Background: an optimization exercise with open tools, aiming at small area. Do not read the settings as production practice.
In this exercise RTL edits were held to simulation tests only and were not proved equivalent to the original.
Not every run is shown, and edits may drop behaviour that the tests do not exercise.

--- flow/design.v ---
(* use_dsp = "yes" *) module MAC_DSP# (
    parameter SIZEIN = 16,    
    parameter SIZEOUT = 40    
    )(
    input         clk,
    input         ce,
    input         sload,
    input signed  [SIZEIN   -1:0] a,
    input signed  [SIZEIN   -1:0] b,
    output signed [SIZEOUT  -1:0] accum_out
    );
    reg signed [SIZEIN-1:0]   a_reg, b_reg;
    reg                       sload_reg;
    reg signed [2*SIZEIN-1:0] mult_reg;
    reg signed [SIZEOUT-1:0]  adder_out, old_result;
    always @(sload_reg or adder_out) begin
        if (sload_reg)
            old_result <= 0;
        else
            old_result <= adder_out;
    end
    always @(posedge clk) begin
        if (ce) begin
            a_reg     <= a;
            b_reg     <= b;
            mult_reg  <= a_reg * b_reg;
            sload_reg <= sload;
            adder_out <= old_result + mult_reg;
        end
    end
    assign accum_out = adder_out;
endmodule
module adder_tree#(
    parameter   DATA_W  = 16,
    parameter   DATA_N  = 32,
    parameter   RES_W   = $clog2(DATA_N) + DATA_W
    )(
    input   clk,
    input   [DATA_N -1 : 0][DATA_W  -1 : 0] vec,
    output  [RES_W  -1 : 0] sum
    );
    reg         [DATA_N*2-2 : 0][RES_W  -1 : 0] local_res;
    assign  sum = local_res[0];
    generate
        genvar i;
        for (i = 0; i < DATA_N - 1; i = i + 1) begin: HEAP
            always @ (posedge clk) begin
                local_res[i] <= local_res[i*2+1] + local_res[i*2+2];
            end
        end
        for (i = 0; i < DATA_N; i = i + 1) begin: INPUT
            wire    [DATA_W -1 : 0] op = vec[i];
            always @ (posedge clk) begin
                local_res[i+DATA_N-1] <= $signed(op);
            end
        end
    endgenerate
endmodule
module mac_array#(
    parameter   BATCH   = 32,
    parameter   DATA_W  = 8,
    parameter   RES_W   = 32
    )(
    input   clk,
    input   rst,
    input   new_acc,
    input   [BATCH  -1 : 0][DATA_W  -1 : 0] vec_a,
    input   [BATCH  -1 : 0][DATA_W  -1 : 0] vec_b,
    output  [BATCH  -1 : 0][RES_W   -1 : 0] vec_out,
    output  [RES_W  -1 : 0] sca_out
    );
    generate
        genvar i;
        for (i = 0; i < BATCH; i = i + 1) begin: ARR
            wire    [DATA_W -1 : 0] op_a, op_b;
            wire    [RES_W  -1 : 0] res;
            MAC_DSP#(
                .SIZEIN (DATA_W ),
                .SIZEOUT(RES_W  )
            ) mac_unit (
                .clk        (clk        ),
                .ce         (1'b1       ),
                .sload      (new_acc    ),
                .a          (vec_a[i]   ),
                .b          (vec_b[i]   ),
                .accum_out  (vec_out[i] )
            );
        end
    endgenerate
    adder_tree#(
        .DATA_W (RES_W      ),
        .DATA_N (BATCH      ),
        .RES_W  (RES_W      )
    ) adder_tree_inst (
        .clk    (clk        ),
        .vec    (vec_out    ),
        .sum    (sca_out    )
    );
endmodule
--- flow/run.sh ---
#!/bin/bash
# synth_recipe.tcl (not shown) runs the flow's synth.tcl, then flattens the netlist and writes it again
# the make line also repeats each setting of config.mk as NAME=value (left out here)
make -C /OpenROAD-flow-scripts/flow DESIGN_CONFIG=/design/flow/config.mk WORK_HOME=/design/flow/orfs CLKGATE_MAP_FILE= SYNTH_SCRIPT=/design/flow/synth_recipe.tcl finish
--- flow/config.mk ---
export PLATFORM = sky130hd
export DESIGN_NAME = mac_array
export DESIGN_NICKNAME = mac_array
export VERILOG_FILES = /design/flow/design.v
export SDC_FILE = /design/flow/constraint.sdc
export NUM_CORES = 4
export LEC_CHECK = 0
export CAP_MARGIN = 35
export CORE_MARGIN = 2
export CORE_UTILIZATION = 40
export SLEW_MARGIN = 35
--- flow/constraint.sdc ---
create_clock -name core_clock -period 6.0 [get_ports {clk}]
set_input_delay 1.2000 -clock core_clock [delete_from_list [all_inputs] [get_ports {clk}]]
set_output_delay 1.2000 -clock core_clock [all_outputs]
set_load 0.01 [all_outputs]
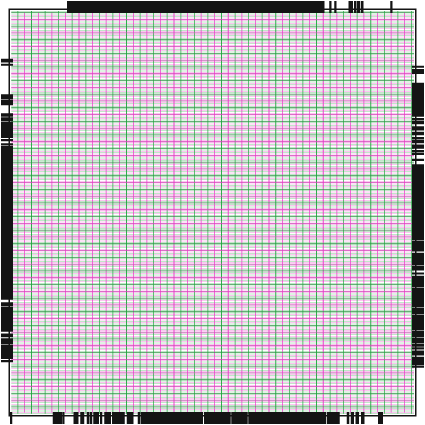
run_1/pdn.png
(0.5 px per um) Pins as bars on the die edge.
legend:
  VSS:
    color: green
  VDD:
    color: magenta
met5 straps: 59
rows: 296

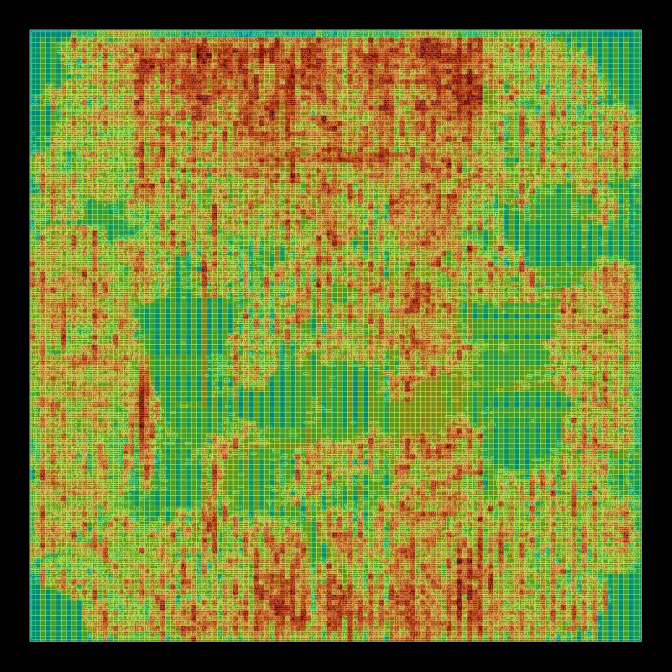
run_1/final_congestion.png
met2 usage: 0.375
met3 Use GR: 0.0410
GRT busiest layer: met2
WL/cell: 21.2 um

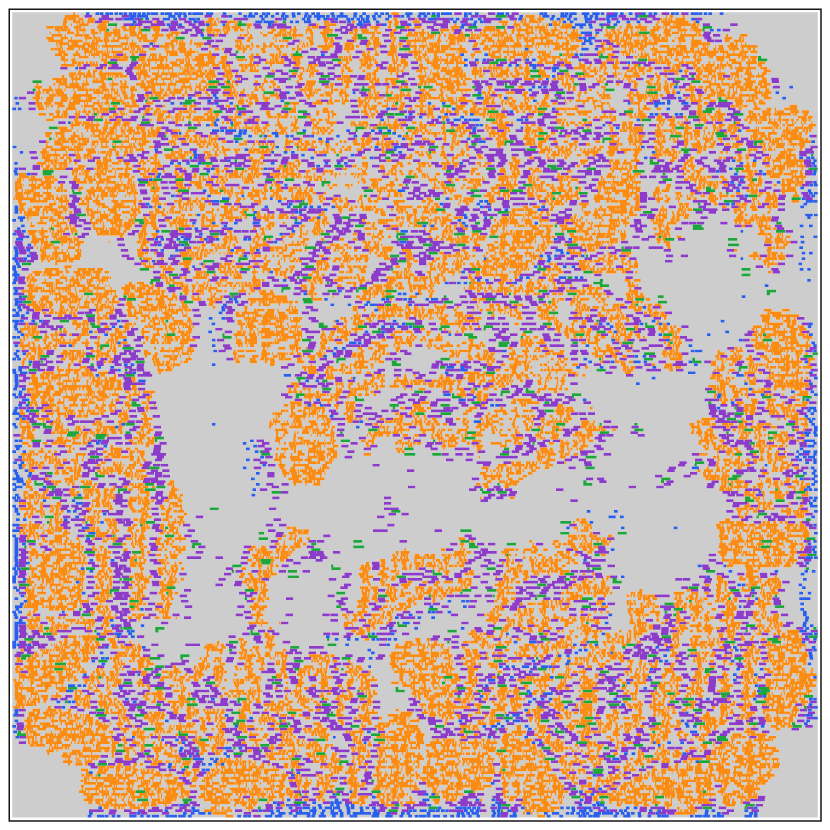
run_1/cell_classes.png
(1 px per um) Fill, decap, tap and diode cells in gray.
legend:
  clock drivers and dummy loads:
    color: green
    cells: 881
  other buffers and delay cells:
    color: blue
    cells: 1636
  all other logic:
    color: orange
    cells: 22964
  flip-flops:
    color: purple
    cells: 4065

==> key figures, run 1 <==
Clocking
  – Worst-Skew Late Latency: 1060 ps
  – CTS tree: built
  – Hold buffer count at cts: 0
  – Maximum clock path buffer count: 4
  – CTS root buf: clkbuf_16
  – H-tree depth: 5
  – Clock sinks: 4065
  – Cts repair resizes: 0
  – Worst-path clk slew: 60 ps

Worst setup path
  – CP max stage cell: a2111oi_1
  – Launch point of the worst path: ARR[19].mac_unit.sload_reg
  – Setup crit end: ARR[29].mac_unit.adder_out[30]
  – CP arrival: 5950 ps
  – Delay-heaviest family, CP: compound AO/OA/AOI/OAI gates
  – Nature of the critical path startpoint: flip-flop
  – Crit-path max FO: 30
  – R2r setup slk: 980 ps
  – CP Class: flip-flop to flip-flop
  – WP buf/inv: 3
  – CP max stage delay: 910 ps
  – Critical Path End Type: flip-flop
  – Cell count along the critical path: 16
  – Worst r2r dst: ARR[29].mac_unit.adder_out[30]
  – Start of the worst register-to-register path: ARR[19].mac_unit.sload_reg

Finish
  – Share of layout cells above drive strength 1: 0.0356
  – Final non-clock buffer share: 0.0540
  – Antenna Cells: 56
  – Final core occ: 0.467
  – Final Non-Filler Cells: 38200
  – Most frequent cells in the layout: 4053 x dfxtp_1, 3399 x inv_1, 2881 x ha_1
  – Multi-input logic area: 165000 sq um
  – Sequential share of cell area: 0.269
  – Max reg flops: 2016
  – Synth-to-layout area growth: 16.6%
  – Non-clk invs: 3400
  – Clock buf/inv share: 0.0555
  – Register area: 81400 sq um
  – Seq_cells: 4065

Global routing
  – Initial antenna violation count: 111
  – Tot GR Track Use: 0.241
  – First-pass GRT wire length: 1200000 um
  – Grt total ovfl: 0

Yosys
  – Post-synth top cells: 4065 x dfxtp_1, 3399 x inv_1, 2881 x ha_1, 1823 x fa_1, 1718 x a21oi_1
  – Synth Cell Area: 260000 sq um
  – Post-synthesis compound-gate area fraction: 0.132
  – Number of synthesized flops with an enable pin: 0
  – Post-synth net total: 32500
  – YS warnings: 2
  – Syn avg cell area: 9.52 sq um
  – Leading area contributor after synthesis: dfxtp_1
  – Sequential share of the synthesized area: 0.313
  – Synth Area in Simple Gates: 0.148
  – Top-area cell type share of the netlist area: 0.313
  – Count leader, synth: dfxtp_1

Timing
  – RSZ-0062 raised after global routing: no
  – Final worst setup slack: 984 ps
  – Worst slew margin: 0.269
  – Worst-margin pin slew: 1090 ps
  – Minimum clock period: 5020 ps
  – Final period utilization: 0.836
  – Max-slew violations: 0
  – Final setup TNS: 0 ps
  – Fin. Hold Viols: 0
  – Clock Skews: 78.9 ps
  – WHS: 325 ps

Placement
  – GPL Wtd Cong: 0.940
  – Pre-CTS setup slack: 1070 ps
  – Placed cell area: 286000 sq um
  – Number of placed instances, taps included: 37300

Status
  – Status: timing/DRC/antenna clean

Route
  – Post-DR vias/cell: 5.05
  – Met1 Wirelength: 354000 um
  – Max layer used: met5
  – Wire length on met2: 351000 um
  – TritonRoute pass-1 iters: 7
  – DR vias: 193000
  – DR DRC count: 0

Min path
  – Worst min path class: flip-flop to flip-flop
  – Min-Delay Endpoint: adder_tree_inst.local_res[1048]
  – Hold Crit Depth: 0
  – Startpoint of the worst hold path: ARR[1].mac_unit.adder_out[24]

Floorplan
  – Die height: 810 um
  – IO Pins: 1571
==> run 2: too many edits to list; what changed since run 1 <==
flow/design.v: 99 -> 2563 lines; modules unchanged: 0
  MAC_DSP: edited, 32 -> 572 lines
  adder_tree: edited, 26 -> 1955 lines
  mac_array: edited, 41 -> 36 lines
==> module mac_array as of run 2 <==
module mac_array#(
    parameter   BATCH   = 32,
    parameter   DATA_W  = 8,
    parameter   RES_W   = 32
    )(
    input   clk,
    input   rst,
    input   new_acc,
    input   [BATCH  -1 : 0][DATA_W  -1 : 0] vec_a,
    input   [BATCH  -1 : 0][DATA_W  -1 : 0] vec_b,
    output  [BATCH  -1 : 0][RES_W   -1 : 0] vec_out,
    output  [RES_W  -1 : 0] sca_out
    );
    reg sload_reg;
    always @(posedge clk) sload_reg <= new_acc;
    wire [BATCH*16-1:0] prod;
    generate
        genvar i;
        for (i = 0; i < BATCH; i = i + 1) begin: ARR
            MAC_DSP mac_unit (
                .clk        (clk                ),
                .sload_reg  (sload_reg          ),
                .a          (vec_a[i]           ),
                .b          (vec_b[i]           ),
                .prod       (prod[16*i +: 16]   ),
                .accum_out  (vec_out[i]         )
            );
        end
    endgenerate
    adder_tree adder_tree_inst (
        .clk        (clk        ),
        .sload_reg  (sload_reg  ),
        .prod       (prod       ),
        .sum        (sca_out    )
    );
endmodule
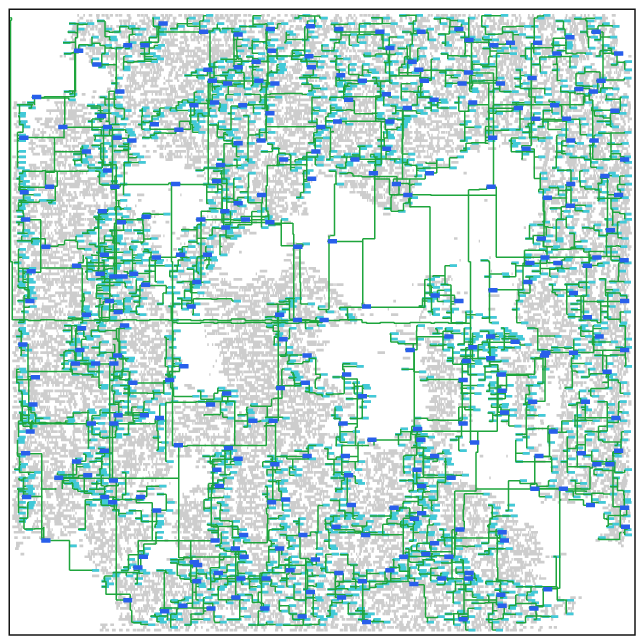
run_2/clock_map.png
(1 px per um)
legend:
  flip-flops:
    color: cyan
    count: 2424
  clock wires:
    color: green
    length: 36.9 mm
  cells driving clock nets:
    color: blue
    count: 295
flops lie: spread over the die

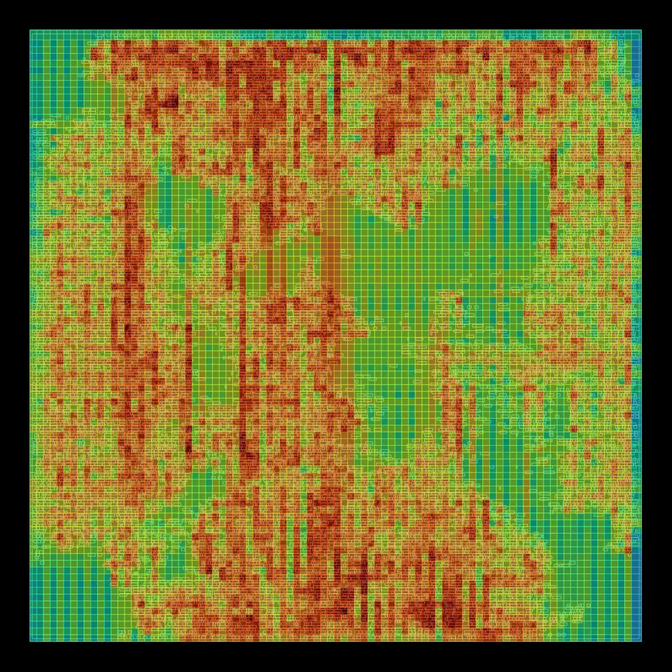
run_2/final_congestion.png
final core occ: 0.485
Tot GR Track Use: 0.265

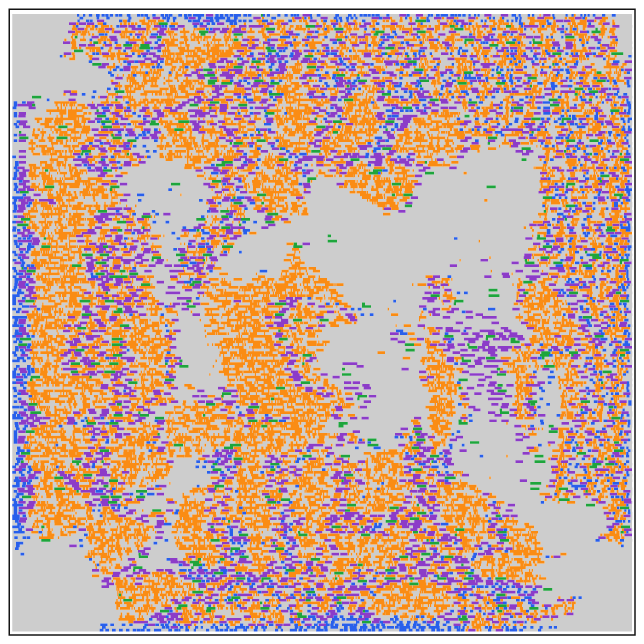
run_2/cell_classes.png
(1 px per um) Fill, decap, tap and diode cells in gray.
core area: 383000 sq um
Rows: 227
Post-Layout Inst Area: 186000 sq um
sequential share of cell area: 0.262

==> run 2 against run 1 <==
The layout now fails its checks (negative setup slack). Final cell count decreased by 44%. Final area decreased by 39%. Global-route usage increased by 2.4 points. Non-clock buffer count increased by 295. Via count decreased by 49%. Worst setup slack got worse by 1100 ps. Critical path depth increased by 2. First-iteration DRC count decreased by 57%. Highest routed layer unchanged.
==> key figures, run 2 <==
Status
  – Status: finished with violations
  – Failing Checks: negative setup slack

Finish
  – Max reg flops: 672
  – Synth-to-layout area growth: 20.7%
  – Final Non-Filler Cells: 21400
  – Clock buf/inv share: 0.0545
  – Non-clk invs: 2768
  – Register area: 48600 sq um
  – Antenna Cells: 84
  – Multi-input logic area: 92200 sq um
  – Most frequent cells in the layout: 2682 x inv_1, 2372 x dfxtp_1, 2309 x fa_1
  – Seq_cells: 2424
  – Final non-clock buffer share: 0.0961
  – Share of layout cells above drive strength 1: 0.117

Placement
  – GPL Wtd Cong: 0.938
  – Placed cell area: 172000 sq um
  – Pre-CTS setup slack: 72.7 ps

Clocking
  – Maximum clock path buffer count: 4
  – Worst-Skew Late Latency: 950 ps
  – CTS tree: built
  – Clock sinks: 2424
  – CTS root buf: clkbuf_16
  – Worst-path clk slew: 60 ps
  – Hold buffer count at cts: 0

Timing
  – WHS: 319 ps
  – Clock Skews: 68.0 ps
  – Final worst setup slack: -75.5 ps
  – Final setup viols: 15
  – RSZ-0062 raised after global routing: yes
  – Minimum clock period: 6080 ps

Worst setup path
  – R2r setup slk: 250 ps
  – Nature of the critical path startpoint: flip-flop
  – WP buf/inv: 5
  – Delay-heaviest family, CP: adder cells
  – Worst r2r dst: ARR[20].mac_unit.lo[10]
  – CP max stage delay: 480 ps
  – Launch point of the worst path: ARR[22].mac_unit.hi[0]
  – Critical Path End Type: primary output
  – Cell count along the critical path: 18
  – Crit-path max FO: 6
  – Start of the worst register-to-register path: sload_reg
  – Setup crit end: vec_out[735]
  – CP max stage cell: or4b_4

Min path
  – Worst min path class: flip-flop to flip-flop
  – Hold Crit Depth: 0

Global routing
  – Met3 Use GR: 0.0456
  – First-pass GRT wire length: 736000 um
  – Grt total ovfl: 0
  – GRT busiest layer: met2

Yosys
  – Synth Cell Area: 154000 sq um
  – Number of synthesized flops with an enable pin: 0
  – Sequential share of the synthesized area: 0.315
  – Synth Area in Simple Gates: 0.153
  – Count leader, synth: inv_1
  – Leading area contributor after synthesis: fa_1
  – Post-synth net total: 18100
  – Syn avg cell area: 10.5 sq um

Route
  – Wire length on met2: 243000 um
  – TritonRoute pass-1 iters: 7
  – Post-DR vias/cell: 4.62
  – Met1 Wirelength: 208000 um
  – WL/cell: 24.2 um
  – Max layer used: met5
  – DR vias: 98800

Floorplan
  – Die height: 624 um
  – IO Pins: 1571
--- run 3 (diff from run 2) ---
--- a/flow/design.v
+++ b/flow/design.v
@@ -10,7 +10,6 @@
     reg [15:0] mult_reg;
-    reg [10:0] lo;
-    reg [20:0] hi;
-    reg [4:0] ph;
-    reg        cy;
-    wire [20:0] upper;
+    reg [15:0] lo;
+    reg [15:0] hi;
+    reg        inc, dec;
+    wire [15:0] upper;
     wire m0;
@@ -287,2 +286,52 @@
     wire m271;
+    wire m272;
+    wire m273;
+    wire m274;
+    wire m275;
+    wire m276;
+    wire m277;
+    wire m278;
+    wire m279;
+    wire m280;
+    wire m281;
+    wire m282;
+    wire m283;
+    wire m284;
+    wire m285;
+    wire m286;
+    wire m287;
+    wire m288;
+    wire m289;
+    wire m290;
+    wire m291;
+    wire m292;
+    wire m293;
+    wire m294;
+    wire m295;
+    wire m296;
+    wire m297;
+    wire m298;
+    wire m299;
+    wire m300;
+    wire m301;
+    wire m302;
+    wire m303;
+    wire m304;
+    wire m305;
+    wire m306;
+    wire m307;
+    wire m308;
+    wire m309;
+    wire m310;
+    wire m311;
+    wire m312;
+    wire m313;
+    wire m314;
+    wire m315;
+    wire m316;
+    wire m317;
+    wire m318;
+    wire m319;
+    wire m320;
+    wire m321;
     assign m0 = a_reg[0] & b_reg[0];
@@ -463,99 +512,149 @@
     assign m175 = (m63 & m147) | (m63 & m173) | (m147 & m173);
-    assign m176 = 1'b1 ^ m175;
-    assign m177 = 1'b1 & m175;
-    assign m178 = m166 ^ m165;
-    assign m179 = m165 & m166;
-    assign m180 = m168 ^ m179;
-    assign m181 = m166 & m168;
-    assign m182 = m165 & m181;
-    assign m183 = m170 ^ m182;
-    assign m184 = m181 & m170;
-    assign m185 = m165 & m184;
-    assign m186 = m172 ^ m185;
-    assign m187 = m184 & m172;
-    assign m188 = m165 & m187;
-    assign m189 = m174 ^ m188;
-    assign m190 = m187 & m174;
-    assign m191 = m165 & m190;
-    assign m192 = m176 ^ m191;
-    assign m193 = lo[0] & ~sload_reg;
-    assign m194 = lo[1] & ~sload_reg;
-    assign m195 = lo[2] & ~sload_reg;
-    assign m196 = lo[3] & ~sload_reg;
-    assign m197 = lo[4] & ~sload_reg;
-    assign m198 = lo[5] & ~sload_reg;
-    assign m199 = lo[6] & ~sload_reg;
-    assign m200 = lo[7] & ~sload_reg;
-    assign m201 = lo[8] & ~sload_reg;
-    assign m202 = lo[9] & ~sload_reg;
-    assign m203 = lo[10] & ~sload_reg;
-    assign m204 = m193 ^ mult_reg[0];
-    assign m205 = m193 & mult_reg[0];
-    assign m206 = m194 ^ mult_reg[1] ^ m205;
-    assign m207 = (m194 & mult_reg[1]) | (m194 & m205) | (mult_reg[1] & m205);
-    assign m208 = m195 ^ mult_reg[2] ^ m207;
-    assign m209 = (m195 & mult_reg[2]) | (m195 & m207) | (mult_reg[2] & m207);
-    assign m210 = m196 ^ mult_reg[3] ^ m209;
-    assign m211 = (m196 & mult_reg[3]) | (m196 & m209) | (mult_reg[3] & m209);
-    assign m212 = m197 ^ mult_reg[4] ^ m211;
-    assign m213 = (m197 & mult_reg[4]) | (m197 & m211) | (mult_reg[4] & m211);
-    assign m214 = m198 ^ mult_reg[5] ^ m213;
-    assign m215 = (m198 & mult_reg[5]) | (m198 & m213) | (mult_reg[5] & m213);
-    assign m216 = m199 ^ mult_reg[6] ^ m215;
-    assign m217 = (m199 & mult_reg[6]) | (m199 & m215) | (mult_reg[6] & m215);
-    assign m218 = m200 ^ mult_reg[7] ^ m217;
-    assign m219 = (m200 & mult_reg[7]) | (m200 & m217) | (mult_reg[7] & m217);
-    assign m220 = m201 ^ mult_reg[8] ^ m219;
-    assign m221 = (m201 & mult_reg[8]) | (m201 & m219) | (mult_reg[8] & m219);
-    assign m222 = m202 ^ mult_reg[9] ^ m221;
-    assign m223 = (m202 & mult_reg[9]) | (m202 & m221) | (mult_reg[9] & m221);
-    assign m224 = m203 ^ mult_reg[10] ^ m223;
-    assign m225 = (m203 & mult_reg[10]) | (m203 & m223) | (mult_reg[10] & m223);
-    assign m226 = ~ph[4];
-    assign m227 = hi[0] ^ ph[0] ^ cy;
-    assign m228 = (hi[0] & ph[0]) | (hi[0] & cy) | (ph[0] & cy);
-    assign m229 = hi[1] ^ ph[1] ^ m228;
-    assign m230 = (hi[1] & ph[1]) | (hi[1] & m228) | (ph[1] & m228);
-    assign m231 = hi[2] ^ ph[2] ^ m230;
-    assign m232 = (hi[2] & ph[2]) | (hi[2] & m230) | (ph[2] & m230);
-    assign m233 = hi[3] ^ ph[3] ^ m232;
-    assign m234 = (hi[3] & ph[3]) | (hi[3] & m232) | (ph[3] & m232);
-    assign m235 = hi[4] ^ m226 ^ m234;
-    assign m236 = (hi[4] & m226) | (hi[4] & m234) | (m226 & m234);
-    assign m237 = ~ph[4];
-    assign m238 = m236 & ~m237;
-    assign m239 = ~m236 & m237;
-    assign m240 = m238 | m239;
-    assign m241 = hi[5] ^ m240;
-    assign m242 = m240 & (hi[5] ^ m239);
-    assign m243 = hi[6] ^ m242;
-    assign m244 = m242 & (hi[6] ^ m239);
-    assign m245 = hi[7] ^ m244;
-    assign m246 = m244 & (hi[7] ^ m239);
-    assign m247 = hi[8] ^ m246;
-    assign m248 = m246 & (hi[8] ^ m239);
-    assign m249 = hi[9] ^ m248;
-    assign m250 = m248 & (hi[9] ^ m239);
-    assign m251 = hi[10] ^ m250;
-    assign m252 = m250 & (hi[10] ^ m239);
-    assign m253 = hi[11] ^ m252;
-    assign m254 = m252 & (hi[11] ^ m239);
-    assign m255 = hi[12] ^ m254;
-    assign m256 = m254 & (hi[12] ^ m239);
-    assign m257 = hi[13] ^ m256;
-    assign m258 = m256 & (hi[13] ^ m239);
-    assign m259 = hi[14] ^ m258;
-    assign m260 = m258 & (hi[14] ^ m239);
-    assign m261 = hi[15] ^ m260;
-    assign m262 = m260 & (hi[15] ^ m239);
-    assign m263 = hi[16] ^ m262;
-    assign m264 = m262 & (hi[16] ^ m239);
-    assign m265 = hi[17] ^ m264;
-    assign m266 = m264 & (hi[17] ^ m239);
-    assign m267 = hi[18] ^ m266;
-    assign m268 = m266 & (hi[18] ^ m239);
-    assign m269 = hi[19] ^ m268;
-    assign m270 = m268 & (hi[19] ^ m239);
-    assign m271 = hi[20] ^ m270;
-    assign upper = {m271, m269, m267, m265, m263, m261, m259, m257, m255, m253, m251, m249, m247, m245, m243, m241, m235, m233, m231, m229, m227};
+    assign m176 = m166 ^ m165;
+    assign m177 = m165 & m166;
+    assign m178 = m168 ^ m177;
+    assign m179 = m166 & m168;
+    assign m180 = m165 & m179;
+    assign m181 = m170 ^ m180;
+    assign m182 = m179 & m170;
+    assign m183 = m165 & m182;
+    assign m184 = m172 ^ m183;
+    assign m185 = m182 & m172;
+    assign m186 = m165 & m185;
+    assign m187 = m174 ^ m186;
+    assign m188 = m185 & m174;
+    assign m189 = m165 & m188;
+    assign m190 = m175 ^ m189;
+    assign m191 = ~mult_reg[15];
+    assign m192 = lo[4] & ~sload_reg;
+    assign m193 = lo[5] & ~sload_reg;
+    assign m194 = lo[6] & ~sload_reg;
+    assign m195 = lo[7] & ~sload_reg;
+    assign m196 = lo[8] & ~sload_reg;
+    assign m197 = lo[9] & ~sload_reg;
+    assign m198 = lo[10] & ~sload_reg;
+    assign m199 = lo[11] & ~sload_reg;
+    assign m200 = lo[12] & ~sload_reg;
+    assign m201 = lo[13] & ~sload_reg;
+    assign m202 = lo[14] & ~sload_reg;
+    assign m203 = lo[15] & ~sload_reg;
+    assign m204 = lo[0] ^ mult_reg[0];
+    assign m205 = lo[0] & mult_reg[0];
+    assign m206 = lo[1] ^ mult_reg[1] ^ m205;
+    assign m207 = (lo[1] & mult_reg[1]) | (lo[1] & m205) | (mult_reg[1] & m205);
+    assign m208 = lo[2] ^ mult_reg[2] ^ m207;
+    assign m209 = (lo[2] & mult_reg[2]) | (lo[2] & m207) | (mult_reg[2] & m207);
+    assign m210 = lo[3] ^ mult_reg[3] ^ m209;
+    assign m211 = (lo[3] & mult_reg[3]) | (lo[3] & m209) | (mult_reg[3] & m209);
+    assign m212 = m211 & ~sload_reg;
+    assign m213 = m192 ^ mult_reg[4] ^ m212;
+    assign m214 = (m192 & mult_reg[4]) | (m192 & m212) | (mult_reg[4] & m212);
+    assign m215 = m193 ^ mult_reg[5] ^ m214;
+    assign m216 = (m193 & mult_reg[5]) | (m193 & m214) | (mult_reg[5] & m214);
+    assign m217 = m194 ^ mult_reg[6] ^ m216;
+    assign m218 = (m194 & mult_reg[6]) | (m194 & m216) | (mult_reg[6] & m216);
+    assign m219 = m195 ^ mult_reg[7] ^ m218;
+    assign m220 = (m195 & mult_reg[7]) | (m195 & m218) | (mult_reg[7] & m218);
+    assign m221 = m196 ^ mult_reg[8] ^ m220;
+    assign m222 = (m196 & mult_reg[8]) | (m196 & m220) | (mult_reg[8] & m220);
+    assign m223 = m197 ^ mult_reg[9] ^ m222;
+    assign m224 = (m197 & mult_reg[9]) | (m197 & m222) | (mult_reg[9] & m222);
+    assign m225 = m198 ^ mult_reg[10];
+    assign m226 = m198 & mult_reg[10];
+    assign m227 = m199 ^ mult_reg[11] ^ m226;
+    assign m228 = (m199 & mult_reg[11]) | (m199 & m226) | (mult_reg[11] & m226);
+    assign m229 = m200 ^ mult_reg[12] ^ m228;
+    assign m230 = (m200 & mult_reg[12]) | (m200 & m228) | (mult_reg[12] & m228);
+    assign m231 = m201 ^ mult_reg[13] ^ m230;
+    assign m232 = (m201 & mult_reg[13]) | (m201 & m230) | (mult_reg[13] & m230);
+    assign m233 = m202 ^ mult_reg[14] ^ m232;
+    assign m234 = (m202 & mult_reg[14]) | (m202 & m232) | (mult_reg[14] & m232);
+    assign m235 = m203 ^ m191 ^ m234;
+    assign m236 = (m203 & m191) | (m203 & m234) | (m191 & m234);
+    assign m237 = m225 ^ m224;
+    assign m238 = m224 & m225;
+    assign m239 = m227 ^ m238;
+    assign m240 = m225 & m227;
+    assign m241 = m224 & m240;
+    assign m242 = m229 ^ m241;
+    assign m243 = m240 & m229;
+    assign m244 = m224 & m243;
+    assign m245 = m231 ^ m244;
+    assign m246 = m243 & m231;
+    assign m247 = m224 & m246;
+    assign m248 = m233 ^ m247;
+    assign m249 = m246 & m233;
+    assign m250 = m224 & m249;
+    assign m251 = m235 ^ m250;
+    assign m252 = m249 & m235;
+    assign m253 = m236 | (m224 & m252);
+    assign m254 = sload_reg ? mult_reg[0] : m204;
+    assign m255 = sload_reg ? mult_reg[1] : m206;
+    assign m256 = sload_reg ? mult_reg[2] : m208;
+    assign m257 = sload_reg ? mult_reg[3] : m210;
+    assign m258 = m253 & ~m191;
+    assign m259 = ~m253 & m191;
+    assign m260 = inc | dec;
+    assign m261 = hi[0] ^ m260;
+    assign m262 = (inc & hi[0]) | (dec & ~hi[0]);
+    assign m263 = hi[1] ^ m262;
+    assign m264 = hi[0] & hi[1];
+    assign m265 = ~hi[0] & ~hi[1];
+    assign m266 = (inc & m264) | (dec & m265);
+    assign m267 = hi[2] ^ m266;
+    assign m268 = m264 & hi[2];
+    assign m269 = m265 & ~hi[2];
+    assign m270 = (inc & m268) | (dec & m269);
+    assign m271 = hi[3] ^ m270;
+    assign m272 = m268 & hi[3];
+    assign m273 = m269 & ~hi[3];
+    assign m274 = (inc & m272) | (dec & m273);
+    assign m275 = hi[4] ^ m274;
+    assign m276 = m272 & hi[4];
+    assign m277 = m273 & ~hi[4];
+    assign m278 = (inc & m276) | (dec & m277);
+    assign m279 = hi[5] ^ m278;
+    assign m280 = m276 & hi[5];
+    assign m281 = m277 & ~hi[5];
+    assign m282 = (inc & m280) | (dec & m281);
+    assign m283 = hi[6] ^ m282;
+    assign m284 = m280 & hi[6];
+    assign m285 = m281 & ~hi[6];
+    assign m286 = (inc & m284) | (dec & m285);
+    assign m287 = hi[7] ^ m286;
+    assign m288 = m284 & hi[7];
+    assign m289 = m285 & ~hi[7];
+    assign m290 = (inc & m288) | (dec & m289);
+    assign m291 = hi[8] ^ m290;
+    assign m292 = m288 & hi[8];
+    assign m293 = m289 & ~hi[8];
+    assign m294 = (inc & m292) | (dec & m293);
+    assign m295 = hi[9] ^ m294;
+    assign m296 = m292 & hi[9];
+    assign m297 = m293 & ~hi[9];
+    assign m298 = (inc & m296) | (dec & m297);
+    assign m299 = hi[10] ^ m298;
+    assign m300 = m296 & hi[10];
+    assign m301 = m297 & ~hi[10];
+    assign m302 = (inc & m300) | (dec & m301);
+    assign m303 = hi[11] ^ m302;
+    assign m304 = m300 & hi[11];
+    assign m305 = m301 & ~hi[11];
+    assign m306 = (inc & m304) | (dec & m305);
+    assign m307 = hi[12] ^ m306;
+    assign m308 = m304 & hi[12];
+    assign m309 = m305 & ~hi[12];
+    assign m310 = (inc & m308) | (dec & m309);
+    assign m311 = hi[13] ^ m310;
+    assign m312 = m308 & hi[13];
+    assign m313 = m309 & ~hi[13];
+    assign m314 = (inc & m312) | (dec & m313);
+    assign m315 = hi[14] ^ m314;
+    assign m316 = m312 & hi[14];
+    assign m317 = m313 & ~hi[14];
+    assign m318 = (inc & m316) | (dec & m317);
+    assign m319 = hi[15] ^ m318;
+    assign m320 = m316 & hi[15];
+    assign m321 = m317 & ~hi[15];
+    assign upper = {m319, m315, m311, m307, m303, m299, m295, m291, m287, m283, m279, m275, m271, m267, m263, m261};
     always @(posedge clk) begin
@@ -563,7 +662,7 @@
         b_reg     <= b;
-        mult_reg  <= {~m192, m189, m186, m183, m180, m178, m164, m162, m160, m158, m156, m154, m152, m150, m148, m0};
-        lo        <= {m224, m222, m220, m218, m216, m214, m212, m210, m208, m206, m204};
-        cy        <= m225;
-        ph        <= mult_reg[15:11];
-        hi        <= upper & {21{~sload_reg}};
+        mult_reg  <= {m190, m187, m184, m181, m178, m176, m164, m162, m160, m158, m156, m154, m152, m150, m148, m0};
+        lo        <= {m251, m248, m245, m242, m239, m237, m223, m221, m219, m217, m215, m213, m257, m256, m255, m254};
+        inc       <= m258;
+        dec       <= m259;
+        hi        <= upper & {16{~sload_reg}};
     end
==> flow/flow/run.sh (new file) <==
#!/bin/bash
# The standard layout (standard synthesis, floorplan, placement, CTS,
# routing), with the port buffers that placement inserts on every input and
# output made with the smallest buffer cell instead of a delay buffer.
set -euo pipefail
export BUFFER_PORTS_ARGS="-buffer_cell sky130_fd_sc_hd__buf_1"
bash standard.sh > standard.log 2>&1
==> flow/standard.sh (new file) <==
#!/bin/bash
# synth_recipe.tcl (not shown) runs the flow's synth.tcl, then flattens the netlist and writes it again
# the make line also repeats each setting of config.mk as NAME=value (left out here)
make -C /OpenROAD-flow-scripts/flow DESIGN_CONFIG=/design/flow/config.mk WORK_HOME=/design/flow/orfs CLKGATE_MAP_FILE= SYNTH_SCRIPT=/design/flow/synth_recipe.tcl "${@:-finish}"
removed: flow/run.sh
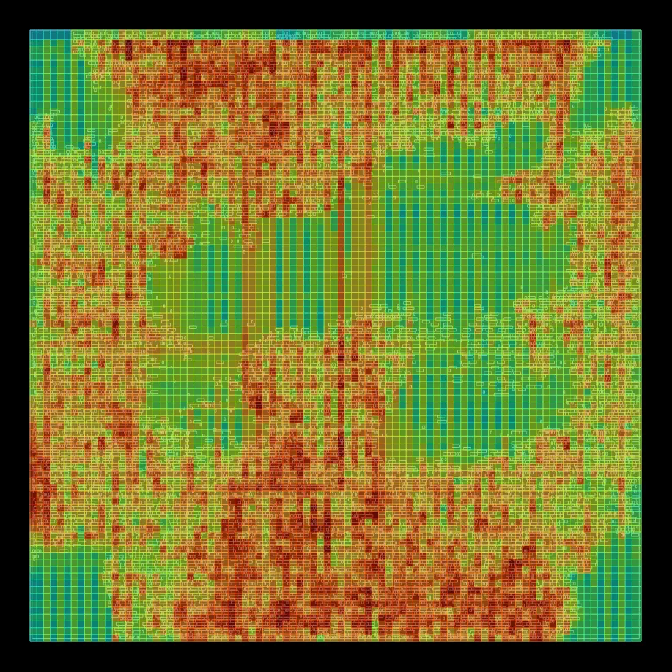
run_3/final_congestion.png
Tot GR Track Use: 0.263
met2 usage: 0.424
final core occ: 0.448
met3 Use GR: 0.0634

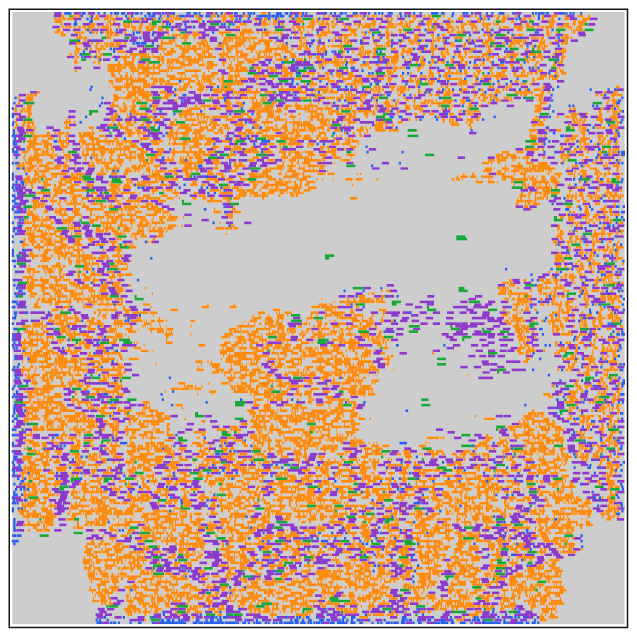
run_3/cell_classes.png
(1 px per um) Fill, decap, tap and diode cells in gray.
legend:
  flip-flops:
    color: purple
    cells: 2296
  other buffers and delay cells:
    color: blue
    cells: 1604
  clock drivers and dummy loads:
    color: green
    cells: 492
  all other logic:
    color: orange
    cells: 11038

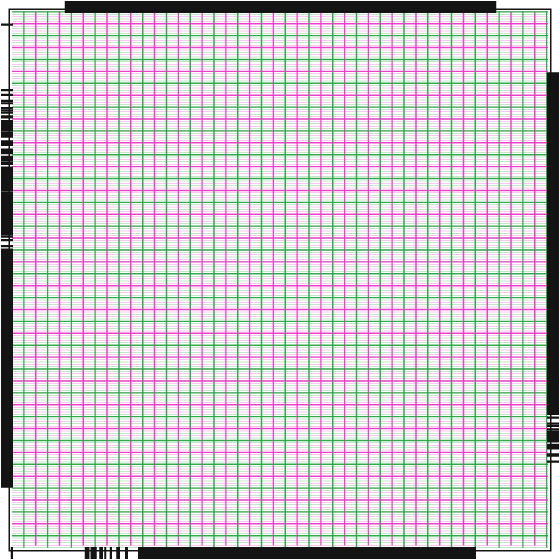
run_3/pdn.png
Pins as bars on the die edge.
legend:
  VDD:
    color: magenta
  VSS:
    color: green
rows: 225
signal pins: 1571
met5 straps: 45

==> run 3 against run 2 <==
Now clean on timing, DRC and antenna. Register-to-register slack gained 240 ps. Worst hold slack worse by 16 ps. Routed wire length shrank 3.4%. Clock skew fell by 3.6 ps. Largest cell class unchanged. Highest routed layer unchanged.
==> key figures, run 3 <==
Finish
  – #MultiIn Comb: 8737
  – Antenna Cells: 29
  – Sequential share of cell area: 0.274
  – Post-Layout Inst Area: 168000 sq um
  – Multi-input logic area: 91300 sq um
  – Fraction of area in multi-input gates: 0.543
  – Synth-to-layout area growth: 11.8%
  – Final Net Count: 18600
  – Final non-clock buffer share: 0.0370
  – Seq_cells: 2296
  – Share of layout cells above drive strength 1: 0.0498
  – Clock buf/inv share: 0.0571
  – Non-clk invs: 2301
  – Most frequent cells in the layout: 2426 x fa_1, 2301 x inv_1, 2293 x dfxtp_1
  – Final Non-Filler Cells: 20500
  – Register area: 46000 sq um

Timing
  – Worst slew margin: 0.355
  – Final setup TNS: 0 ps
  – WHS: 303 ps
  – Max-slew violations: 0
  – Fin. Hold Viols: 0
  – Minimum clock period: 5820 ps
  – Final worst setup slack: 184 ps
  – Clock Skews: 64.4 ps
  – RSZ-0062 raised after global routing: no
  – Final setup viols: 0
  – Worst-margin pin slew: 968 ps
  – Final period utilization: 0.969

Floorplan
  – Die height: 617 um
  – IO Pins: 1571
  – Tap Cells: 4994
  – Rows: 225
  – Core area: 375000 sq um
  – Die area: 380000 sq um

Worst setup path
  – Start of the worst register-to-register path: ARR[2].mac_unit.mult_reg[0]
  – CP max stage delay: 940 ps
  – WP buf/inv: 1
  – Setup crit end: vec_out[63]
  – Nature of the critical path startpoint: flip-flop
  – Critical Path End Type: primary output
  – R2r setup slk: 490 ps
  – Worst r2r dst: ARR[2].mac_unit.dec
  – Crit-path max FO: 6
  – CP max stage cell: dfxtp_1
  – Most frequent CP cell: or4b_4
  – CP Class: flip-flop to primary output
  – Launch point of the worst path: ARR[1].mac_unit.dec
  – Cell count along the critical path: 8
  – CP arrival: 4620 ps
  – Delay-heaviest family, CP: simple AND/OR/NAND/NOR gates

Placement
  – Pre-CTS setup slack: 517 ps
  – GPL Wtd Cong: 0.959
  – Number of placed instances, taps included: 19900
  – Placed cell area: 158000 sq um

Clocking
  – Hold buffer count at cts: 0
  – Cts repair resizes: 0
  – Worst-path clk slew: 60 ps
  – H-tree depth: 5
  – CTS Buf Count: 279
  – Clock sinks: 2296
  – CTS root buf: clkbuf_16
  – CTS tree: built
  – Post-CTS Setup Inserts: 0
  – Worst-Skew Late Latency: 950 ps
  – Maximum clock path buffer count: 4

Yosys
  – Post-synth net total: 17400
  – YS warnings: 3
  – Top-area cell type share of the netlist area: 0.323
  – Post-synthesis compound-gate area fraction: 0.0178
  – Largest family of logic cells by synthesized area: adder cells
  – Synth Area in Simple Gates: 0.164
  – Syn avg cell area: 10.7 sq um
  – Leading area contributor after synthesis: fa_1
  – Area contributors post-synth: fa_1 32%, dfxtp_1 31%, inv_1 5.7%
  – Mux contribution to synthesized area: 0.0148
  – Sequential share of the synthesized area: 0.306
  – Synth Flop Type: dfxtp_1
  – Post-synth top cells: 2426 x fa_1, 2301 x inv_1, 2296 x dfxtp_1, 1355 x and2_1, 953 x nand2_1
  – Count leader, synth: fa_1
  – Synth Cell Area: 150000 sq um
  – Number of synthesized flops with an enable pin: 0

Global routing
  – Grt total ovfl: 0
  – GRT busiest layer: met2
  – Largest net degree at the start of global routing: 90
  – GR Layer Usage met1: 0.319
  – Initial antenna violation count: 52
  – First-pass GRT wire length: 714000 um

Route
  – DR vias: 96800
  – Met1 Wirelength: 200000 um
  – Post-DR vias/cell: 4.73
  – DR DRC count: 0
  – TritonRoute pass-1 iters: 7
  – Final wirelength: 500000 um
  – WL/cell: 24.5 um
  – Wire length on met2: 230000 um
  – Max layer used: met5

Min path
  – Startpoint of the worst hold path: adder_tree_inst.d3[13]
  – Worst min path class: flip-flop to flip-flop
  – Min-Delay Endpoint: adder_tree_inst.d4[13]
  – Hold Crit Depth: 0

Status
  – Status: timing/DRC/antenna clean
--- run 4 (diff from run 3) ---
==> flow/flow/run.sh (replaced) <==
#!/bin/bash
# The standard layout (standard synthesis, floorplan, placement, CTS,
# routing) with two changes:
# - the port buffers that placement inserts on every input and output use the
#   smallest buffer cell instead of a delay buffer;
# - CTS clusters more flip-flops per leaf buffer and adds no dummy loads.
set -euo pipefail
export BUFFER_PORTS_ARGS="-buffer_cell sky130_fd_sc_hd__buf_1"
export CTS_ARGS="-sink_clustering_enable -repair_clock_nets -dont_use_dummy_load -sink_clustering_size 24 -sink_clustering_max_diameter 120"
bash standard.sh > standard.log 2>&1
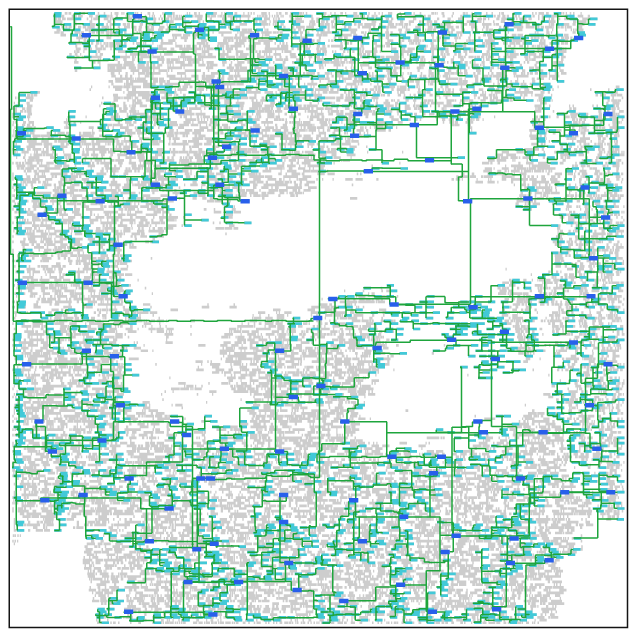
run_4/clock_map.png
(1 px per um)
legend:
  cells driving clock nets:
    color: blue
    count: 120
  flip-flops:
    color: cyan
    count: 2296
  clock wires:
    color: green
    length: 30.3 mm
flops lie: spread over the die

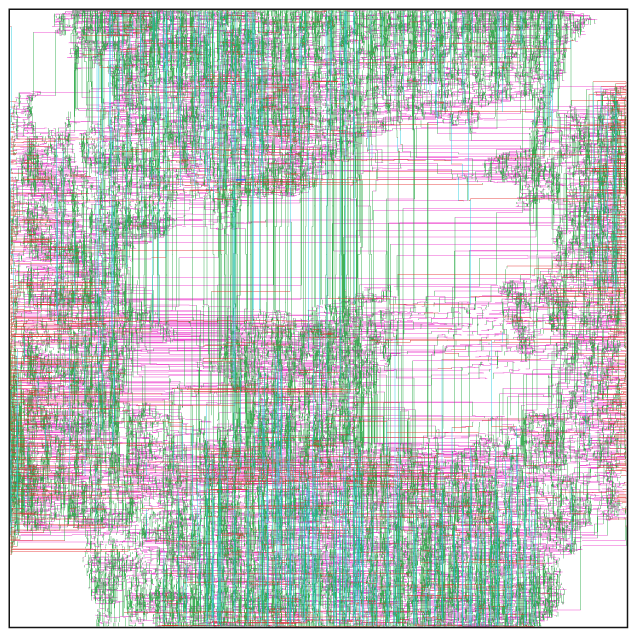
run_4/metal_stack.png
(1 px per um)
legend:
  met1:
    color: magenta
    wire_length: 201 mm
  met4:
    color: cyan
    wire_length: 34.6 mm
  met2:
    color: green
    wire_length: 228 mm
  met3:
    color: red
    wire_length: 30.9 mm
  met5:
    color: blue
    wire_length: 8.30 um

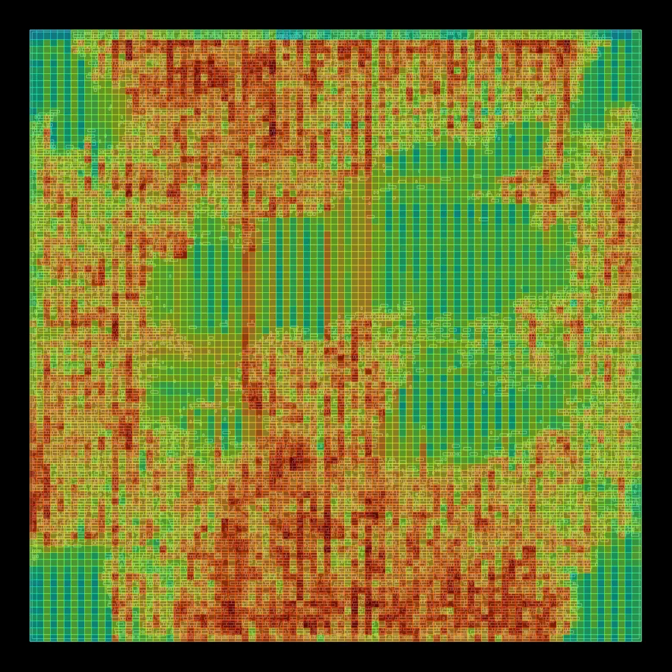
run_4/final_congestion.png
met3 Use GR: 0.0538
GR Layer Usage met1: 0.322
final core occ: 0.431
Tot GR Track Use: 0.260
WL/cell: 24.7 um

==> run 4 against run 3 <==
Global-route usage decreased by 0.31 points. Core utilization down 1.8 points. Synthesized cell count did not move. Final cell count fell by 1.9%. Worst setup slack gained 42 ps.
==> key figures, run 4 <==
Status
  – Status: timing/DRC/antenna clean

Worst setup path
  – Critical Path End Type: primary output
  – CP max stage delay: 910 ps
  – R2R depth: 17
  – Worst r2r dst: ARR[2].mac_unit.dec
  – Worst EP required: 4800 ps
  – Launch point of the worst path: ARR[1].mac_unit.dec
  – Most frequent CP cell: or4b_4
  – CP arrival: 4570 ps
  – WP buf/inv: 1
  – CP Class: flip-flop to primary output
  – Setup crit end: vec_out[63]
  – CP max stage cell: dfxtp_1
  – Cell count along the critical path: 8
  – Crit-path cells: or4b_4 -> nor3_2 -> or4b_4 -> or4_4 -> nor4_4 -> mux2i_1 -> xnor2_1 -> buf_1
  – Start of the worst register-to-register path: ARR[2].mac_unit.mult_reg[0]
  – Crit-path max FO: 4
  – R2r setup slk: 460 ps
  – Nature of the critical path startpoint: flip-flop
  – Delay-heaviest family, CP: simple AND/OR/NAND/NOR gates

Yosys
  – YS warnings: 3
  – Synth Cell Area: 150000 sq um
  – Synth Flop Type: dfxtp_1
  – Top-area cell type share of the netlist area: 0.323
  – Synth async-reset ratio: 0
  – Leading area contributor after synthesis: fa_1
  – Post-synth net total: 17400
  – Sequential share of the synthesized area: 0.306
  – Synth Area in Simple Gates: 0.164
  – Adder-cell area share of the yosys netlist: 0.363
  – Number of synthesized flops with an enable pin: 0
  – Count leader, synth: fa_1
  – Unique masters post-synth: 68
  – Post-Synthesis Cells: 14000
  – Largest family of logic cells by synthesized area: adder cells
  – Synth Area in XOR/XNOR: 0.0474
  – Post-synthesis compound-gate area fraction: 0.0178
  – Syn avg cell area: 10.7 sq um
  – Post-synth top cells: 2426 x fa_1, 2301 x inv_1, 2296 x dfxtp_1, 1355 x and2_1, 953 x nand2_1
  – FF+latch count, synth: 2296
  – Area contributors post-synth: fa_1 32%, dfxtp_1 31%, inv_1 5.7%
  – Mux contribution to synthesized area: 0.0148

Placement
  – IO Port Bufs: 1569
  – Number of placed instances, taps included: 19900
  – Placed cell area: 158000 sq um
  – DPL Wire Length: 427000 um
  – Pre-CTS setup slack: 517 ps
  – GPL Wtd Cong: 0.959

Global routing
  – Met2 usage: 0.422
  – Vias in the first global route: 98800
  – Initial antenna violation count: 49
  – Largest net degree at the start of global routing: 90
  – GRT busiest layer: met2
  – Grt total ovfl: 0
  – First-pass GRT wire length: 705000 um

Route
  – DR DRC count: 0
  – Met1 Wirelength: 201000 um
  – DR vias: 95300
  – TritonRoute pass-1 iters: 9
  – Post-DR vias/cell: 4.75
  – Routed Antenna Nets: 0
  – Final wirelength: 495000 um
  – Max layer used: met5
  – WL met3: 30900 um
  – Wire length on met2: 228000 um
  – DR iter-0 viols: 5371

Floorplan
  – Tap Cells: 4994
  – IO Pins: 1571
  – Die height: 617 um
  – Die width: 617 um
  – Core area: 375000 sq um
  – Starting Density: 0.401
  – Rows: 225
  – Die area: 380000 sq um

Finish
  – Clock buf/inv share: 0.0186
  – Fraction of area in multi-input gates: 0.566
  – #MultiIn Comb: 8737
  – Commonest non-fill, non-tap cell in the layout: fa_1
  – Final non-clock buffer share: 0.0385
  – Antenna Cells: 18
  – Seq_cells: 2296
  – Post-Layout Inst Area: 161000 sq um
  – Layout clock buffer count: 120
  – Register area: 46000 sq um
  – Multi-input logic area: 91300 sq um
  – Share of layout cells above drive strength 1: 0.0295
  – Sequential share of cell area: 0.285
  – Final Net Count: 18500
  – Most frequent cells in the layout: 2426 x fa_1, 2301 x inv_1, 2294 x dfxtp_1
  – Final Non-Filler Cells: 20100
  – Bufs w/o clock: 1604
  – Non-clk invs: 2301
  – Max-area cell class: multi-input combinational cells
  – Fillers: 36300
  – Synth-to-layout area growth: 7.43%

Min path
  – Worst min path class: flip-flop to flip-flop
  – Startpoint of the worst hold path: adder_tree_inst.f[4]
  – Min-Delay Endpoint: adder_tree_inst.f[5]
  – Hold Crit Depth: 0

Timing
  – Final worst setup slack: 226 ps
  – RSZ-0062 raised after global routing: no
  – Clock Skews: 111 ps
  – Minimum clock period: 5770 ps
  – Worst-margin pin slew: 947 ps
  – Max-slew violations: 0
  – Final setup viols: 0
  – Final setup TNS: 0 ps
  – Final period utilization: 0.962
  – WHS: 332 ps
  – Worst slew margin: 0.369
  – Fin. Hold Viols: 0
  – F_max: 173 MHz

Clocking
  – Maximum clock path buffer count: 4
  – CTS Buf Count: 120
  – Hold buffer count at cts: 0
  – H-tree depth: 3
  – Worst-Skew Late Latency: 940 ps
  – Post-CTS Setup Inserts: 0
  – Cts repair resizes: 0
  – Clock sinks: 2296
  – CTS tree: built
  – Worst-path clk slew: 100 ps
  – CTS root buf: clkbuf_16

Run
  – Max-Cap Viols: 0
--- run 5 (diff from run 4) ---
--- a/flow/design.v
+++ b/flow/design.v
@@ -333,5 +333,2 @@
     wire m318;
-    wire m319;
-    wire m320;
-    wire m321;
     assign m0 = a_reg[0] & b_reg[0];
@@ -561,6 +558,6 @@
     assign m224 = (m197 & mult_reg[9]) | (m197 & m222) | (mult_reg[9] & m222);
-    assign m225 = m198 ^ mult_reg[10];
-    assign m226 = m198 & mult_reg[10];
-    assign m227 = m199 ^ mult_reg[11] ^ m226;
-    assign m228 = (m199 & mult_reg[11]) | (m199 & m226) | (mult_reg[11] & m226);
+    assign m225 = m198 ^ mult_reg[10] ^ m224;
+    assign m226 = (m198 & mult_reg[10]) | (m198 & m224) | (mult_reg[10] & m224);
+    assign m227 = m199 ^ mult_reg[11];
+    assign m228 = m199 & mult_reg[11];
     assign m229 = m200 ^ mult_reg[12] ^ m228;
@@ -573,88 +570,85 @@
     assign m236 = (m203 & m191) | (m203 & m234) | (m191 & m234);
-    assign m237 = m225 ^ m224;
-    assign m238 = m224 & m225;
-    assign m239 = m227 ^ m238;
-    assign m240 = m225 & m227;
-    assign m241 = m224 & m240;
-    assign m242 = m229 ^ m241;
-    assign m243 = m240 & m229;
-    assign m244 = m224 & m243;
-    assign m245 = m231 ^ m244;
-    assign m246 = m243 & m231;
-    assign m247 = m224 & m246;
-    assign m248 = m233 ^ m247;
-    assign m249 = m246 & m233;
-    assign m250 = m224 & m249;
-    assign m251 = m235 ^ m250;
-    assign m252 = m249 & m235;
-    assign m253 = m236 | (m224 & m252);
-    assign m254 = sload_reg ? mult_reg[0] : m204;
-    assign m255 = sload_reg ? mult_reg[1] : m206;
-    assign m256 = sload_reg ? mult_reg[2] : m208;
-    assign m257 = sload_reg ? mult_reg[3] : m210;
-    assign m258 = m253 & ~m191;
-    assign m259 = ~m253 & m191;
-    assign m260 = inc | dec;
-    assign m261 = hi[0] ^ m260;
-    assign m262 = (inc & hi[0]) | (dec & ~hi[0]);
-    assign m263 = hi[1] ^ m262;
-    assign m264 = hi[0] & hi[1];
-    assign m265 = ~hi[0] & ~hi[1];
-    assign m266 = (inc & m264) | (dec & m265);
-    assign m267 = hi[2] ^ m266;
-    assign m268 = m264 & hi[2];
-    assign m269 = m265 & ~hi[2];
-    assign m270 = (inc & m268) | (dec & m269);
-    assign m271 = hi[3] ^ m270;
-    assign m272 = m268 & hi[3];
-    assign m273 = m269 & ~hi[3];
-    assign m274 = (inc & m272) | (dec & m273);
-    assign m275 = hi[4] ^ m274;
-    assign m276 = m272 & hi[4];
-    assign m277 = m273 & ~hi[4];
-    assign m278 = (inc & m276) | (dec & m277);
-    assign m279 = hi[5] ^ m278;
-    assign m280 = m276 & hi[5];
-    assign m281 = m277 & ~hi[5];
-    assign m282 = (inc & m280) | (dec & m281);
-    assign m283 = hi[6] ^ m282;
-    assign m284 = m280 & hi[6];
-    assign m285 = m281 & ~hi[6];
-    assign m286 = (inc & m284) | (dec & m285);
-    assign m287 = hi[7] ^ m286;
-    assign m288 = m284 & hi[7];
-    assign m289 = m285 & ~hi[7];
-    assign m290 = (inc & m288) | (dec & m289);
-    assign m291 = hi[8] ^ m290;
-    assign m292 = m288 & hi[8];
-    assign m293 = m289 & ~hi[8];
-    assign m294 = (inc & m292) | (dec & m293);
-    assign m295 = hi[9] ^ m294;
-    assign m296 = m292 & hi[9];
-    assign m297 = m293 & ~hi[9];
-    assign m298 = (inc & m296) | (dec & m297);
-    assign m299 = hi[10] ^ m298;
-    assign m300 = m296 & hi[10];
-    assign m301 = m297 & ~hi[10];
-    assign m302 = (inc & m300) | (dec & m301);
-    assign m303 = hi[11] ^ m302;
-    assign m304 = m300 & hi[11];
-    assign m305 = m301 & ~hi[11];
-    assign m306 = (inc & m304) | (dec & m305);
-    assign m307 = hi[12] ^ m306;
-    assign m308 = m304 & hi[12];
-    assign m309 = m305 & ~hi[12];
-    assign m310 = (inc & m308) | (dec & m309);
-    assign m311 = hi[13] ^ m310;
-    assign m312 = m308 & hi[13];
-    assign m313 = m309 & ~hi[13];
-    assign m314 = (inc & m312) | (dec & m313);
-    assign m315 = hi[14] ^ m314;
-    assign m316 = m312 & hi[14];
-    assign m317 = m313 & ~hi[14];
-    assign m318 = (inc & m316) | (dec & m317);
-    assign m319 = hi[15] ^ m318;
-    assign m320 = m316 & hi[15];
-    assign m321 = m317 & ~hi[15];
-    assign upper = {m319, m315, m311, m307, m303, m299, m295, m291, m287, m283, m279, m275, m271, m267, m263, m261};
+    assign m237 = m227 ^ m226;
+    assign m238 = m226 & m227;
+    assign m239 = m229 ^ m238;
+    assign m240 = m227 & m229;
+    assign m241 = m226 & m240;
+    assign m242 = m231 ^ m241;
+    assign m243 = m240 & m231;
+    assign m244 = m226 & m243;
+    assign m245 = m233 ^ m244;
+    assign m246 = m243 & m233;
+    assign m247 = m226 & m246;
+    assign m248 = m235 ^ m247;
+    assign m249 = m246 & m235;
+    assign m250 = m236 | (m226 & m249);
+    assign m251 = sload_reg ? mult_reg[0] : m204;
+    assign m252 = sload_reg ? mult_reg[1] : m206;
+    assign m253 = sload_reg ? mult_reg[2] : m208;
+    assign m254 = sload_reg ? mult_reg[3] : m210;
+    assign m255 = m250 & ~m191;
+    assign m256 = ~m250 & m191;
+    assign m257 = inc | dec;
+    assign m258 = hi[0] ^ m257;
+    assign m259 = (inc & hi[0]) | (dec & ~hi[0]);
+    assign m260 = hi[1] ^ m259;
+    assign m261 = hi[0] & hi[1];
+    assign m262 = ~hi[0] & ~hi[1];
+    assign m263 = (inc & m261) | (dec & m262);
+    assign m264 = hi[2] ^ m263;
+    assign m265 = m261 & hi[2];
+    assign m266 = m262 & ~hi[2];
+    assign m267 = (inc & m265) | (dec & m266);
+    assign m268 = hi[3] ^ m267;
+    assign m269 = m265 & hi[3];
+    assign m270 = m266 & ~hi[3];
+    assign m271 = (inc & m269) | (dec & m270);
+    assign m272 = hi[4] ^ m271;
+    assign m273 = m269 & hi[4];
+    assign m274 = m270 & ~hi[4];
+    assign m275 = (inc & m273) | (dec & m274);
+    assign m276 = hi[5] ^ m275;
+    assign m277 = m273 & hi[5];
+    assign m278 = m274 & ~hi[5];
+    assign m279 = (inc & m277) | (dec & m278);
+    assign m280 = hi[6] ^ m279;
+    assign m281 = m277 & hi[6];
+    assign m282 = m278 & ~hi[6];
+    assign m283 = (inc & m281) | (dec & m282);
+    assign m284 = hi[7] ^ m283;
+    assign m285 = m281 & hi[7];
+    assign m286 = m282 & ~hi[7];
+    assign m287 = (inc & m285) | (dec & m286);
+    assign m288 = hi[8] ^ m287;
+    assign m289 = m285 & hi[8];
+    assign m290 = m286 & ~hi[8];
+    assign m291 = (inc & m289) | (dec & m290);
+    assign m292 = hi[9] ^ m291;
+    assign m293 = m289 & hi[9];
+    assign m294 = m290 & ~hi[9];
+    assign m295 = (inc & m293) | (dec & m294);
+    assign m296 = hi[10] ^ m295;
+    assign m297 = m293 & hi[10];
+    assign m298 = m294 & ~hi[10];
+    assign m299 = (inc & m297) | (dec & m298);
+    assign m300 = hi[11] ^ m299;
+    assign m301 = m297 & hi[11];
+    assign m302 = m298 & ~hi[11];
+    assign m303 = (inc & m301) | (dec & m302);
+    assign m304 = hi[12] ^ m303;
+    assign m305 = m301 & hi[12];
+    assign m306 = m302 & ~hi[12];
+    assign m307 = (inc & m305) | (dec & m306);
+    assign m308 = hi[13] ^ m307;
+    assign m309 = m305 & hi[13];
+    assign m310 = m306 & ~hi[13];
+    assign m311 = (inc & m309) | (dec & m310);
+    assign m312 = hi[14] ^ m311;
+    assign m313 = m309 & hi[14];
+    assign m314 = m310 & ~hi[14];
+    assign m315 = (inc & m313) | (dec & m314);
+    assign m316 = hi[15] ^ m315;
+    assign m317 = m313 & hi[15];
+    assign m318 = m314 & ~hi[15];
+    assign upper = {m316, m312, m308, m304, m300, m296, m292, m288, m284, m280, m276, m272, m268, m264, m260, m258};
     always @(posedge clk) begin
@@ -663,5 +657,5 @@
         mult_reg  <= {m190, m187, m184, m181, m178, m176, m164, m162, m160, m158, m156, m154, m152, m150, m148, m0};
-        lo        <= {m251, m248, m245, m242, m239, m237, m223, m221, m219, m217, m215, m213, m257, m256, m255, m254};
-        inc       <= m258;
-        dec       <= m259;
+        lo        <= {m248, m245, m242, m239, m237, m225, m223, m221, m219, m217, m215, m213, m254, m253, m252, m251};
+        inc       <= m255;
+        dec       <= m256;
         hi        <= upper & {16{~sload_reg}};
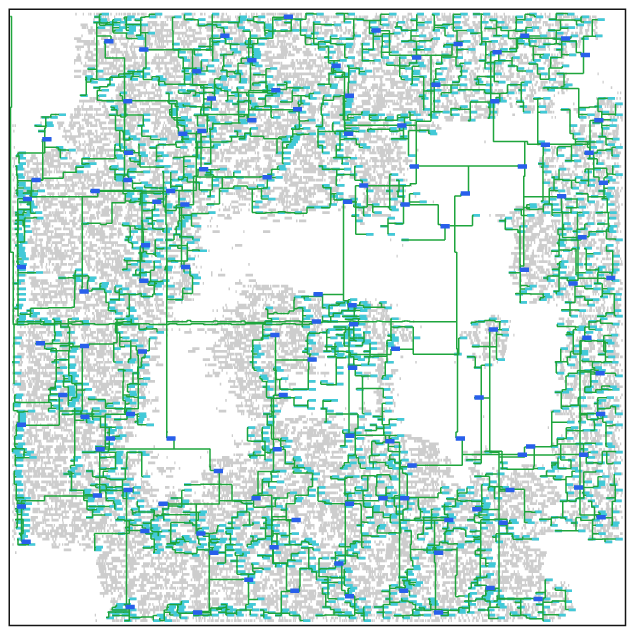
run_5/clock_map.png
(1 px per um)
Worst-Skew Late Latency: 990 ps
Clock Skews: 138 ps

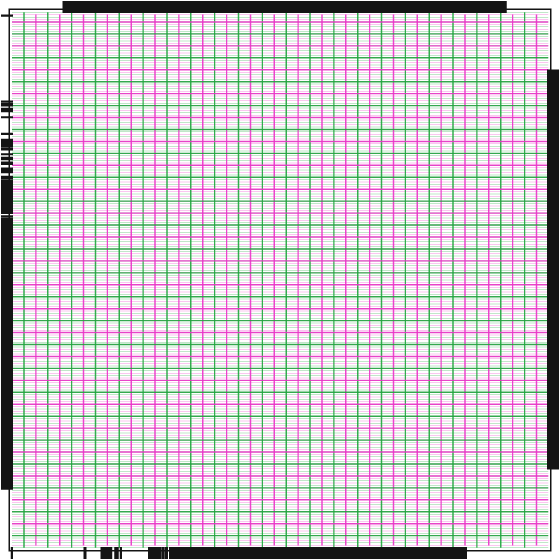
run_5/pdn.png
Pins as bars on the die edge.
legend:
  VDD:
    color: magenta
  VSS:
    color: green
signal pins: 1571
rows: 224
met4 straps: 44

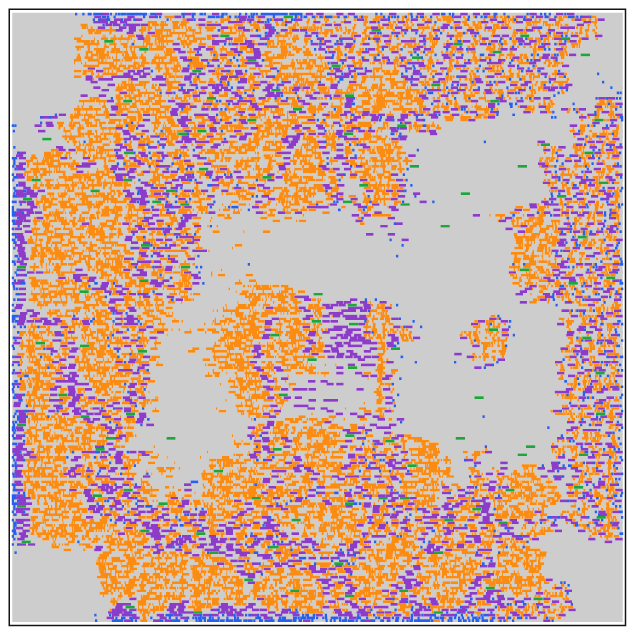
run_5/cell_classes.png
(1 px per um) Fill, decap, tap and diode cells in gray.
legend:
  flip-flops:
    color: purple
    cells: 2296
  all other logic:
    color: orange
    cells: 10868
  other buffers and delay cells:
    color: blue
    cells: 1615
  cells driving clock nets:
    color: green
    cells: 122

==> run 5 against run 4 <==
Highest routed layer unchanged. Maximum frequency is 0.92% higher. Synthesized cell count is 1.1% lower. Critical path type unchanged. First-iteration DRC count is 4.3% higher. Sequential cell count stayed put.
==> key figures, run 5 <==
Status
  – Status: timing/DRC/antenna clean

Finish
  – Fillers: 35900
  – Final Net Count: 18300
  – Fraction of area in multi-input gates: 0.564
  – Sequential share of cell area: 0.287
  – Seq_cells: 2296
  – Synth-to-layout area growth: 7.51%
  – Register area: 46000 sq um
  – Final core occ: 0.431
  – Antenna Cells: 28
  – Max-area cell class: multi-input combinational cells
  – Most frequent cells in the layout: 2426 x fa_1, 2292 x dfxtp_1, 2215 x inv_1
  – Clock buf/inv share: 0.0190
  – Post-Layout Inst Area: 160000 sq um
  – Share of layout cells above drive strength 1: 0.0266
  – Bufs w/o clock: 1615
  – Commonest non-fill, non-tap cell in the layout: fa_1
  – Non-clk invs: 2215
  – Final Non-Filler Cells: 19900

Timing
  – Worst-margin pin slew: 873 ps
  – Final setup viols: 0
  – F_max: 175 MHz
  – Final period utilization: 0.954
  – Worst slew margin: 0.413
  – WHS: 271 ps
  – RSZ-0062 raised after global routing: no
  – Max-slew violations: 0
  – Minimum clock period: 5720 ps
  – Final setup TNS: 0 ps
  – Final worst setup slack: 279 ps
  – Fin. Hold Viols: 0

Clocking
  – Maximum clock path buffer count: 4
  – CTS root buf: clkbuf_16
  – CTS tree: built
  – H-tree depth: 3
  – Worst-path clk slew: 100 ps
  – Clock sinks: 2296
  – Hold buffer count at cts: 0
  – CTS Buf Count: 122
  – Cts repair resizes: 1

Worst setup path
  – Crit-path cells: or4b_1 -> nor3_2 -> nand3b_1 -> or3_1 -> or3_1 -> o41ai_1 -> xor2_1 -> buf_1
  – Launch point of the worst path: ARR[15].mac_unit.dec
  – Crit-path max FO: 5
  – CP max stage delay: 660 ps
  – R2r setup slk: 280 ps
  – WP buf/inv: 1
  – Delay-heaviest family, CP: simple AND/OR/NAND/NOR gates
  – Start of the worst register-to-register path: ARR[2].mac_unit.mult_reg[0]
  – CP max stage cell: or4b_1
  – R2R depth: 16
  – Nature of the critical path startpoint: flip-flop
  – Worst r2r dst: ARR[2].mac_unit.lo[12]
  – Setup crit end: vec_out[511]
  – CP arrival: 4520 ps

Yosys
  – Synth Cell Area: 149000 sq um
  – Post-synth net total: 17300
  – Adder-cell area share of the yosys netlist: 0.366
  – Area contributors post-synth: fa_1 33%, dfxtp_1 31%, and2_1 5.8%
  – Mux contribution to synthesized area: 0.0131
  – FF+latch count, synth: 2296
  – Post-synthesis compound-gate area fraction: 0.0192
  – Synth async-reset ratio: 0
  – Largest family of logic cells by synthesized area: adder cells
  – Post-synth top cells: 2426 x fa_1, 2296 x dfxtp_1, 2215 x inv_1, 1382 x and2_1, 905 x nand2_1
  – Sequential share of the synthesized area: 0.308
  – Count leader, synth: fa_1
  – Synth Area in XOR/XNOR: 0.0459
  – Post-Synthesis Cells: 13800
  – YS warnings: 3
  – Number of synthesized flops with an enable pin: 0
  – Synth Flop Type: dfxtp_1
  – Top-area cell type share of the netlist area: 0.326
  – Unique masters post-synth: 64
  – Synth Area in Simple Gates: 0.163

Floorplan
  – IO Pins: 1571
  – Core area: 372000 sq um
  – Starting Density: 0.401
  – Tap Cells: 4972
  – Die height: 615 um
  – Die width: 615 um
  – Die area: 378000 sq um

Route
  – WL/cell: 24.7 um
  – DR vias: 94300
  – DR DRC count: 0
  – Met1 Wirelength: 203000 um
  – Post-DR vias/cell: 4.74
  – Wire length on met2: 222000 um
  – DR iter-0 viols: 5600

Global routing
  – Met3 Use GR: 0.0463
  – GR Layer Usage met1: 0.331
  – Initial antenna violation count: 40
  – Met2 usage: 0.413
  – Tot GR Track Use: 0.260
  – Grt total ovfl: 0
  – Largest net degree at the start of global routing: 105
  – First-pass GRT wire length: 704000 um
  – GRT busiest layer: met2
  – Vias in the first global route: 98000

Placement
  – DPL Wire Length: 425000 um
  – Placed cell area: 157000 sq um
  – Number of placed instances, taps included: 19800

Run
  – Max-Cap Viols: 0

Min path
  – Worst min path class: flip-flop to flip-flop
  – Startpoint of the worst hold path: adder_tree_inst.d1[13]
  – Hold Crit Depth: 0
--- run 6 (diff from run 5) ---
--- a/flow/config.mk
+++ b/flow/config.mk
@@ -9,3 +9,3 @@
 export CORE_MARGIN = 2
-export CORE_UTILIZATION = 40
+export CORE_UTILIZATION = 60
 export SLEW_MARGIN = 35
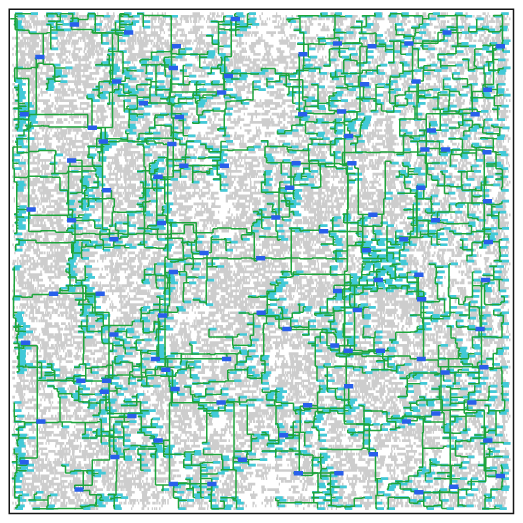
run_6/clock_map.png
(1 px per um)
legend:
  cells driving clock nets:
    color: blue
    count: 106
  clock wires:
    color: green
    length: 26.5 mm
  flip-flops:
    color: cyan
    count: 2296
flops lie: spread over the die

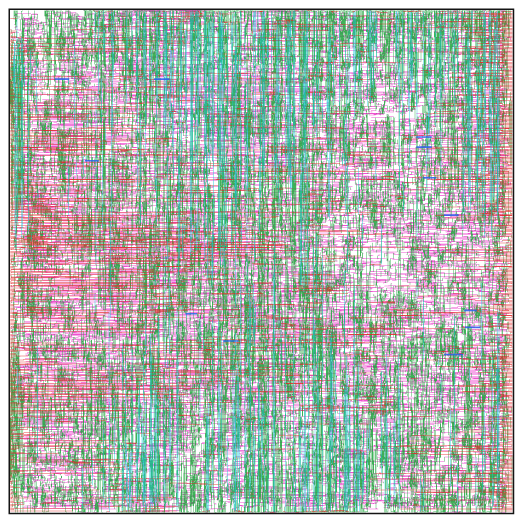
run_6/metal_stack.png
(1 px per um)
legend:
  met1:
    color: magenta
    wire_length: 181 mm
  met3:
    color: red
    wire_length: 49.5 mm
  met2:
    color: green
    wire_length: 211 mm
  met5:
    color: blue
    wire_length: 157 um
  met4:
    color: cyan
    wire_length: 37.9 mm

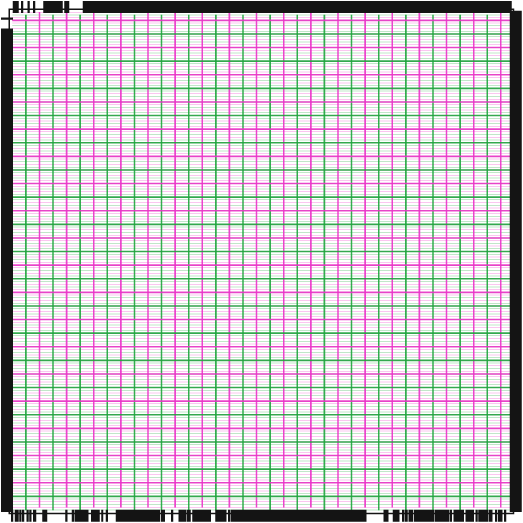
run_6/pdn.png
(1 px per um) Pins as bars on the die edge.
legend:
  VDD:
    color: magenta
  VSS:
    color: green
met1 rails: 184
met5 straps: 36
met4 straps: 36
signal pins: 1571
rows: 183

==> run 6 against run 5 <==
Still clean on timing, DRC and antenna. Worst hold slack improved by 50 ps. Maximum frequency up 0.82%. Clock-buffer cell count is 16 lower. Die area down 33%. Worst setup slack better by 46 ps. Routed wire length down 2.6%. Register-to-register slack improved by 60 ps. Final cell count down 8.3%. Critical path type unchanged. Highest routed layer unchanged.
==> key figures, run 6 <==
Yosys
  – Synth Area in XOR/XNOR: 0.0459
  – Synth async-reset ratio: 0
  – Post-Synthesis Cells: 13800
  – Count leader, synth: fa_1
  – Number of synthesized flops with an enable pin: 0
  – Sequential share of the synthesized area: 0.308
  – Post-synthesis compound-gate area fraction: 0.0192
  – Largest family of logic cells by synthesized area: adder cells
  – Synth Cell Area: 149000 sq um
  – Mux contribution to synthesized area: 0.0131
  – Synth Area in Simple Gates: 0.163
  – Area contributors post-synth: fa_1 33%, dfxtp_1 31%, and2_1 5.8%
  – Syn avg cell area: 10.8 sq um
  – Leading area contributor after synthesis: fa_1
  – FF+latch count, synth: 2296
  – YS warnings: 3
  – Synth Flop Type: dfxtp_1
  – Top-area cell type share of the netlist area: 0.326
  – Unique masters post-synth: 64

Global routing
  – First-pass GRT wire length: 687000 um
  – Largest net degree at the start of global routing: 160
  – GR Layer Usage met1: 0.465
  – Initial antenna violation count: 64
  – Tot GR Track Use: 0.379
  – GRT busiest layer: met2
  – Vias in the first global route: 102000
  – Grt total ovfl: 0
  – Met3 Use GR: 0.127

Clocking
  – CTS tree: built
  – Maximum clock path buffer count: 3
  – Post-CTS Setup Inserts: 0
  – Cts repair resizes: 0
  – Worst-Skew Late Latency: 830 ps
  – Clock sinks: 2296
  – CTS Buf Count: 106
  – Hold buffer count at cts: 0
  – CTS root buf: clkbuf_16
  – Worst-path clk slew: 100 ps

Worst setup path
  – R2r setup slk: 340 ps
  – Worst r2r dst: ARR[2].mac_unit.lo[12]
  – Delay-heaviest family, CP: simple AND/OR/NAND/NOR gates
  – Crit-path max FO: 4
  – Worst EP required: 4800 ps
  – Launch point of the worst path: ARR[16].mac_unit.dec
  – CP arrival: 4470 ps
  – Start of the worst register-to-register path: ARR[2].mac_unit.lo[0]
  – WP buf/inv: 1
  – CP max stage delay: 880 ps
  – CP Class: flip-flop to primary output
  – Nature of the critical path startpoint: flip-flop
  – R2R depth: 16
  – Crit-path cells: or4b_4 -> nor3_4 -> or3b_1 -> or3_4 -> or4_4 -> nor4_2 -> a41oi_1 -> xnor2_1 -> buf_1
  – CP max stage cell: dfxtp_1
  – Setup crit end: vec_out[543]
  – Cell count along the critical path: 9
  – Critical Path End Type: primary output

Placement
  – Placed cell area: 155000 sq um
  – IO Port Bufs: 1569
  – Pre-CTS setup slack: 378 ps
  – Number of placed instances, taps included: 18100
  – DPL Wire Length: 412000 um
  – GPL Wtd Cong: 1.00

Floorplan
  – Die area: 253000 sq um
  – Rows: 183
  – Starting Density: 0.602
  – Die width: 503 um
  – Core area: 248000 sq um
  – Tap Cells: 3330

Timing
  – Worst-margin pin slew: 928 ps
  – Clock Skews: 59.6 ps
  – Final period utilization: 0.946
  – Minimum clock period: 5670 ps
  – F_max: 176 MHz
  – Final worst setup slack: 325 ps
  – Final setup TNS: 0 ps
  – Worst slew margin: 0.381
  – Fin. Hold Viols: 0
  – Max-slew violations: 0
  – WHS: 321 ps

Route
  – WL met3: 49500 um
  – TritonRoute pass-1 iters: 6
  – DR vias: 97200
  – Wire length on met2: 211000 um
  – Met1 Wirelength: 181000 um
  – DR iter-0 viols: 6465
  – DR DRC count: 0
  – Post-DR vias/cell: 5.33
  – Final wirelength: 479000 um
  – Max layer used: met5
  – Routed Antenna Nets: 0
  – WL/cell: 26.3 um

Min path
  – Startpoint of the worst hold path: adder_tree_inst.d3[16]
  – Min-Delay Endpoint: adder_tree_inst.d4[16]
  – Hold Crit Depth: 0
  – Worst min path class: flip-flop to flip-flop

Finish
  – Final Non-Filler Cells: 18200
  – Most frequent cells in the layout: 2426 x fa_1, 2295 x dfxtp_1, 2215 x inv_1
  – Final non-clock buffer share: 0.0397
  – Seq_cells: 2296
  – Clock buf/inv share: 0.0168
  – Fillers: 20600
  – Register area: 46000 sq um
  – Multi-input logic area: 90500 sq um
  – Commonest non-fill, non-tap cell in the layout: fa_1
  – Non-clk invs: 2215
  – Antenna Cells: 40
  – Share of layout cells above drive strength 1: 0.0250
  – Layout clock buffer count: 106
  – Synth-to-layout area growth: 5.87%
  – Fraction of area in multi-input gates: 0.573
  – Max-area cell class: multi-input combinational cells
  – Post-Layout Inst Area: 158000 sq um
  – Sequential share of cell area: 0.291

Run
  – Max-Cap Viols: 0

Status
  – Status: timing/DRC/antenna clean
## Run 7: large edit since run 6, in outline
flow/design.v: 2656 -> 2690 lines; modules unchanged: 2
  MAC_DSP: edited, 665 -> 699 lines
==> flow/run.sh (new file) <==
#!/bin/bash
# synth_recipe.tcl (not shown) runs the flow's synth.tcl, then flattens the netlist and writes it again
# the make line also repeats each setting of config.mk as NAME=value (left out here)
make -C /OpenROAD-flow-scripts/flow DESIGN_CONFIG=/design/flow/config.mk WORK_HOME=/design/flow/orfs CLKGATE_MAP_FILE= SYNTH_SCRIPT=/design/flow/synth_recipe.tcl finish
--- a/flow/config.mk
+++ b/flow/config.mk
@@ -8,4 +8,4 @@
 export CAP_MARGIN = 35
 export CORE_MARGIN = 2
-export CORE_UTILIZATION = 60
+export CORE_UTILIZATION = 40
 export SLEW_MARGIN = 35
removed: flow/flow/run.sh
removed: flow/standard.sh
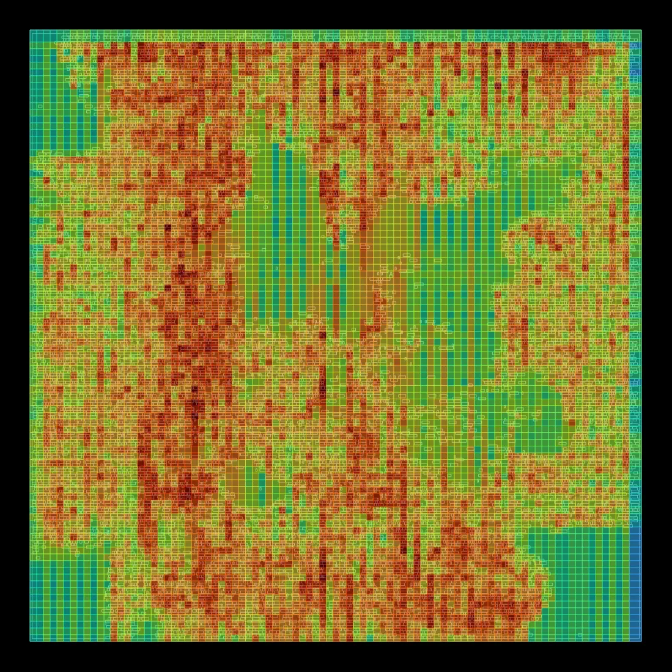
run_7/final_congestion.png
Tot GR Track Use: 0.271
WL/cell: 25.0 um

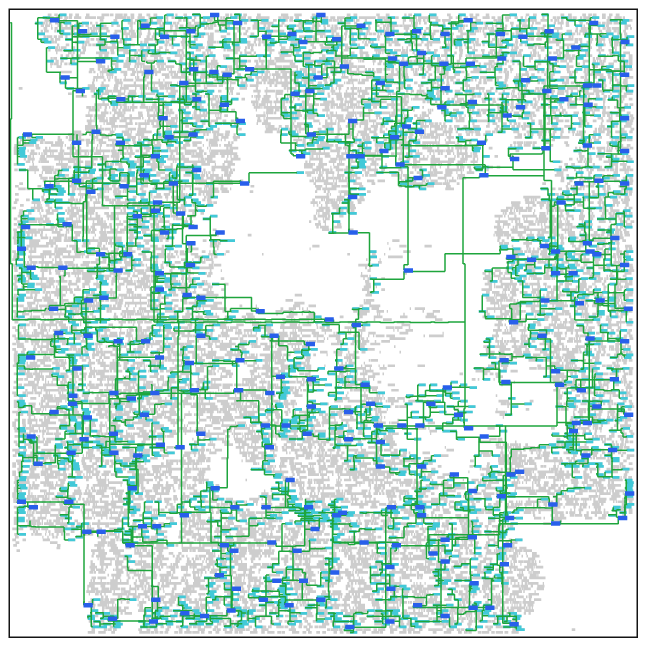
run_7/clock_map.png
(1 px per um)
legend:
  clock wires:
    color: green
    length: 35.9 mm
  flip-flops:
    color: cyan
    count: 2296
  cells driving clock nets:
    color: blue
    count: 285
routed clock nets: 286
flops lie: spread over the die

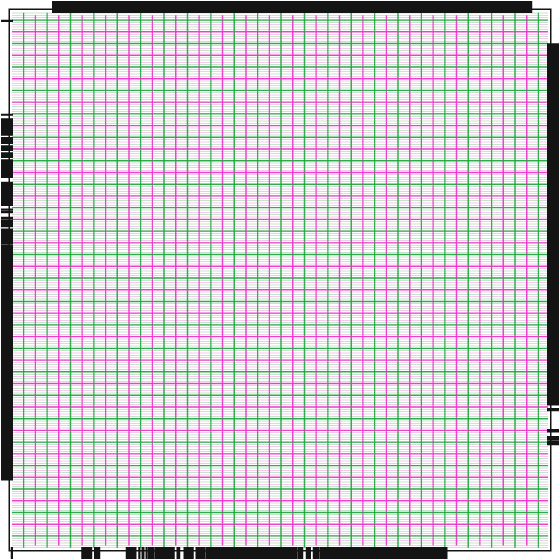
run_7/pdn.png
Pins as bars on the die edge.
core area: 386000 sq um
die width: 626 um
die height: 626 um

==> run 7 against run 6 <==
Final cell count is 17% higher. Critical path depth stayed put. First-iteration DRC count decreased by 19%. Register-to-register slack improved by 200 ps. Maximum frequency down 4.0%. Worst setup slack worse by 240 ps. Clock-buffer cell count up 279. Still clean. Sequential share of layout area shrank 4.0 points.
==> key figures, run 7 <==
Global routing
  – GR Layer Usage met1: 0.322
  – Initial antenna violation count: 62
  – GRT busiest layer: met2
  – Vias in the first global route: 104000
  – Met3 Use GR: 0.0550
  – Grt total ovfl: 0
  – First-pass GRT wire length: 754000 um
  – Largest net degree at the start of global routing: 194
  – Met2 usage: 0.453

Yosys
  – Synth Area in XOR/XNOR: 0.0469
  – Mux contribution to synthesized area: 0.0283
  – Post-synth top cells: 2653 x inv_1, 2426 x fa_1, 2296 x dfxtp_1, 1399 x and2_1, 1011 x nand2_1
  – Sequential share of the synthesized area: 0.297
  – Unique masters post-synth: 62
  – Area contributors post-synth: fa_1 31%, dfxtp_1 30%, inv_1 6.4%
  – Top-area cell type share of the netlist area: 0.313
  – Syn avg cell area: 10.6 sq um
  – Synth Area in Simple Gates: 0.144
  – Post-Synthesis Cells: 14700
  – Count leader, synth: inv_1
  – Synth async-reset ratio: 0
  – Synth Cell Area: 155000 sq um
  – Adder-cell area share of the yosys netlist: 0.368
  – Leading area contributor after synthesis: fa_1
  – Largest family of logic cells by synthesized area: adder cells
  – FF+latch count, synth: 2296
  – YS warnings: 3
  – Synth Flop Type: dfxtp_1
  – Post-synth net total: 18300
  – Number of synthesized flops with an enable pin: 0
  – Post-synthesis compound-gate area fraction: 0.0240

Floorplan
  – Rows: 228
  – Die area: 392000 sq um
  – IO Pins: 1571
  – Tap Cells: 5175
  – Starting Density: 0.402

Worst setup path
  – Worst r2r dst: ARR[25].mac_unit.lo[15]
  – Crit-path cells: or4b_1 -> nor3_1 -> or4b_1 -> or4_1 -> or3_1 -> nor3_1 -> a21oi_1 -> xnor2_1 -> clkdlybuf4s50_1
  – WP buf/inv: 1
  – Worst EP required: 4800 ps
  – CP Class: flip-flop to primary output
  – Critical Path End Type: primary output
  – R2R depth: 17
  – Nature of the critical path startpoint: flip-flop
  – Launch point of the worst path: ARR[20].mac_unit.dec
  – CP max stage cell: clkdlybuf4s50_1
  – Start of the worst register-to-register path: ARR[25].mac_unit.mult_reg[0]
  – Delay-heaviest family, CP: simple AND/OR/NAND/NOR gates
  – Cell count along the critical path: 9
  – Crit-path max FO: 4
  – CP max stage delay: 590 ps
  – R2r setup slk: 540 ps
  – CP arrival: 4710 ps
  – Setup crit end: vec_out[671]

Timing
  – Final period utilization: 0.985
  – Final setup viols: 0
  – WHS: 310 ps
  – Fin. Hold Viols: 0
  – Worst slew margin: 0.317
  – Final worst setup slack: 89.8 ps
  – Worst-margin pin slew: 1020 ps
  – Max-slew violations: 0
  – RSZ-0062 raised after global routing: yes
  – Clock Skews: 60.8 ps
  – Final setup TNS: 0 ps
  – F_max: 169 MHz
  – Minimum clock period: 5910 ps

Clocking
  – Hold buffer count at cts: 0
  – CTS Buf Count: 285
  – Post-CTS Setup Inserts: 0
  – CTS root buf: clkbuf_16
  – Cts repair resizes: 21
  – Maximum clock path buffer count: 4
  – Worst-Skew Late Latency: 940 ps
  – H-tree depth: 5
  – Clock sinks: 2296
  – CTS tree: built
  – Worst-path clk slew: 60 ps

Route
  – WL met3: 32700 um
  – Routed Antenna Nets: 0
  – DR iter-0 viols: 5268
  – Post-DR vias/cell: 4.70
  – DR DRC count: 0
  – Met1 Wirelength: 208000 um
  – Wire length on met2: 253000 um
  – TritonRoute pass-1 iters: 6
  – Final wirelength: 533000 um
  – Max layer used: met5
  – DR vias: 100000

Run
  – Max-Cap Viols: 0

Finish
  – Antenna Cells: 39
  – Layout clock buffer count: 385
  – Sequential share of cell area: 0.251
  – Final non-clock buffer share: 0.0883
  – Final core occ: 0.475
  – Post-Layout Inst Area: 183000 sq um
  – Final Non-Filler Cells: 21300
  – Non-clk invs: 2653
  – Final Net Count: 19500
  – Clock buf/inv share: 0.0532
  – Fraction of area in multi-input gates: 0.517
  – Fillers: 35800
  – Multi-input logic area: 94700 sq um
  – Bufs w/o clock: 1614
  – #MultiIn Comb: 9049
  – Register area: 46000 sq um
  – Max-area cell class: multi-input combinational cells
  – Synth-to-layout area growth: 18.2%
  – Commonest non-fill, non-tap cell in the layout: inv_1
  – Most frequent cells in the layout: 2653 x inv_1, 2426 x fa_1, 2288 x dfxtp_1
  – Share of layout cells above drive strength 1: 0.0575
  – Seq_cells: 2296

Min path
  – Min-Delay Endpoint: adder_tree_inst.d4[12]
  – Hold Crit Depth: 0
  – Startpoint of the worst hold path: adder_tree_inst.d3[12]
  – Worst min path class: flip-flop to flip-flop

Placement
  – DPL Wire Length: 458000 um
  – Number of placed instances, taps included: 20800
  – Pre-CTS setup slack: 555 ps
  – Placed cell area: 173000 sq um
  – IO Port Bufs: 1569
  – GPL Wtd Cong: 0.942

Status
  – Status: timing/DRC/antenna clean
--- run 8 (diff from run 7) ---
--- a/flow/config.mk
+++ b/flow/config.mk
@@ -9,3 +9,5 @@
 export CORE_MARGIN = 2
-export CORE_UTILIZATION = 40
+export CORE_UTILIZATION = 55
+export CTS_BUF_LIST = sky130_fd_sc_hd__clkbuf_4 sky130_fd_sc_hd__clkbuf_8
+export CTS_CLUSTER_SIZE = 30
 export SLEW_MARGIN = 35
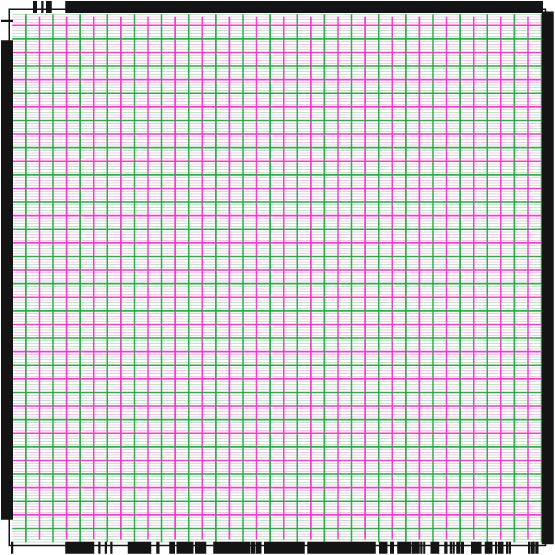
run_8/pdn.png
(1 px per um) Pins as bars on the die edge.
legend:
  VSS:
    color: green
  VDD:
    color: magenta
met5 straps: 38
rows: 194
met1 rails: 195
met4 straps: 39
signal pins: 1571

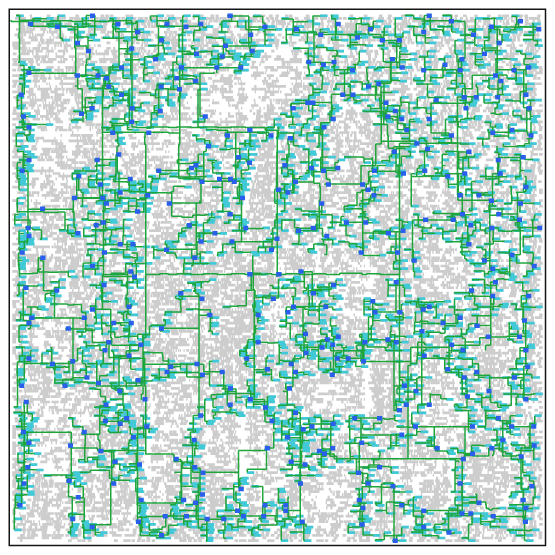
run_8/clock_map.png
(1 px per um)
legend:
  flip-flops:
    color: cyan
    count: 2296
  cells driving clock nets:
    color: blue
    count: 402
  clock wires:
    color: green
    length: 33.4 mm
routed clock nets: 403
flops lie: spread over the die

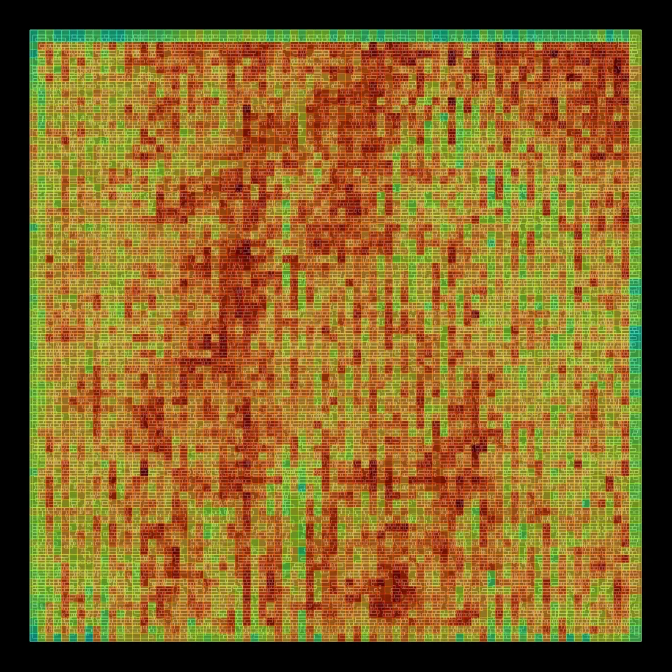
run_8/final_congestion.png
Tot GR Track Use: 0.365
met2 usage: 0.582
final core occ: 0.646
WL/cell: 26.0 um

==> run 8 against run 7 <==
Die area down 27%. Global-route usage up 9.4 points. Highest routed layer unchanged. Register-to-register slack worse by 210 ps. Still clean on timing, DRC and antenna. Routed wire length down 2.2%. First-iteration DRC count up 26%. Sequential cell count unchanged. Synthesized area unchanged. Final cell count down 5.8%. Clock-buffer cell count up 217. Worst setup slack better by 19 ps. Critical path depth up 1.
==> key figures, run 8 <==
Finish
  – Non-clk invs: 2653
  – Max-area cell class: multi-input combinational cells
  – Fillers: 22400
  – Share of layout cells above drive strength 1: 0.0733
  – Bufs w/o clock: 1596
  – Clock buf/inv share: 0.0514
  – Register area: 46000 sq um
  – #MultiIn Comb: 9049
  – Final Net Count: 19600
  – Commonest non-fill, non-tap cell in the layout: inv_1
  – Final non-clock buffer share: 0.0885
  – Layout clock buffer count: 602
  – Sequential share of cell area: 0.254
  – Synth-to-layout area growth: 16.7%
  – Multi-input logic area: 94800 sq um
  – Fraction of area in multi-input gates: 0.524
  – Final Non-Filler Cells: 20100

Timing
  – Final period utilization: 0.982
  – WHS: 289 ps
  – Final setup viols: 0
  – Max-slew violations: 0
  – Worst-margin pin slew: 979 ps
  – Fin. Hold Viols: 0
  – Clock Skews: 62.5 ps
  – Final worst setup slack: 109 ps
  – Worst slew margin: 0.347
  – Minimum clock period: 5890 ps
  – Final setup TNS: 0 ps

Min path
  – Worst min path class: flip-flop to flip-flop
  – Startpoint of the worst hold path: adder_tree_inst.d1[4]
  – Min-Delay Endpoint: adder_tree_inst.d2[4]
  – Hold Crit Depth: 0

Worst setup path
  – R2R depth: 17
  – CP Class: flip-flop to primary output
  – Start of the worst register-to-register path: ARR[31].mac_unit.mult_reg[0]
  – R2r setup slk: 330 ps
  – Nature of the critical path startpoint: flip-flop
  – Launch point of the worst path: ARR[25].mac_unit.dec
  – Critical Path End Type: primary output
  – Most frequent CP cell: or4_1
  – Worst EP required: 4800 ps
  – Crit-path max FO: 5
  – Cell count along the critical path: 10
  – CP max stage delay: 540 ps
  – CP max stage cell: or4_1
  – Setup crit end: vec_out[831]
  – Delay-heaviest family, CP: simple AND/OR/NAND/NOR gates

Global routing
  – Met3 Use GR: 0.0961
  – Largest net degree at the start of global routing: 152
  – Vias in the first global route: 112000
  – First-pass GRT wire length: 753000 um
  – Grt total ovfl: 0
  – GRT busiest layer: met2

Yosys
  – FF+latch count, synth: 2296
  – Number of synthesized flops with an enable pin: 0
  – Largest family of logic cells by synthesized area: adder cells
  – Unique masters post-synth: 62
  – Syn avg cell area: 10.6 sq um
  – Synth Cell Area: 155000 sq um
  – Post-Synthesis Cells: 14700
  – Synth Area in Simple Gates: 0.144
  – Count leader, synth: inv_1
  – Post-synth net total: 18300
  – Adder-cell area share of the yosys netlist: 0.368
  – Synth async-reset ratio: 0
  – Sequential share of the synthesized area: 0.297
  – Post-synthesis compound-gate area fraction: 0.0240
  – YS warnings: 3
  – Post-synth top cells: 2653 x inv_1, 2426 x fa_1, 2296 x dfxtp_1, 1399 x and2_1, 1011 x nand2_1
  – Top-area cell type share of the netlist area: 0.313
  – Mux contribution to synthesized area: 0.0283

Route
  – Routed Antenna Nets: 0
  – Max layer used: met5
  – DR iter-0 viols: 6658
  – DR DRC count: 0
  – Final wirelength: 522000 um
  – Wire length on met2: 239000 um
  – TritonRoute pass-1 iters: 8
  – Post-DR vias/cell: 5.21
  – Met1 Wirelength: 197000 um
  – DR vias: 105000

Placement
  – DPL Wire Length: 443000 um
  – GPL Wtd Cong: 0.984
  – Number of placed instances, taps included: 19300
  – IO Port Bufs: 1569

Run
  – Max-Cap Viols: 0

Floorplan
  – IO Pins: 1571
  – Rows: 194
  – Die width: 535 um
  – Die area: 286000 sq um
  – Starting Density: 0.554

Clocking
  – Hold buffer count at cts: 0
  – CTS tree: built
  – Worst-path clk slew: 60 ps
  – Cts repair resizes: 42
  – Worst-Skew Late Latency: 1130 ps
  – Maximum clock path buffer count: 4
  – Clock sinks: 2296

Status
  – Status: timing/DRC/antenna clean
==> run 9: too many edits to list; what changed since run 8 <==
flow/design.v: 2690 -> 2099 lines; modules unchanged: 0
  FA: new, 4 lines
  HA: new, 4 lines
  adder_tree: edited, 1955 -> 1472 lines
  mac_array: edited, 36 -> 619 lines
  removed: MAC_DSP
==> module HA as of run 9 <==
module HA (input a, input b, output s, output co);
    assign s  = a ^ b;
    assign co = a & b;
endmodule
==> module FA as of run 9 <==
module FA (input a, input b, input c, output s, output co);
    assign s  = a ^ b ^ c;
    assign co = (a & b) | (a & c) | (b & c);
endmodule
==> flow/flow/run.sh (new file) <==
#!/bin/bash
# The standard layout (standard synthesis, floorplan, placement, CTS,
# routing) with two changes:
# - the port buffers that placement inserts on every input and output use the
#   smallest buffer cell instead of a delay buffer;
# - CTS clusters more flip-flops per leaf buffer and adds no dummy loads.
set -euo pipefail
export BUFFER_PORTS_ARGS="-buffer_cell sky130_fd_sc_hd__buf_1"
export CTS_ARGS="-sink_clustering_enable -repair_clock_nets -dont_use_dummy_load -sink_clustering_size 24 -sink_clustering_max_diameter 120"
bash standard.sh > standard.log 2>&1
==> flow/standard.sh (new file) <==
#!/bin/bash
# synth_recipe.tcl (not shown) runs the flow's synth.tcl, then flattens the netlist and writes it again
# the make line also repeats each setting of config.mk as NAME=value (left out here)
make -C /OpenROAD-flow-scripts/flow DESIGN_CONFIG=/design/flow/config.mk WORK_HOME=/design/flow/orfs CLKGATE_MAP_FILE= SYNTH_SCRIPT=/design/flow/synth_recipe.tcl "${@:-finish}"
--- a/flow/config.mk
+++ b/flow/config.mk
@@ -8,6 +8,5 @@
 export CAP_MARGIN = 35
 export CORE_MARGIN = 2
-export CORE_UTILIZATION = 55
-export CTS_BUF_LIST = sky130_fd_sc_hd__clkbuf_4 sky130_fd_sc_hd__clkbuf_8
-export CTS_CLUSTER_SIZE = 30
+export CORE_UTILIZATION = 40
 export SLEW_MARGIN = 35
+export SYNTH_HIERARCHICAL = 1
removed: flow/run.sh
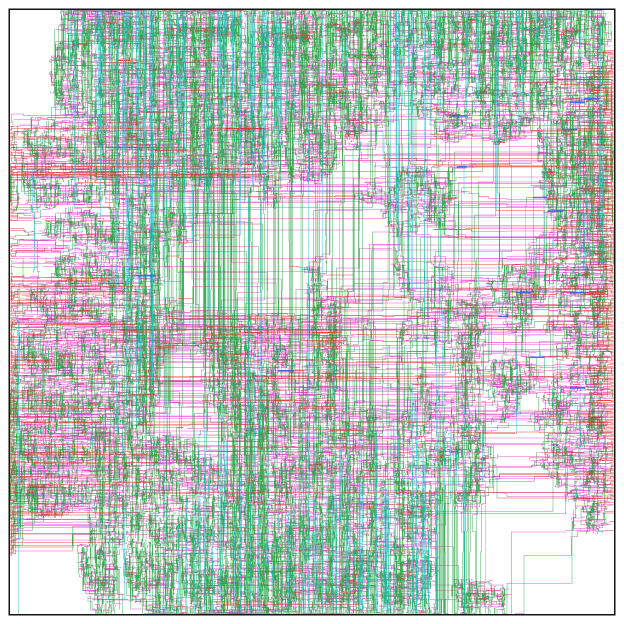
run_9/metal_stack.png
(1 px per um)
legend:
  met5:
    color: blue
    wire_length: 185 um
  met4:
    color: cyan
    wire_length: 39.9 mm
  met1:
    color: magenta
    wire_length: 197 mm
  met2:
    color: green
    wire_length: 228 mm
  met3:
    color: red
    wire_length: 33.3 mm

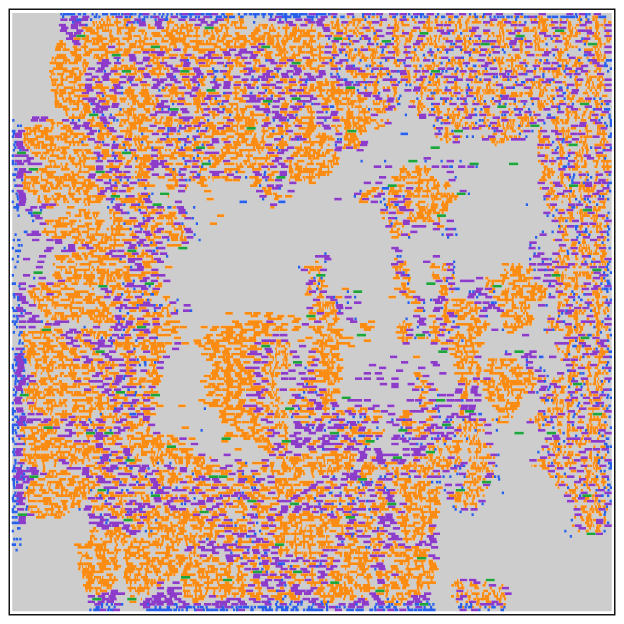
run_9/cell_classes.png
(1 px per um) Fill, decap, tap and diode cells in gray.
legend:
  all other logic:
    color: orange
    cells: 8963
  cells driving clock nets:
    color: green
    cells: 124
  flip-flops:
    color: purple
    cells: 2296
  other buffers and delay cells:
    color: blue
    cells: 1604

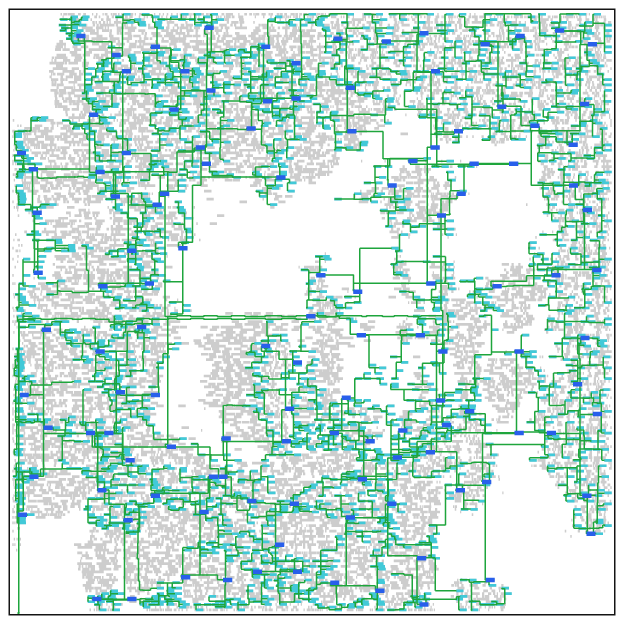
run_9/clock_map.png
(1 px per um)
legend:
  clock wires:
    color: green
    length: 29.7 mm
  cells driving clock nets:
    color: blue
    count: 124
  flip-flops:
    color: cyan
    count: 2296
routed clock nets: 125

==> run 9 against run 8 <==
Non-clock buffer count grew 8. Via count decreased by 14%. Worst hold slack better by 14 ps. Clock skew is 92 ps higher. First-iteration DRC count decreased by 12%. Die area grew 28%. Worst setup slack gained 120 ps. Sequential cell count stayed put. Routed wire length fell by 4.4%. Final area decreased by 15%. Critical path depth rose by 5. Critical path type is now flip-flop to flip-flop.
==> key figures, run 9 <==
Clocking
  – Worst-Skew Late Latency: 970 ps
  – CTS tree: built
  – Hold buffer count at cts: 0
  – Post-CTS Setup Inserts: 0
  – Clock sinks: 2296
  – Cts repair resizes: 0
  – CTS Buf Count: 124
  – H-tree depth: 3
  – Maximum clock path buffer count: 4

Timing
  – Fin. Hold Viols: 0
  – Clock Skews: 154 ps
  – WHS: 303 ps
  – Max-slew violations: 0
  – Worst-margin pin slew: 1010 ps
  – Minimum clock period: 5770 ps
  – Final period utilization: 0.962

Floorplan
  – Die width: 604 um
  – Rows: 220
  – Starting Density: 0.401
  – Die height: 604 um
  – Tap Cells: 4773
  – Die area: 365000 sq um

Yosys
  – Post-Synthesis Cells: 12000
  – Synth Area in Simple Gates: 0.175
  – Synth Area in XOR/XNOR: 0.0512
  – Count leader, synth: fa_1
  – Adder-cell area share of the yosys netlist: 0.379
  – Post-synth net total: 15400
  – YS warnings: 8
  – Largest family of logic cells by synthesized area: adder cells
  – Area contributors post-synth: fa_1 34%, dfxtp_1 32%, and2_1 7.3%
  – Synth async-reset ratio: 0
  – Syn avg cell area: 12.0 sq um

Route
  – Routed Antenna Nets: 0
  – Wire length on met2: 228000 um
  – Met1 Wirelength: 197000 um
  – DR DRC count: 0
  – WL met3: 33300 um
  – TritonRoute pass-1 iters: 5
  – Post-DR vias/cell: 5.06
  – WL/cell: 28.0 um

Finish
  – Commonest non-fill, non-tap cell in the layout: fa_1
  – Final core occ: 0.431
  – Register area: 46000 sq um
  – Sequential share of cell area: 0.297
  – Bufs w/o clock: 1604
  – Final non-clock buffer share: 0.0404
  – Antenna Cells: 36
  – Fraction of area in multi-input gates: 0.599
  – Post-Layout Inst Area: 155000 sq um
  – Share of layout cells above drive strength 1: 0.0268
  – Final Net Count: 16400
  – Final Non-Filler Cells: 17800
  – Non-clk invs: 154
  – Layout clock buffer count: 124

Placement
  – Pre-CTS setup slack: 276 ps
  – Number of placed instances, taps included: 17600
  – DPL Wire Length: 430000 um
  – IO Port Bufs: 1569
  – GPL Wtd Cong: 0.953
  – Placed cell area: 151000 sq um

Worst setup path
  – Critical Path End Type: flip-flop
  – CP Class: flip-flop to flip-flop
  – Launch point of the worst path: ARR[0].mult_reg[0]
  – Cell count along the critical path: 15
  – CP arrival: 6590 ps
  – CP max stage delay: 520 ps
  – Worst EP required: 6820 ps
  – Delay-heaviest family, CP: adder cells
  – Most frequent CP cell: fa_1
  – Nature of the critical path startpoint: flip-flop
  – CP max stage cell: dfxtp_1
  – Crit-path cells: ha_1 -> fa_1 -> fa_1 -> fa_1 -> nor2b_1 -> fa_1 -> fa_1 -> fa_1 -> fa_1 -> fa_1 -> fa_1 -> fa_1 -> and3_1 -> a41oi_1 -> and2_1

Global routing
  – Met2 usage: 0.432
  – Largest net degree at the start of global routing: 184
  – GR Layer Usage met1: 0.335
  – Met3 Use GR: 0.0624
  – Initial antenna violation count: 79
  – Tot GR Track Use: 0.273
  – First-pass GRT wire length: 703000 um
  – Vias in the first global route: 94600

Min path
  – Min-Delay Endpoint: adder_tree_inst.d4[4]
  – Startpoint of the worst hold path: adder_tree_inst.d3[4]
  – Hold Crit Depth: 0

Status
  – Status: timing/DRC/antenna clean

Run
  – Max-Cap Viols: 0
--- run 10: outline of the changes from run 9 ---
flow/design.v: 2099 -> 2081 lines; modules unchanged: 3
  mac_array: edited, 619 -> 601 lines
--- a/flow/config.mk
+++ b/flow/config.mk
@@ -8,5 +8,5 @@
 export CAP_MARGIN = 35
 export CORE_MARGIN = 2
-export CORE_UTILIZATION = 40
+export CORE_UTILIZATION = 60
 export SLEW_MARGIN = 35
 export SYNTH_HIERARCHICAL = 1
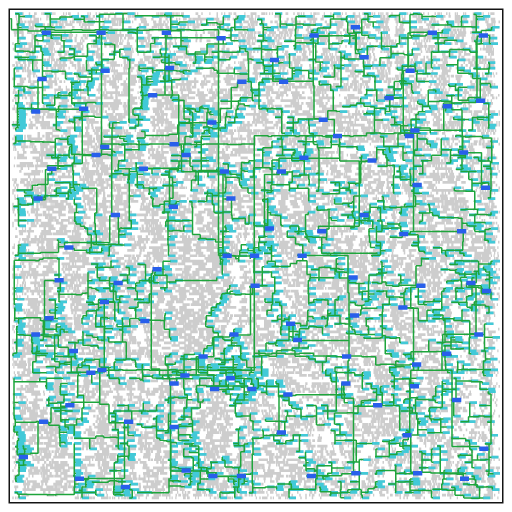
run_10/clock_map.png
(1 px per um)
legend:
  cells driving clock nets:
    color: blue
    count: 105
  flip-flops:
    color: cyan
    count: 2296
  clock wires:
    color: green
    length: 26.5 mm
flops lie: spread over the die
routed clock nets: 106

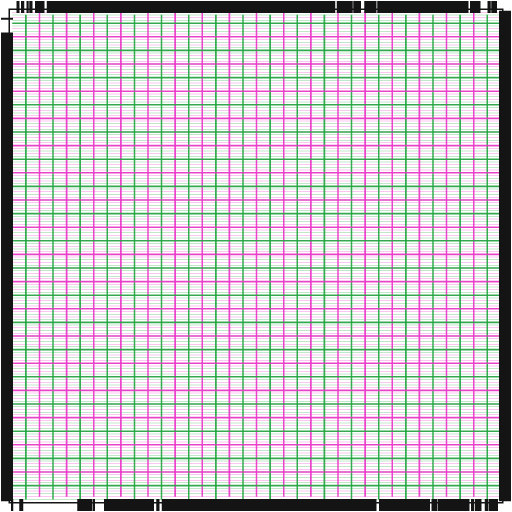
run_10/pdn.png
(1 px per um) Pins as bars on the die edge.
legend:
  VDD:
    color: magenta
  VSS:
    color: green
met1 rails: 180
met5 straps: 35
rows: 179

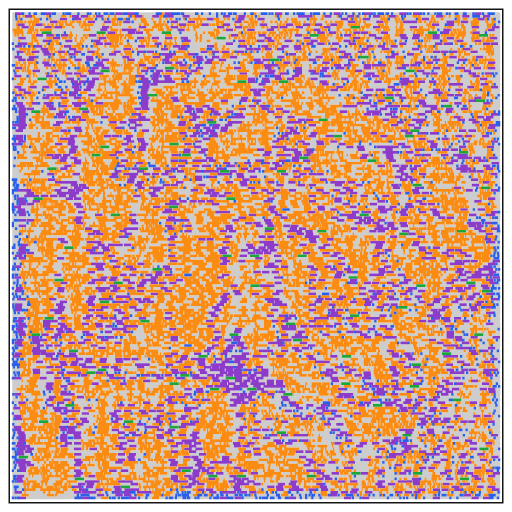
run_10/cell_classes.png
(1 px per um) Fill, decap, tap and diode cells in gray.
Rows: 179
Post-Layout Inst Area: 151000 sq um
final core occ: 0.638
sequential share of cell area: 0.304
core area: 237000 sq um

==> run 10 against run 9 <==
Still clean. Critical path depth is 1 higher. Final cell count is 9.5% lower. Register-to-register slack worse by 110 ps. Critical endpoint is now ARR[4].dec. Largest cell class unchanged.
==> key figures, run 10 <==
Status
  – Status: timing/DRC/antenna clean

Finish
  – Register area: 46000 sq um
  – Final Non-Filler Cells: 16100
  – Antenna Cells: 86
  – Most frequent cells in the layout: 2402 x fa_1, 2289 x dfxtp_1, 1673 x and2_1
  – Clock buf/inv share: 0.0174
  – Bufs w/o clock: 1635
  – #MultiIn Comb: 8670
  – Seq_cells: 2296
  – Multi-input logic area: 91600 sq um
  – Max-area cell class: multi-input combinational cells
  – Fillers: 19100
  – Layout clock buffer count: 105
  – Final non-clock buffer share: 0.0427
  – Non-clk invs: 147
  – Synth-to-layout area growth: 6.01%
  – Share of layout cells above drive strength 1: 0.0320
  – Fraction of area in multi-input gates: 0.605
  – Commonest non-fill, non-tap cell in the layout: fa_1
  – Final Net Count: 16300

Yosys
  – Synth Area in Simple Gates: 0.175
  – Number of synthesized flops with an enable pin: 0
  – Post-synth net total: 15300
  – Post-synth top cells: 2426 x fa_1, 2296 x dfxtp_1, 1673 x and2_1, 966 x nor2b_1, 627 x nand2_1
  – Post-Synthesis Cells: 11900
  – Post-synthesis compound-gate area fraction: 0.0227
  – Top-area cell type share of the netlist area: 0.340
  – Synth async-reset ratio: 0
  – Area contributors post-synth: fa_1 34%, dfxtp_1 32%, and2_1 7.3%
  – FF+latch count, synth: 2296
  – Mux contribution to synthesized area: 0.0158
  – Largest family of logic cells by synthesized area: adder cells
  – Leading area contributor after synthesis: fa_1
  – Sequential share of the synthesized area: 0.322
  – Adder-cell area share of the yosys netlist: 0.382
  – Synth Flop Type: dfxtp_1
  – YS warnings: 8
  – Count leader, synth: fa_1
  – Syn avg cell area: 12.0 sq um
  – Synth Area in XOR/XNOR: 0.0456

Timing
  – WHS: 325 ps
  – Fin. Hold Viols: 0
  – Final setup TNS: 0 ps
  – Worst-margin pin slew: 946 ps
  – Final worst setup slack: 116 ps
  – F_max: 170 MHz
  – Minimum clock period: 5880 ps
  – RSZ-0062 raised after global routing: yes
  – Final setup viols: 0
  – Final period utilization: 0.981

Floorplan
  – Tap Cells: 3167
  – Die width: 492 um
  – Die area: 242000 sq um
  – Starting Density: 0.602
  – Die height: 492 um
  – IO Pins: 1571

Worst setup path
  – CP max stage delay: 420 ps
  – Cell count along the critical path: 16
  – Crit-path max FO: 3
  – Worst r2r dst: ARR[4].dec
  – Worst EP required: 6740 ps
  – Setup crit end: ARR[4].dec
  – R2R depth: 16
  – Most frequent CP cell: fa_1
  – CP arrival: 6620 ps
  – R2r setup slk: 120 ps
  – Crit-path cells: ha_1 -> fa_1 -> fa_1 -> fa_1 -> nor2b_1 -> fa_1 -> fa_1 -> fa_1 -> fa_1 -> fa_1 -> fa_1 -> fa_1 -> fa_2 -> and3_1 -> a31oi_1 -> and2_1
  – Nature of the critical path startpoint: flip-flop
  – Delay-heaviest family, CP: adder cells
  – CP Class: flip-flop to flip-flop
  – WP buf/inv: 0
  – Start of the worst register-to-register path: ARR[4].mult_reg[0]

Min path
  – Startpoint of the worst hold path: adder_tree_inst.d2[20]
  – Worst min path class: flip-flop to flip-flop
  – Hold Crit Depth: 0
  – Min-Delay Endpoint: adder_tree_inst.d3[20]

Placement
  – Pre-CTS setup slack: 64.4 ps
  – GPL Wtd Cong: 1.01
  – IO Port Bufs: 1569
  – Placed cell area: 148000 sq um
  – Number of placed instances, taps included: 15900

Route
  – Post-DR vias/cell: 5.68
  – Final wirelength: 465000 um
  – Routed Antenna Nets: 0
  – DR iter-0 viols: 6655
  – WL met3: 43400 um
  – Wire length on met2: 209000 um
  – WL/cell: 28.9 um
  – Max layer used: met5
  – Met1 Wirelength: 172000 um
  – DR vias: 91500
  – DR DRC count: 0
  – TritonRoute pass-1 iters: 8

Global routing
  – Initial antenna violation count: 118
  – Vias in the first global route: 95700
  – GR Layer Usage met1: 0.471
  – Largest net degree at the start of global routing: 154
  – GRT busiest layer: met2
  – Tot GR Track Use: 0.386
  – Met2 usage: 0.588
  – Met3 Use GR: 0.114
  – Grt total ovfl: 0

Clocking
  – Post-CTS Setup Inserts: 0
  – CTS tree: built
  – Worst-Skew Late Latency: 810 ps
  – H-tree depth: 3
  – Worst-path clk slew: 100 ps
  – Clock sinks: 2296
  – Maximum clock path buffer count: 3
  – Hold buffer count at cts: 0
  – CTS Buf Count: 105

Run
  – Max-Cap Viols: 0

==> notes/layouts.md <==
Pictures saved along the way, in no particular order.

Metal layers overlaid.
(1 px per um)
panel A
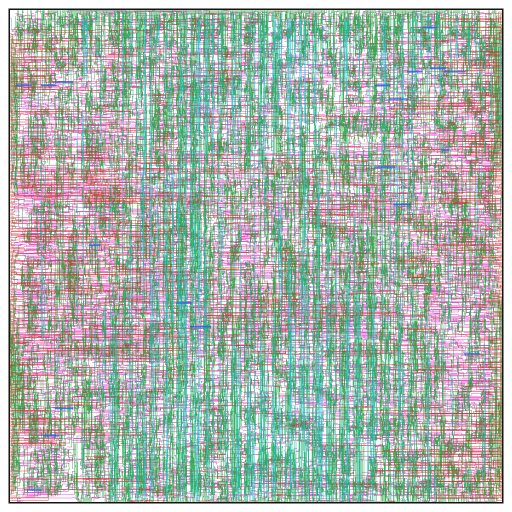
panel B
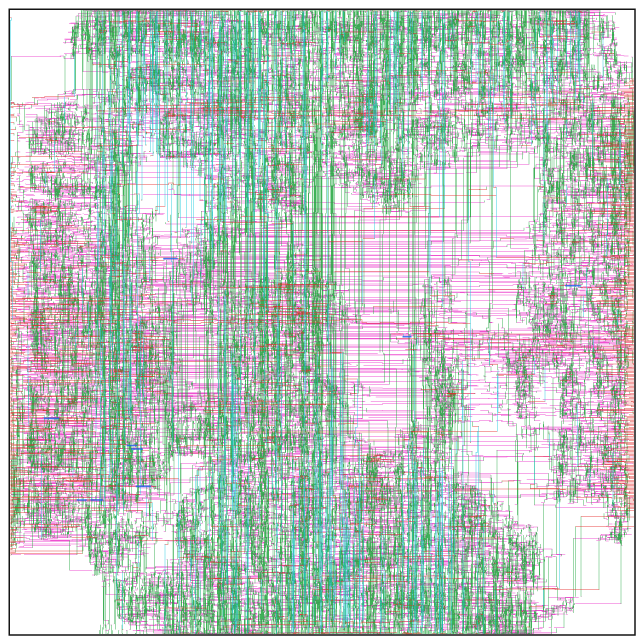
panel C
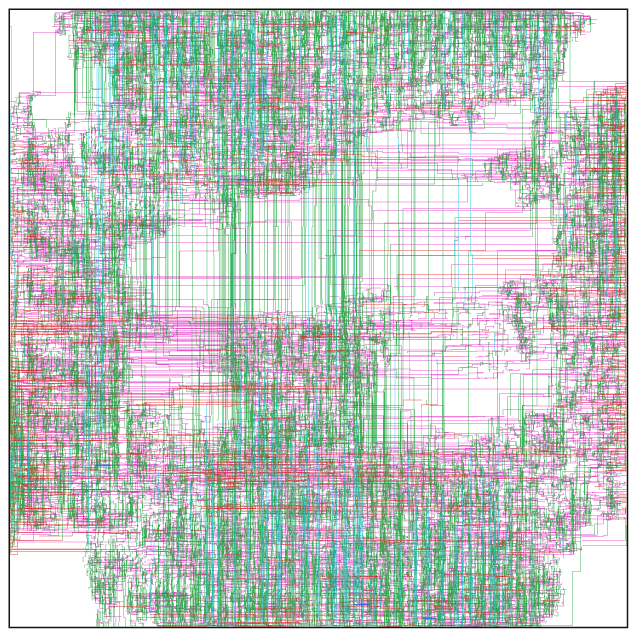
panel D
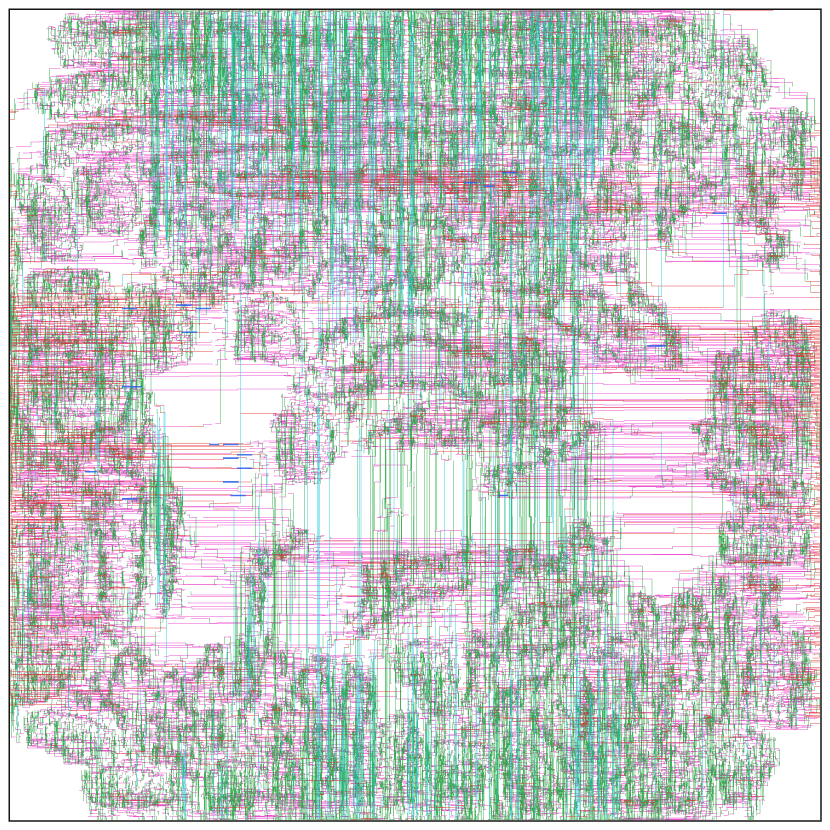
panel E
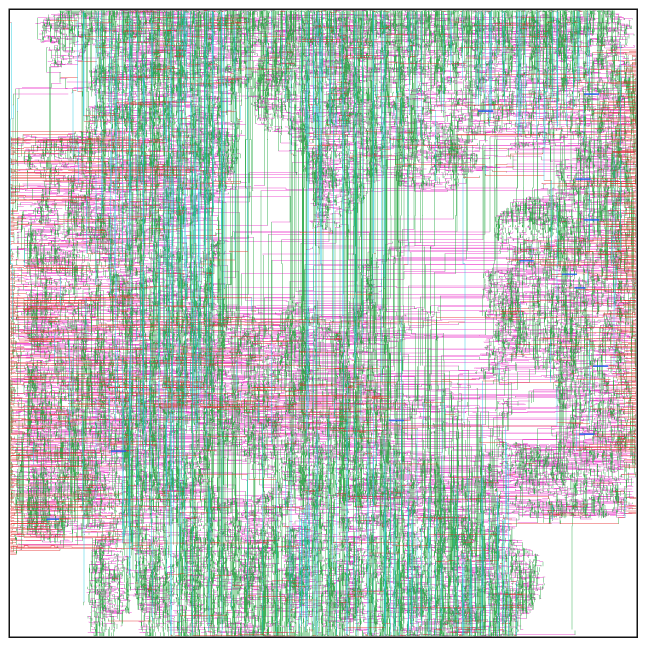
panel F
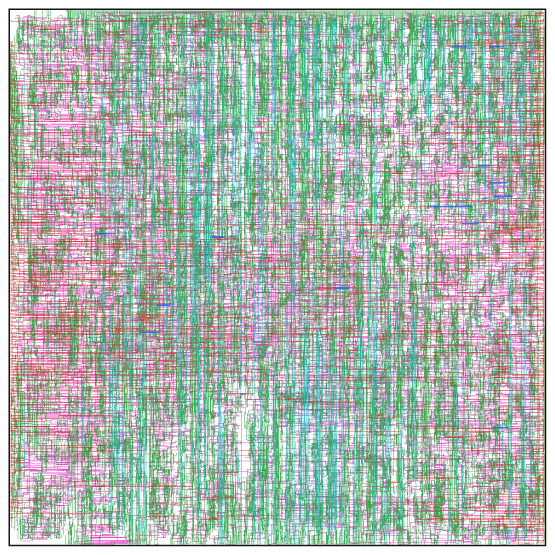
panel A -> run 10
panel F -> run 8
panel C -> run 3
panel B -> run 2
panel E -> run 7
panel D -> run 1
The one with the most wire is panel D.

Key to panel B:
legend:
  met2:
    color: green
    wire_length: 243 mm
  met5:
    color: blue
    wire_length: 100 um
  met4:
    color: cyan
    wire_length: 38.7 mm
  met1:
    color: magenta
    wire_length: 208 mm
  met3:
    color: red
    wire_length: 28.3 mm


==> screenshots <==
Track usage over the die.
image #1
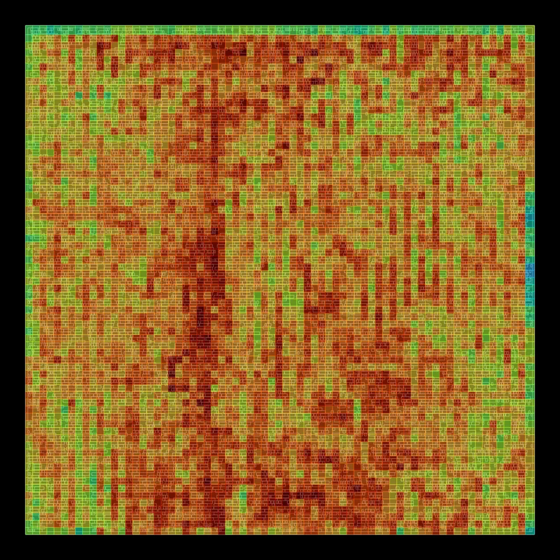
image #2
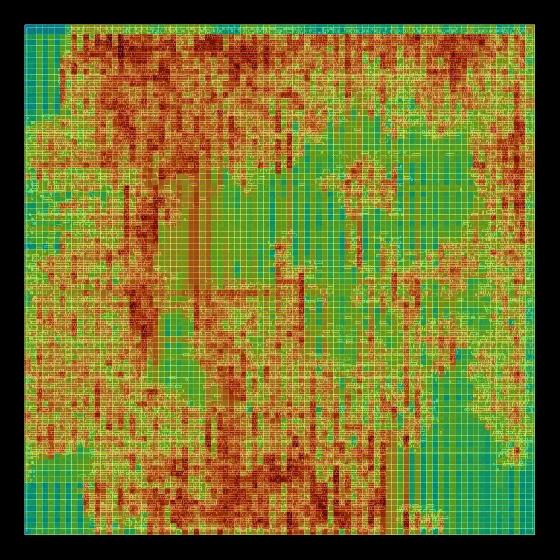
- run 10 = image #1
- run 9 = image #2
The one with the highest utilization is image #1.

==> what the ideal ports hide <==
No port has a modelled driver above. Below, the same layouts with a new extraction and two added sets of constraints.
Step 1 assumes that a clkbuf_16 drives the clock port and a buf_2 every other input.
Step 2 also shifts input and output timing later by t, the mid clock arrival at the registers, as if the neighbouring blocks saw the same clock.
Slacks: ideal / step 1 / step 2; pairs: ideal / step 1.
| run | t, ns | slack for setup (ns) | worst slew at a driven data input, ns |
|---|---|---|---|
| run 1 | 1.155 | 0.984 / 0.984 / 0.984 | 0.26 |
| run 2 | 1.033 | -0.075 / -0.193 / 0.250 | 0.20 |
| run 3 | 1.024 | 0.184 / 0.072 / 0.491 | 0.20 |
| run 4 | 1.003 | 0.226 / 0.111 / 0.456 | 0.17 |
| run 5 | 1.032 | 0.279 / 0.163 / 0.283 | 0.23 |
| run 6 | 0.916 | 0.325 / 0.207 / 0.341 | 0.25 |
| run 7 | 1.018 | 0.090 / -0.026 / 0.539 | 0.22 |
| run 8 | 1.200 | 0.109 / -0.001 / 0.329 | 0.26 |
| run 9 | 1.015 | 0.227 / 0.227 / 0.227 | 0.32 |
| run 10 | 0.907 | 0.116 / 0.116 / 0.116 | 0.23 |
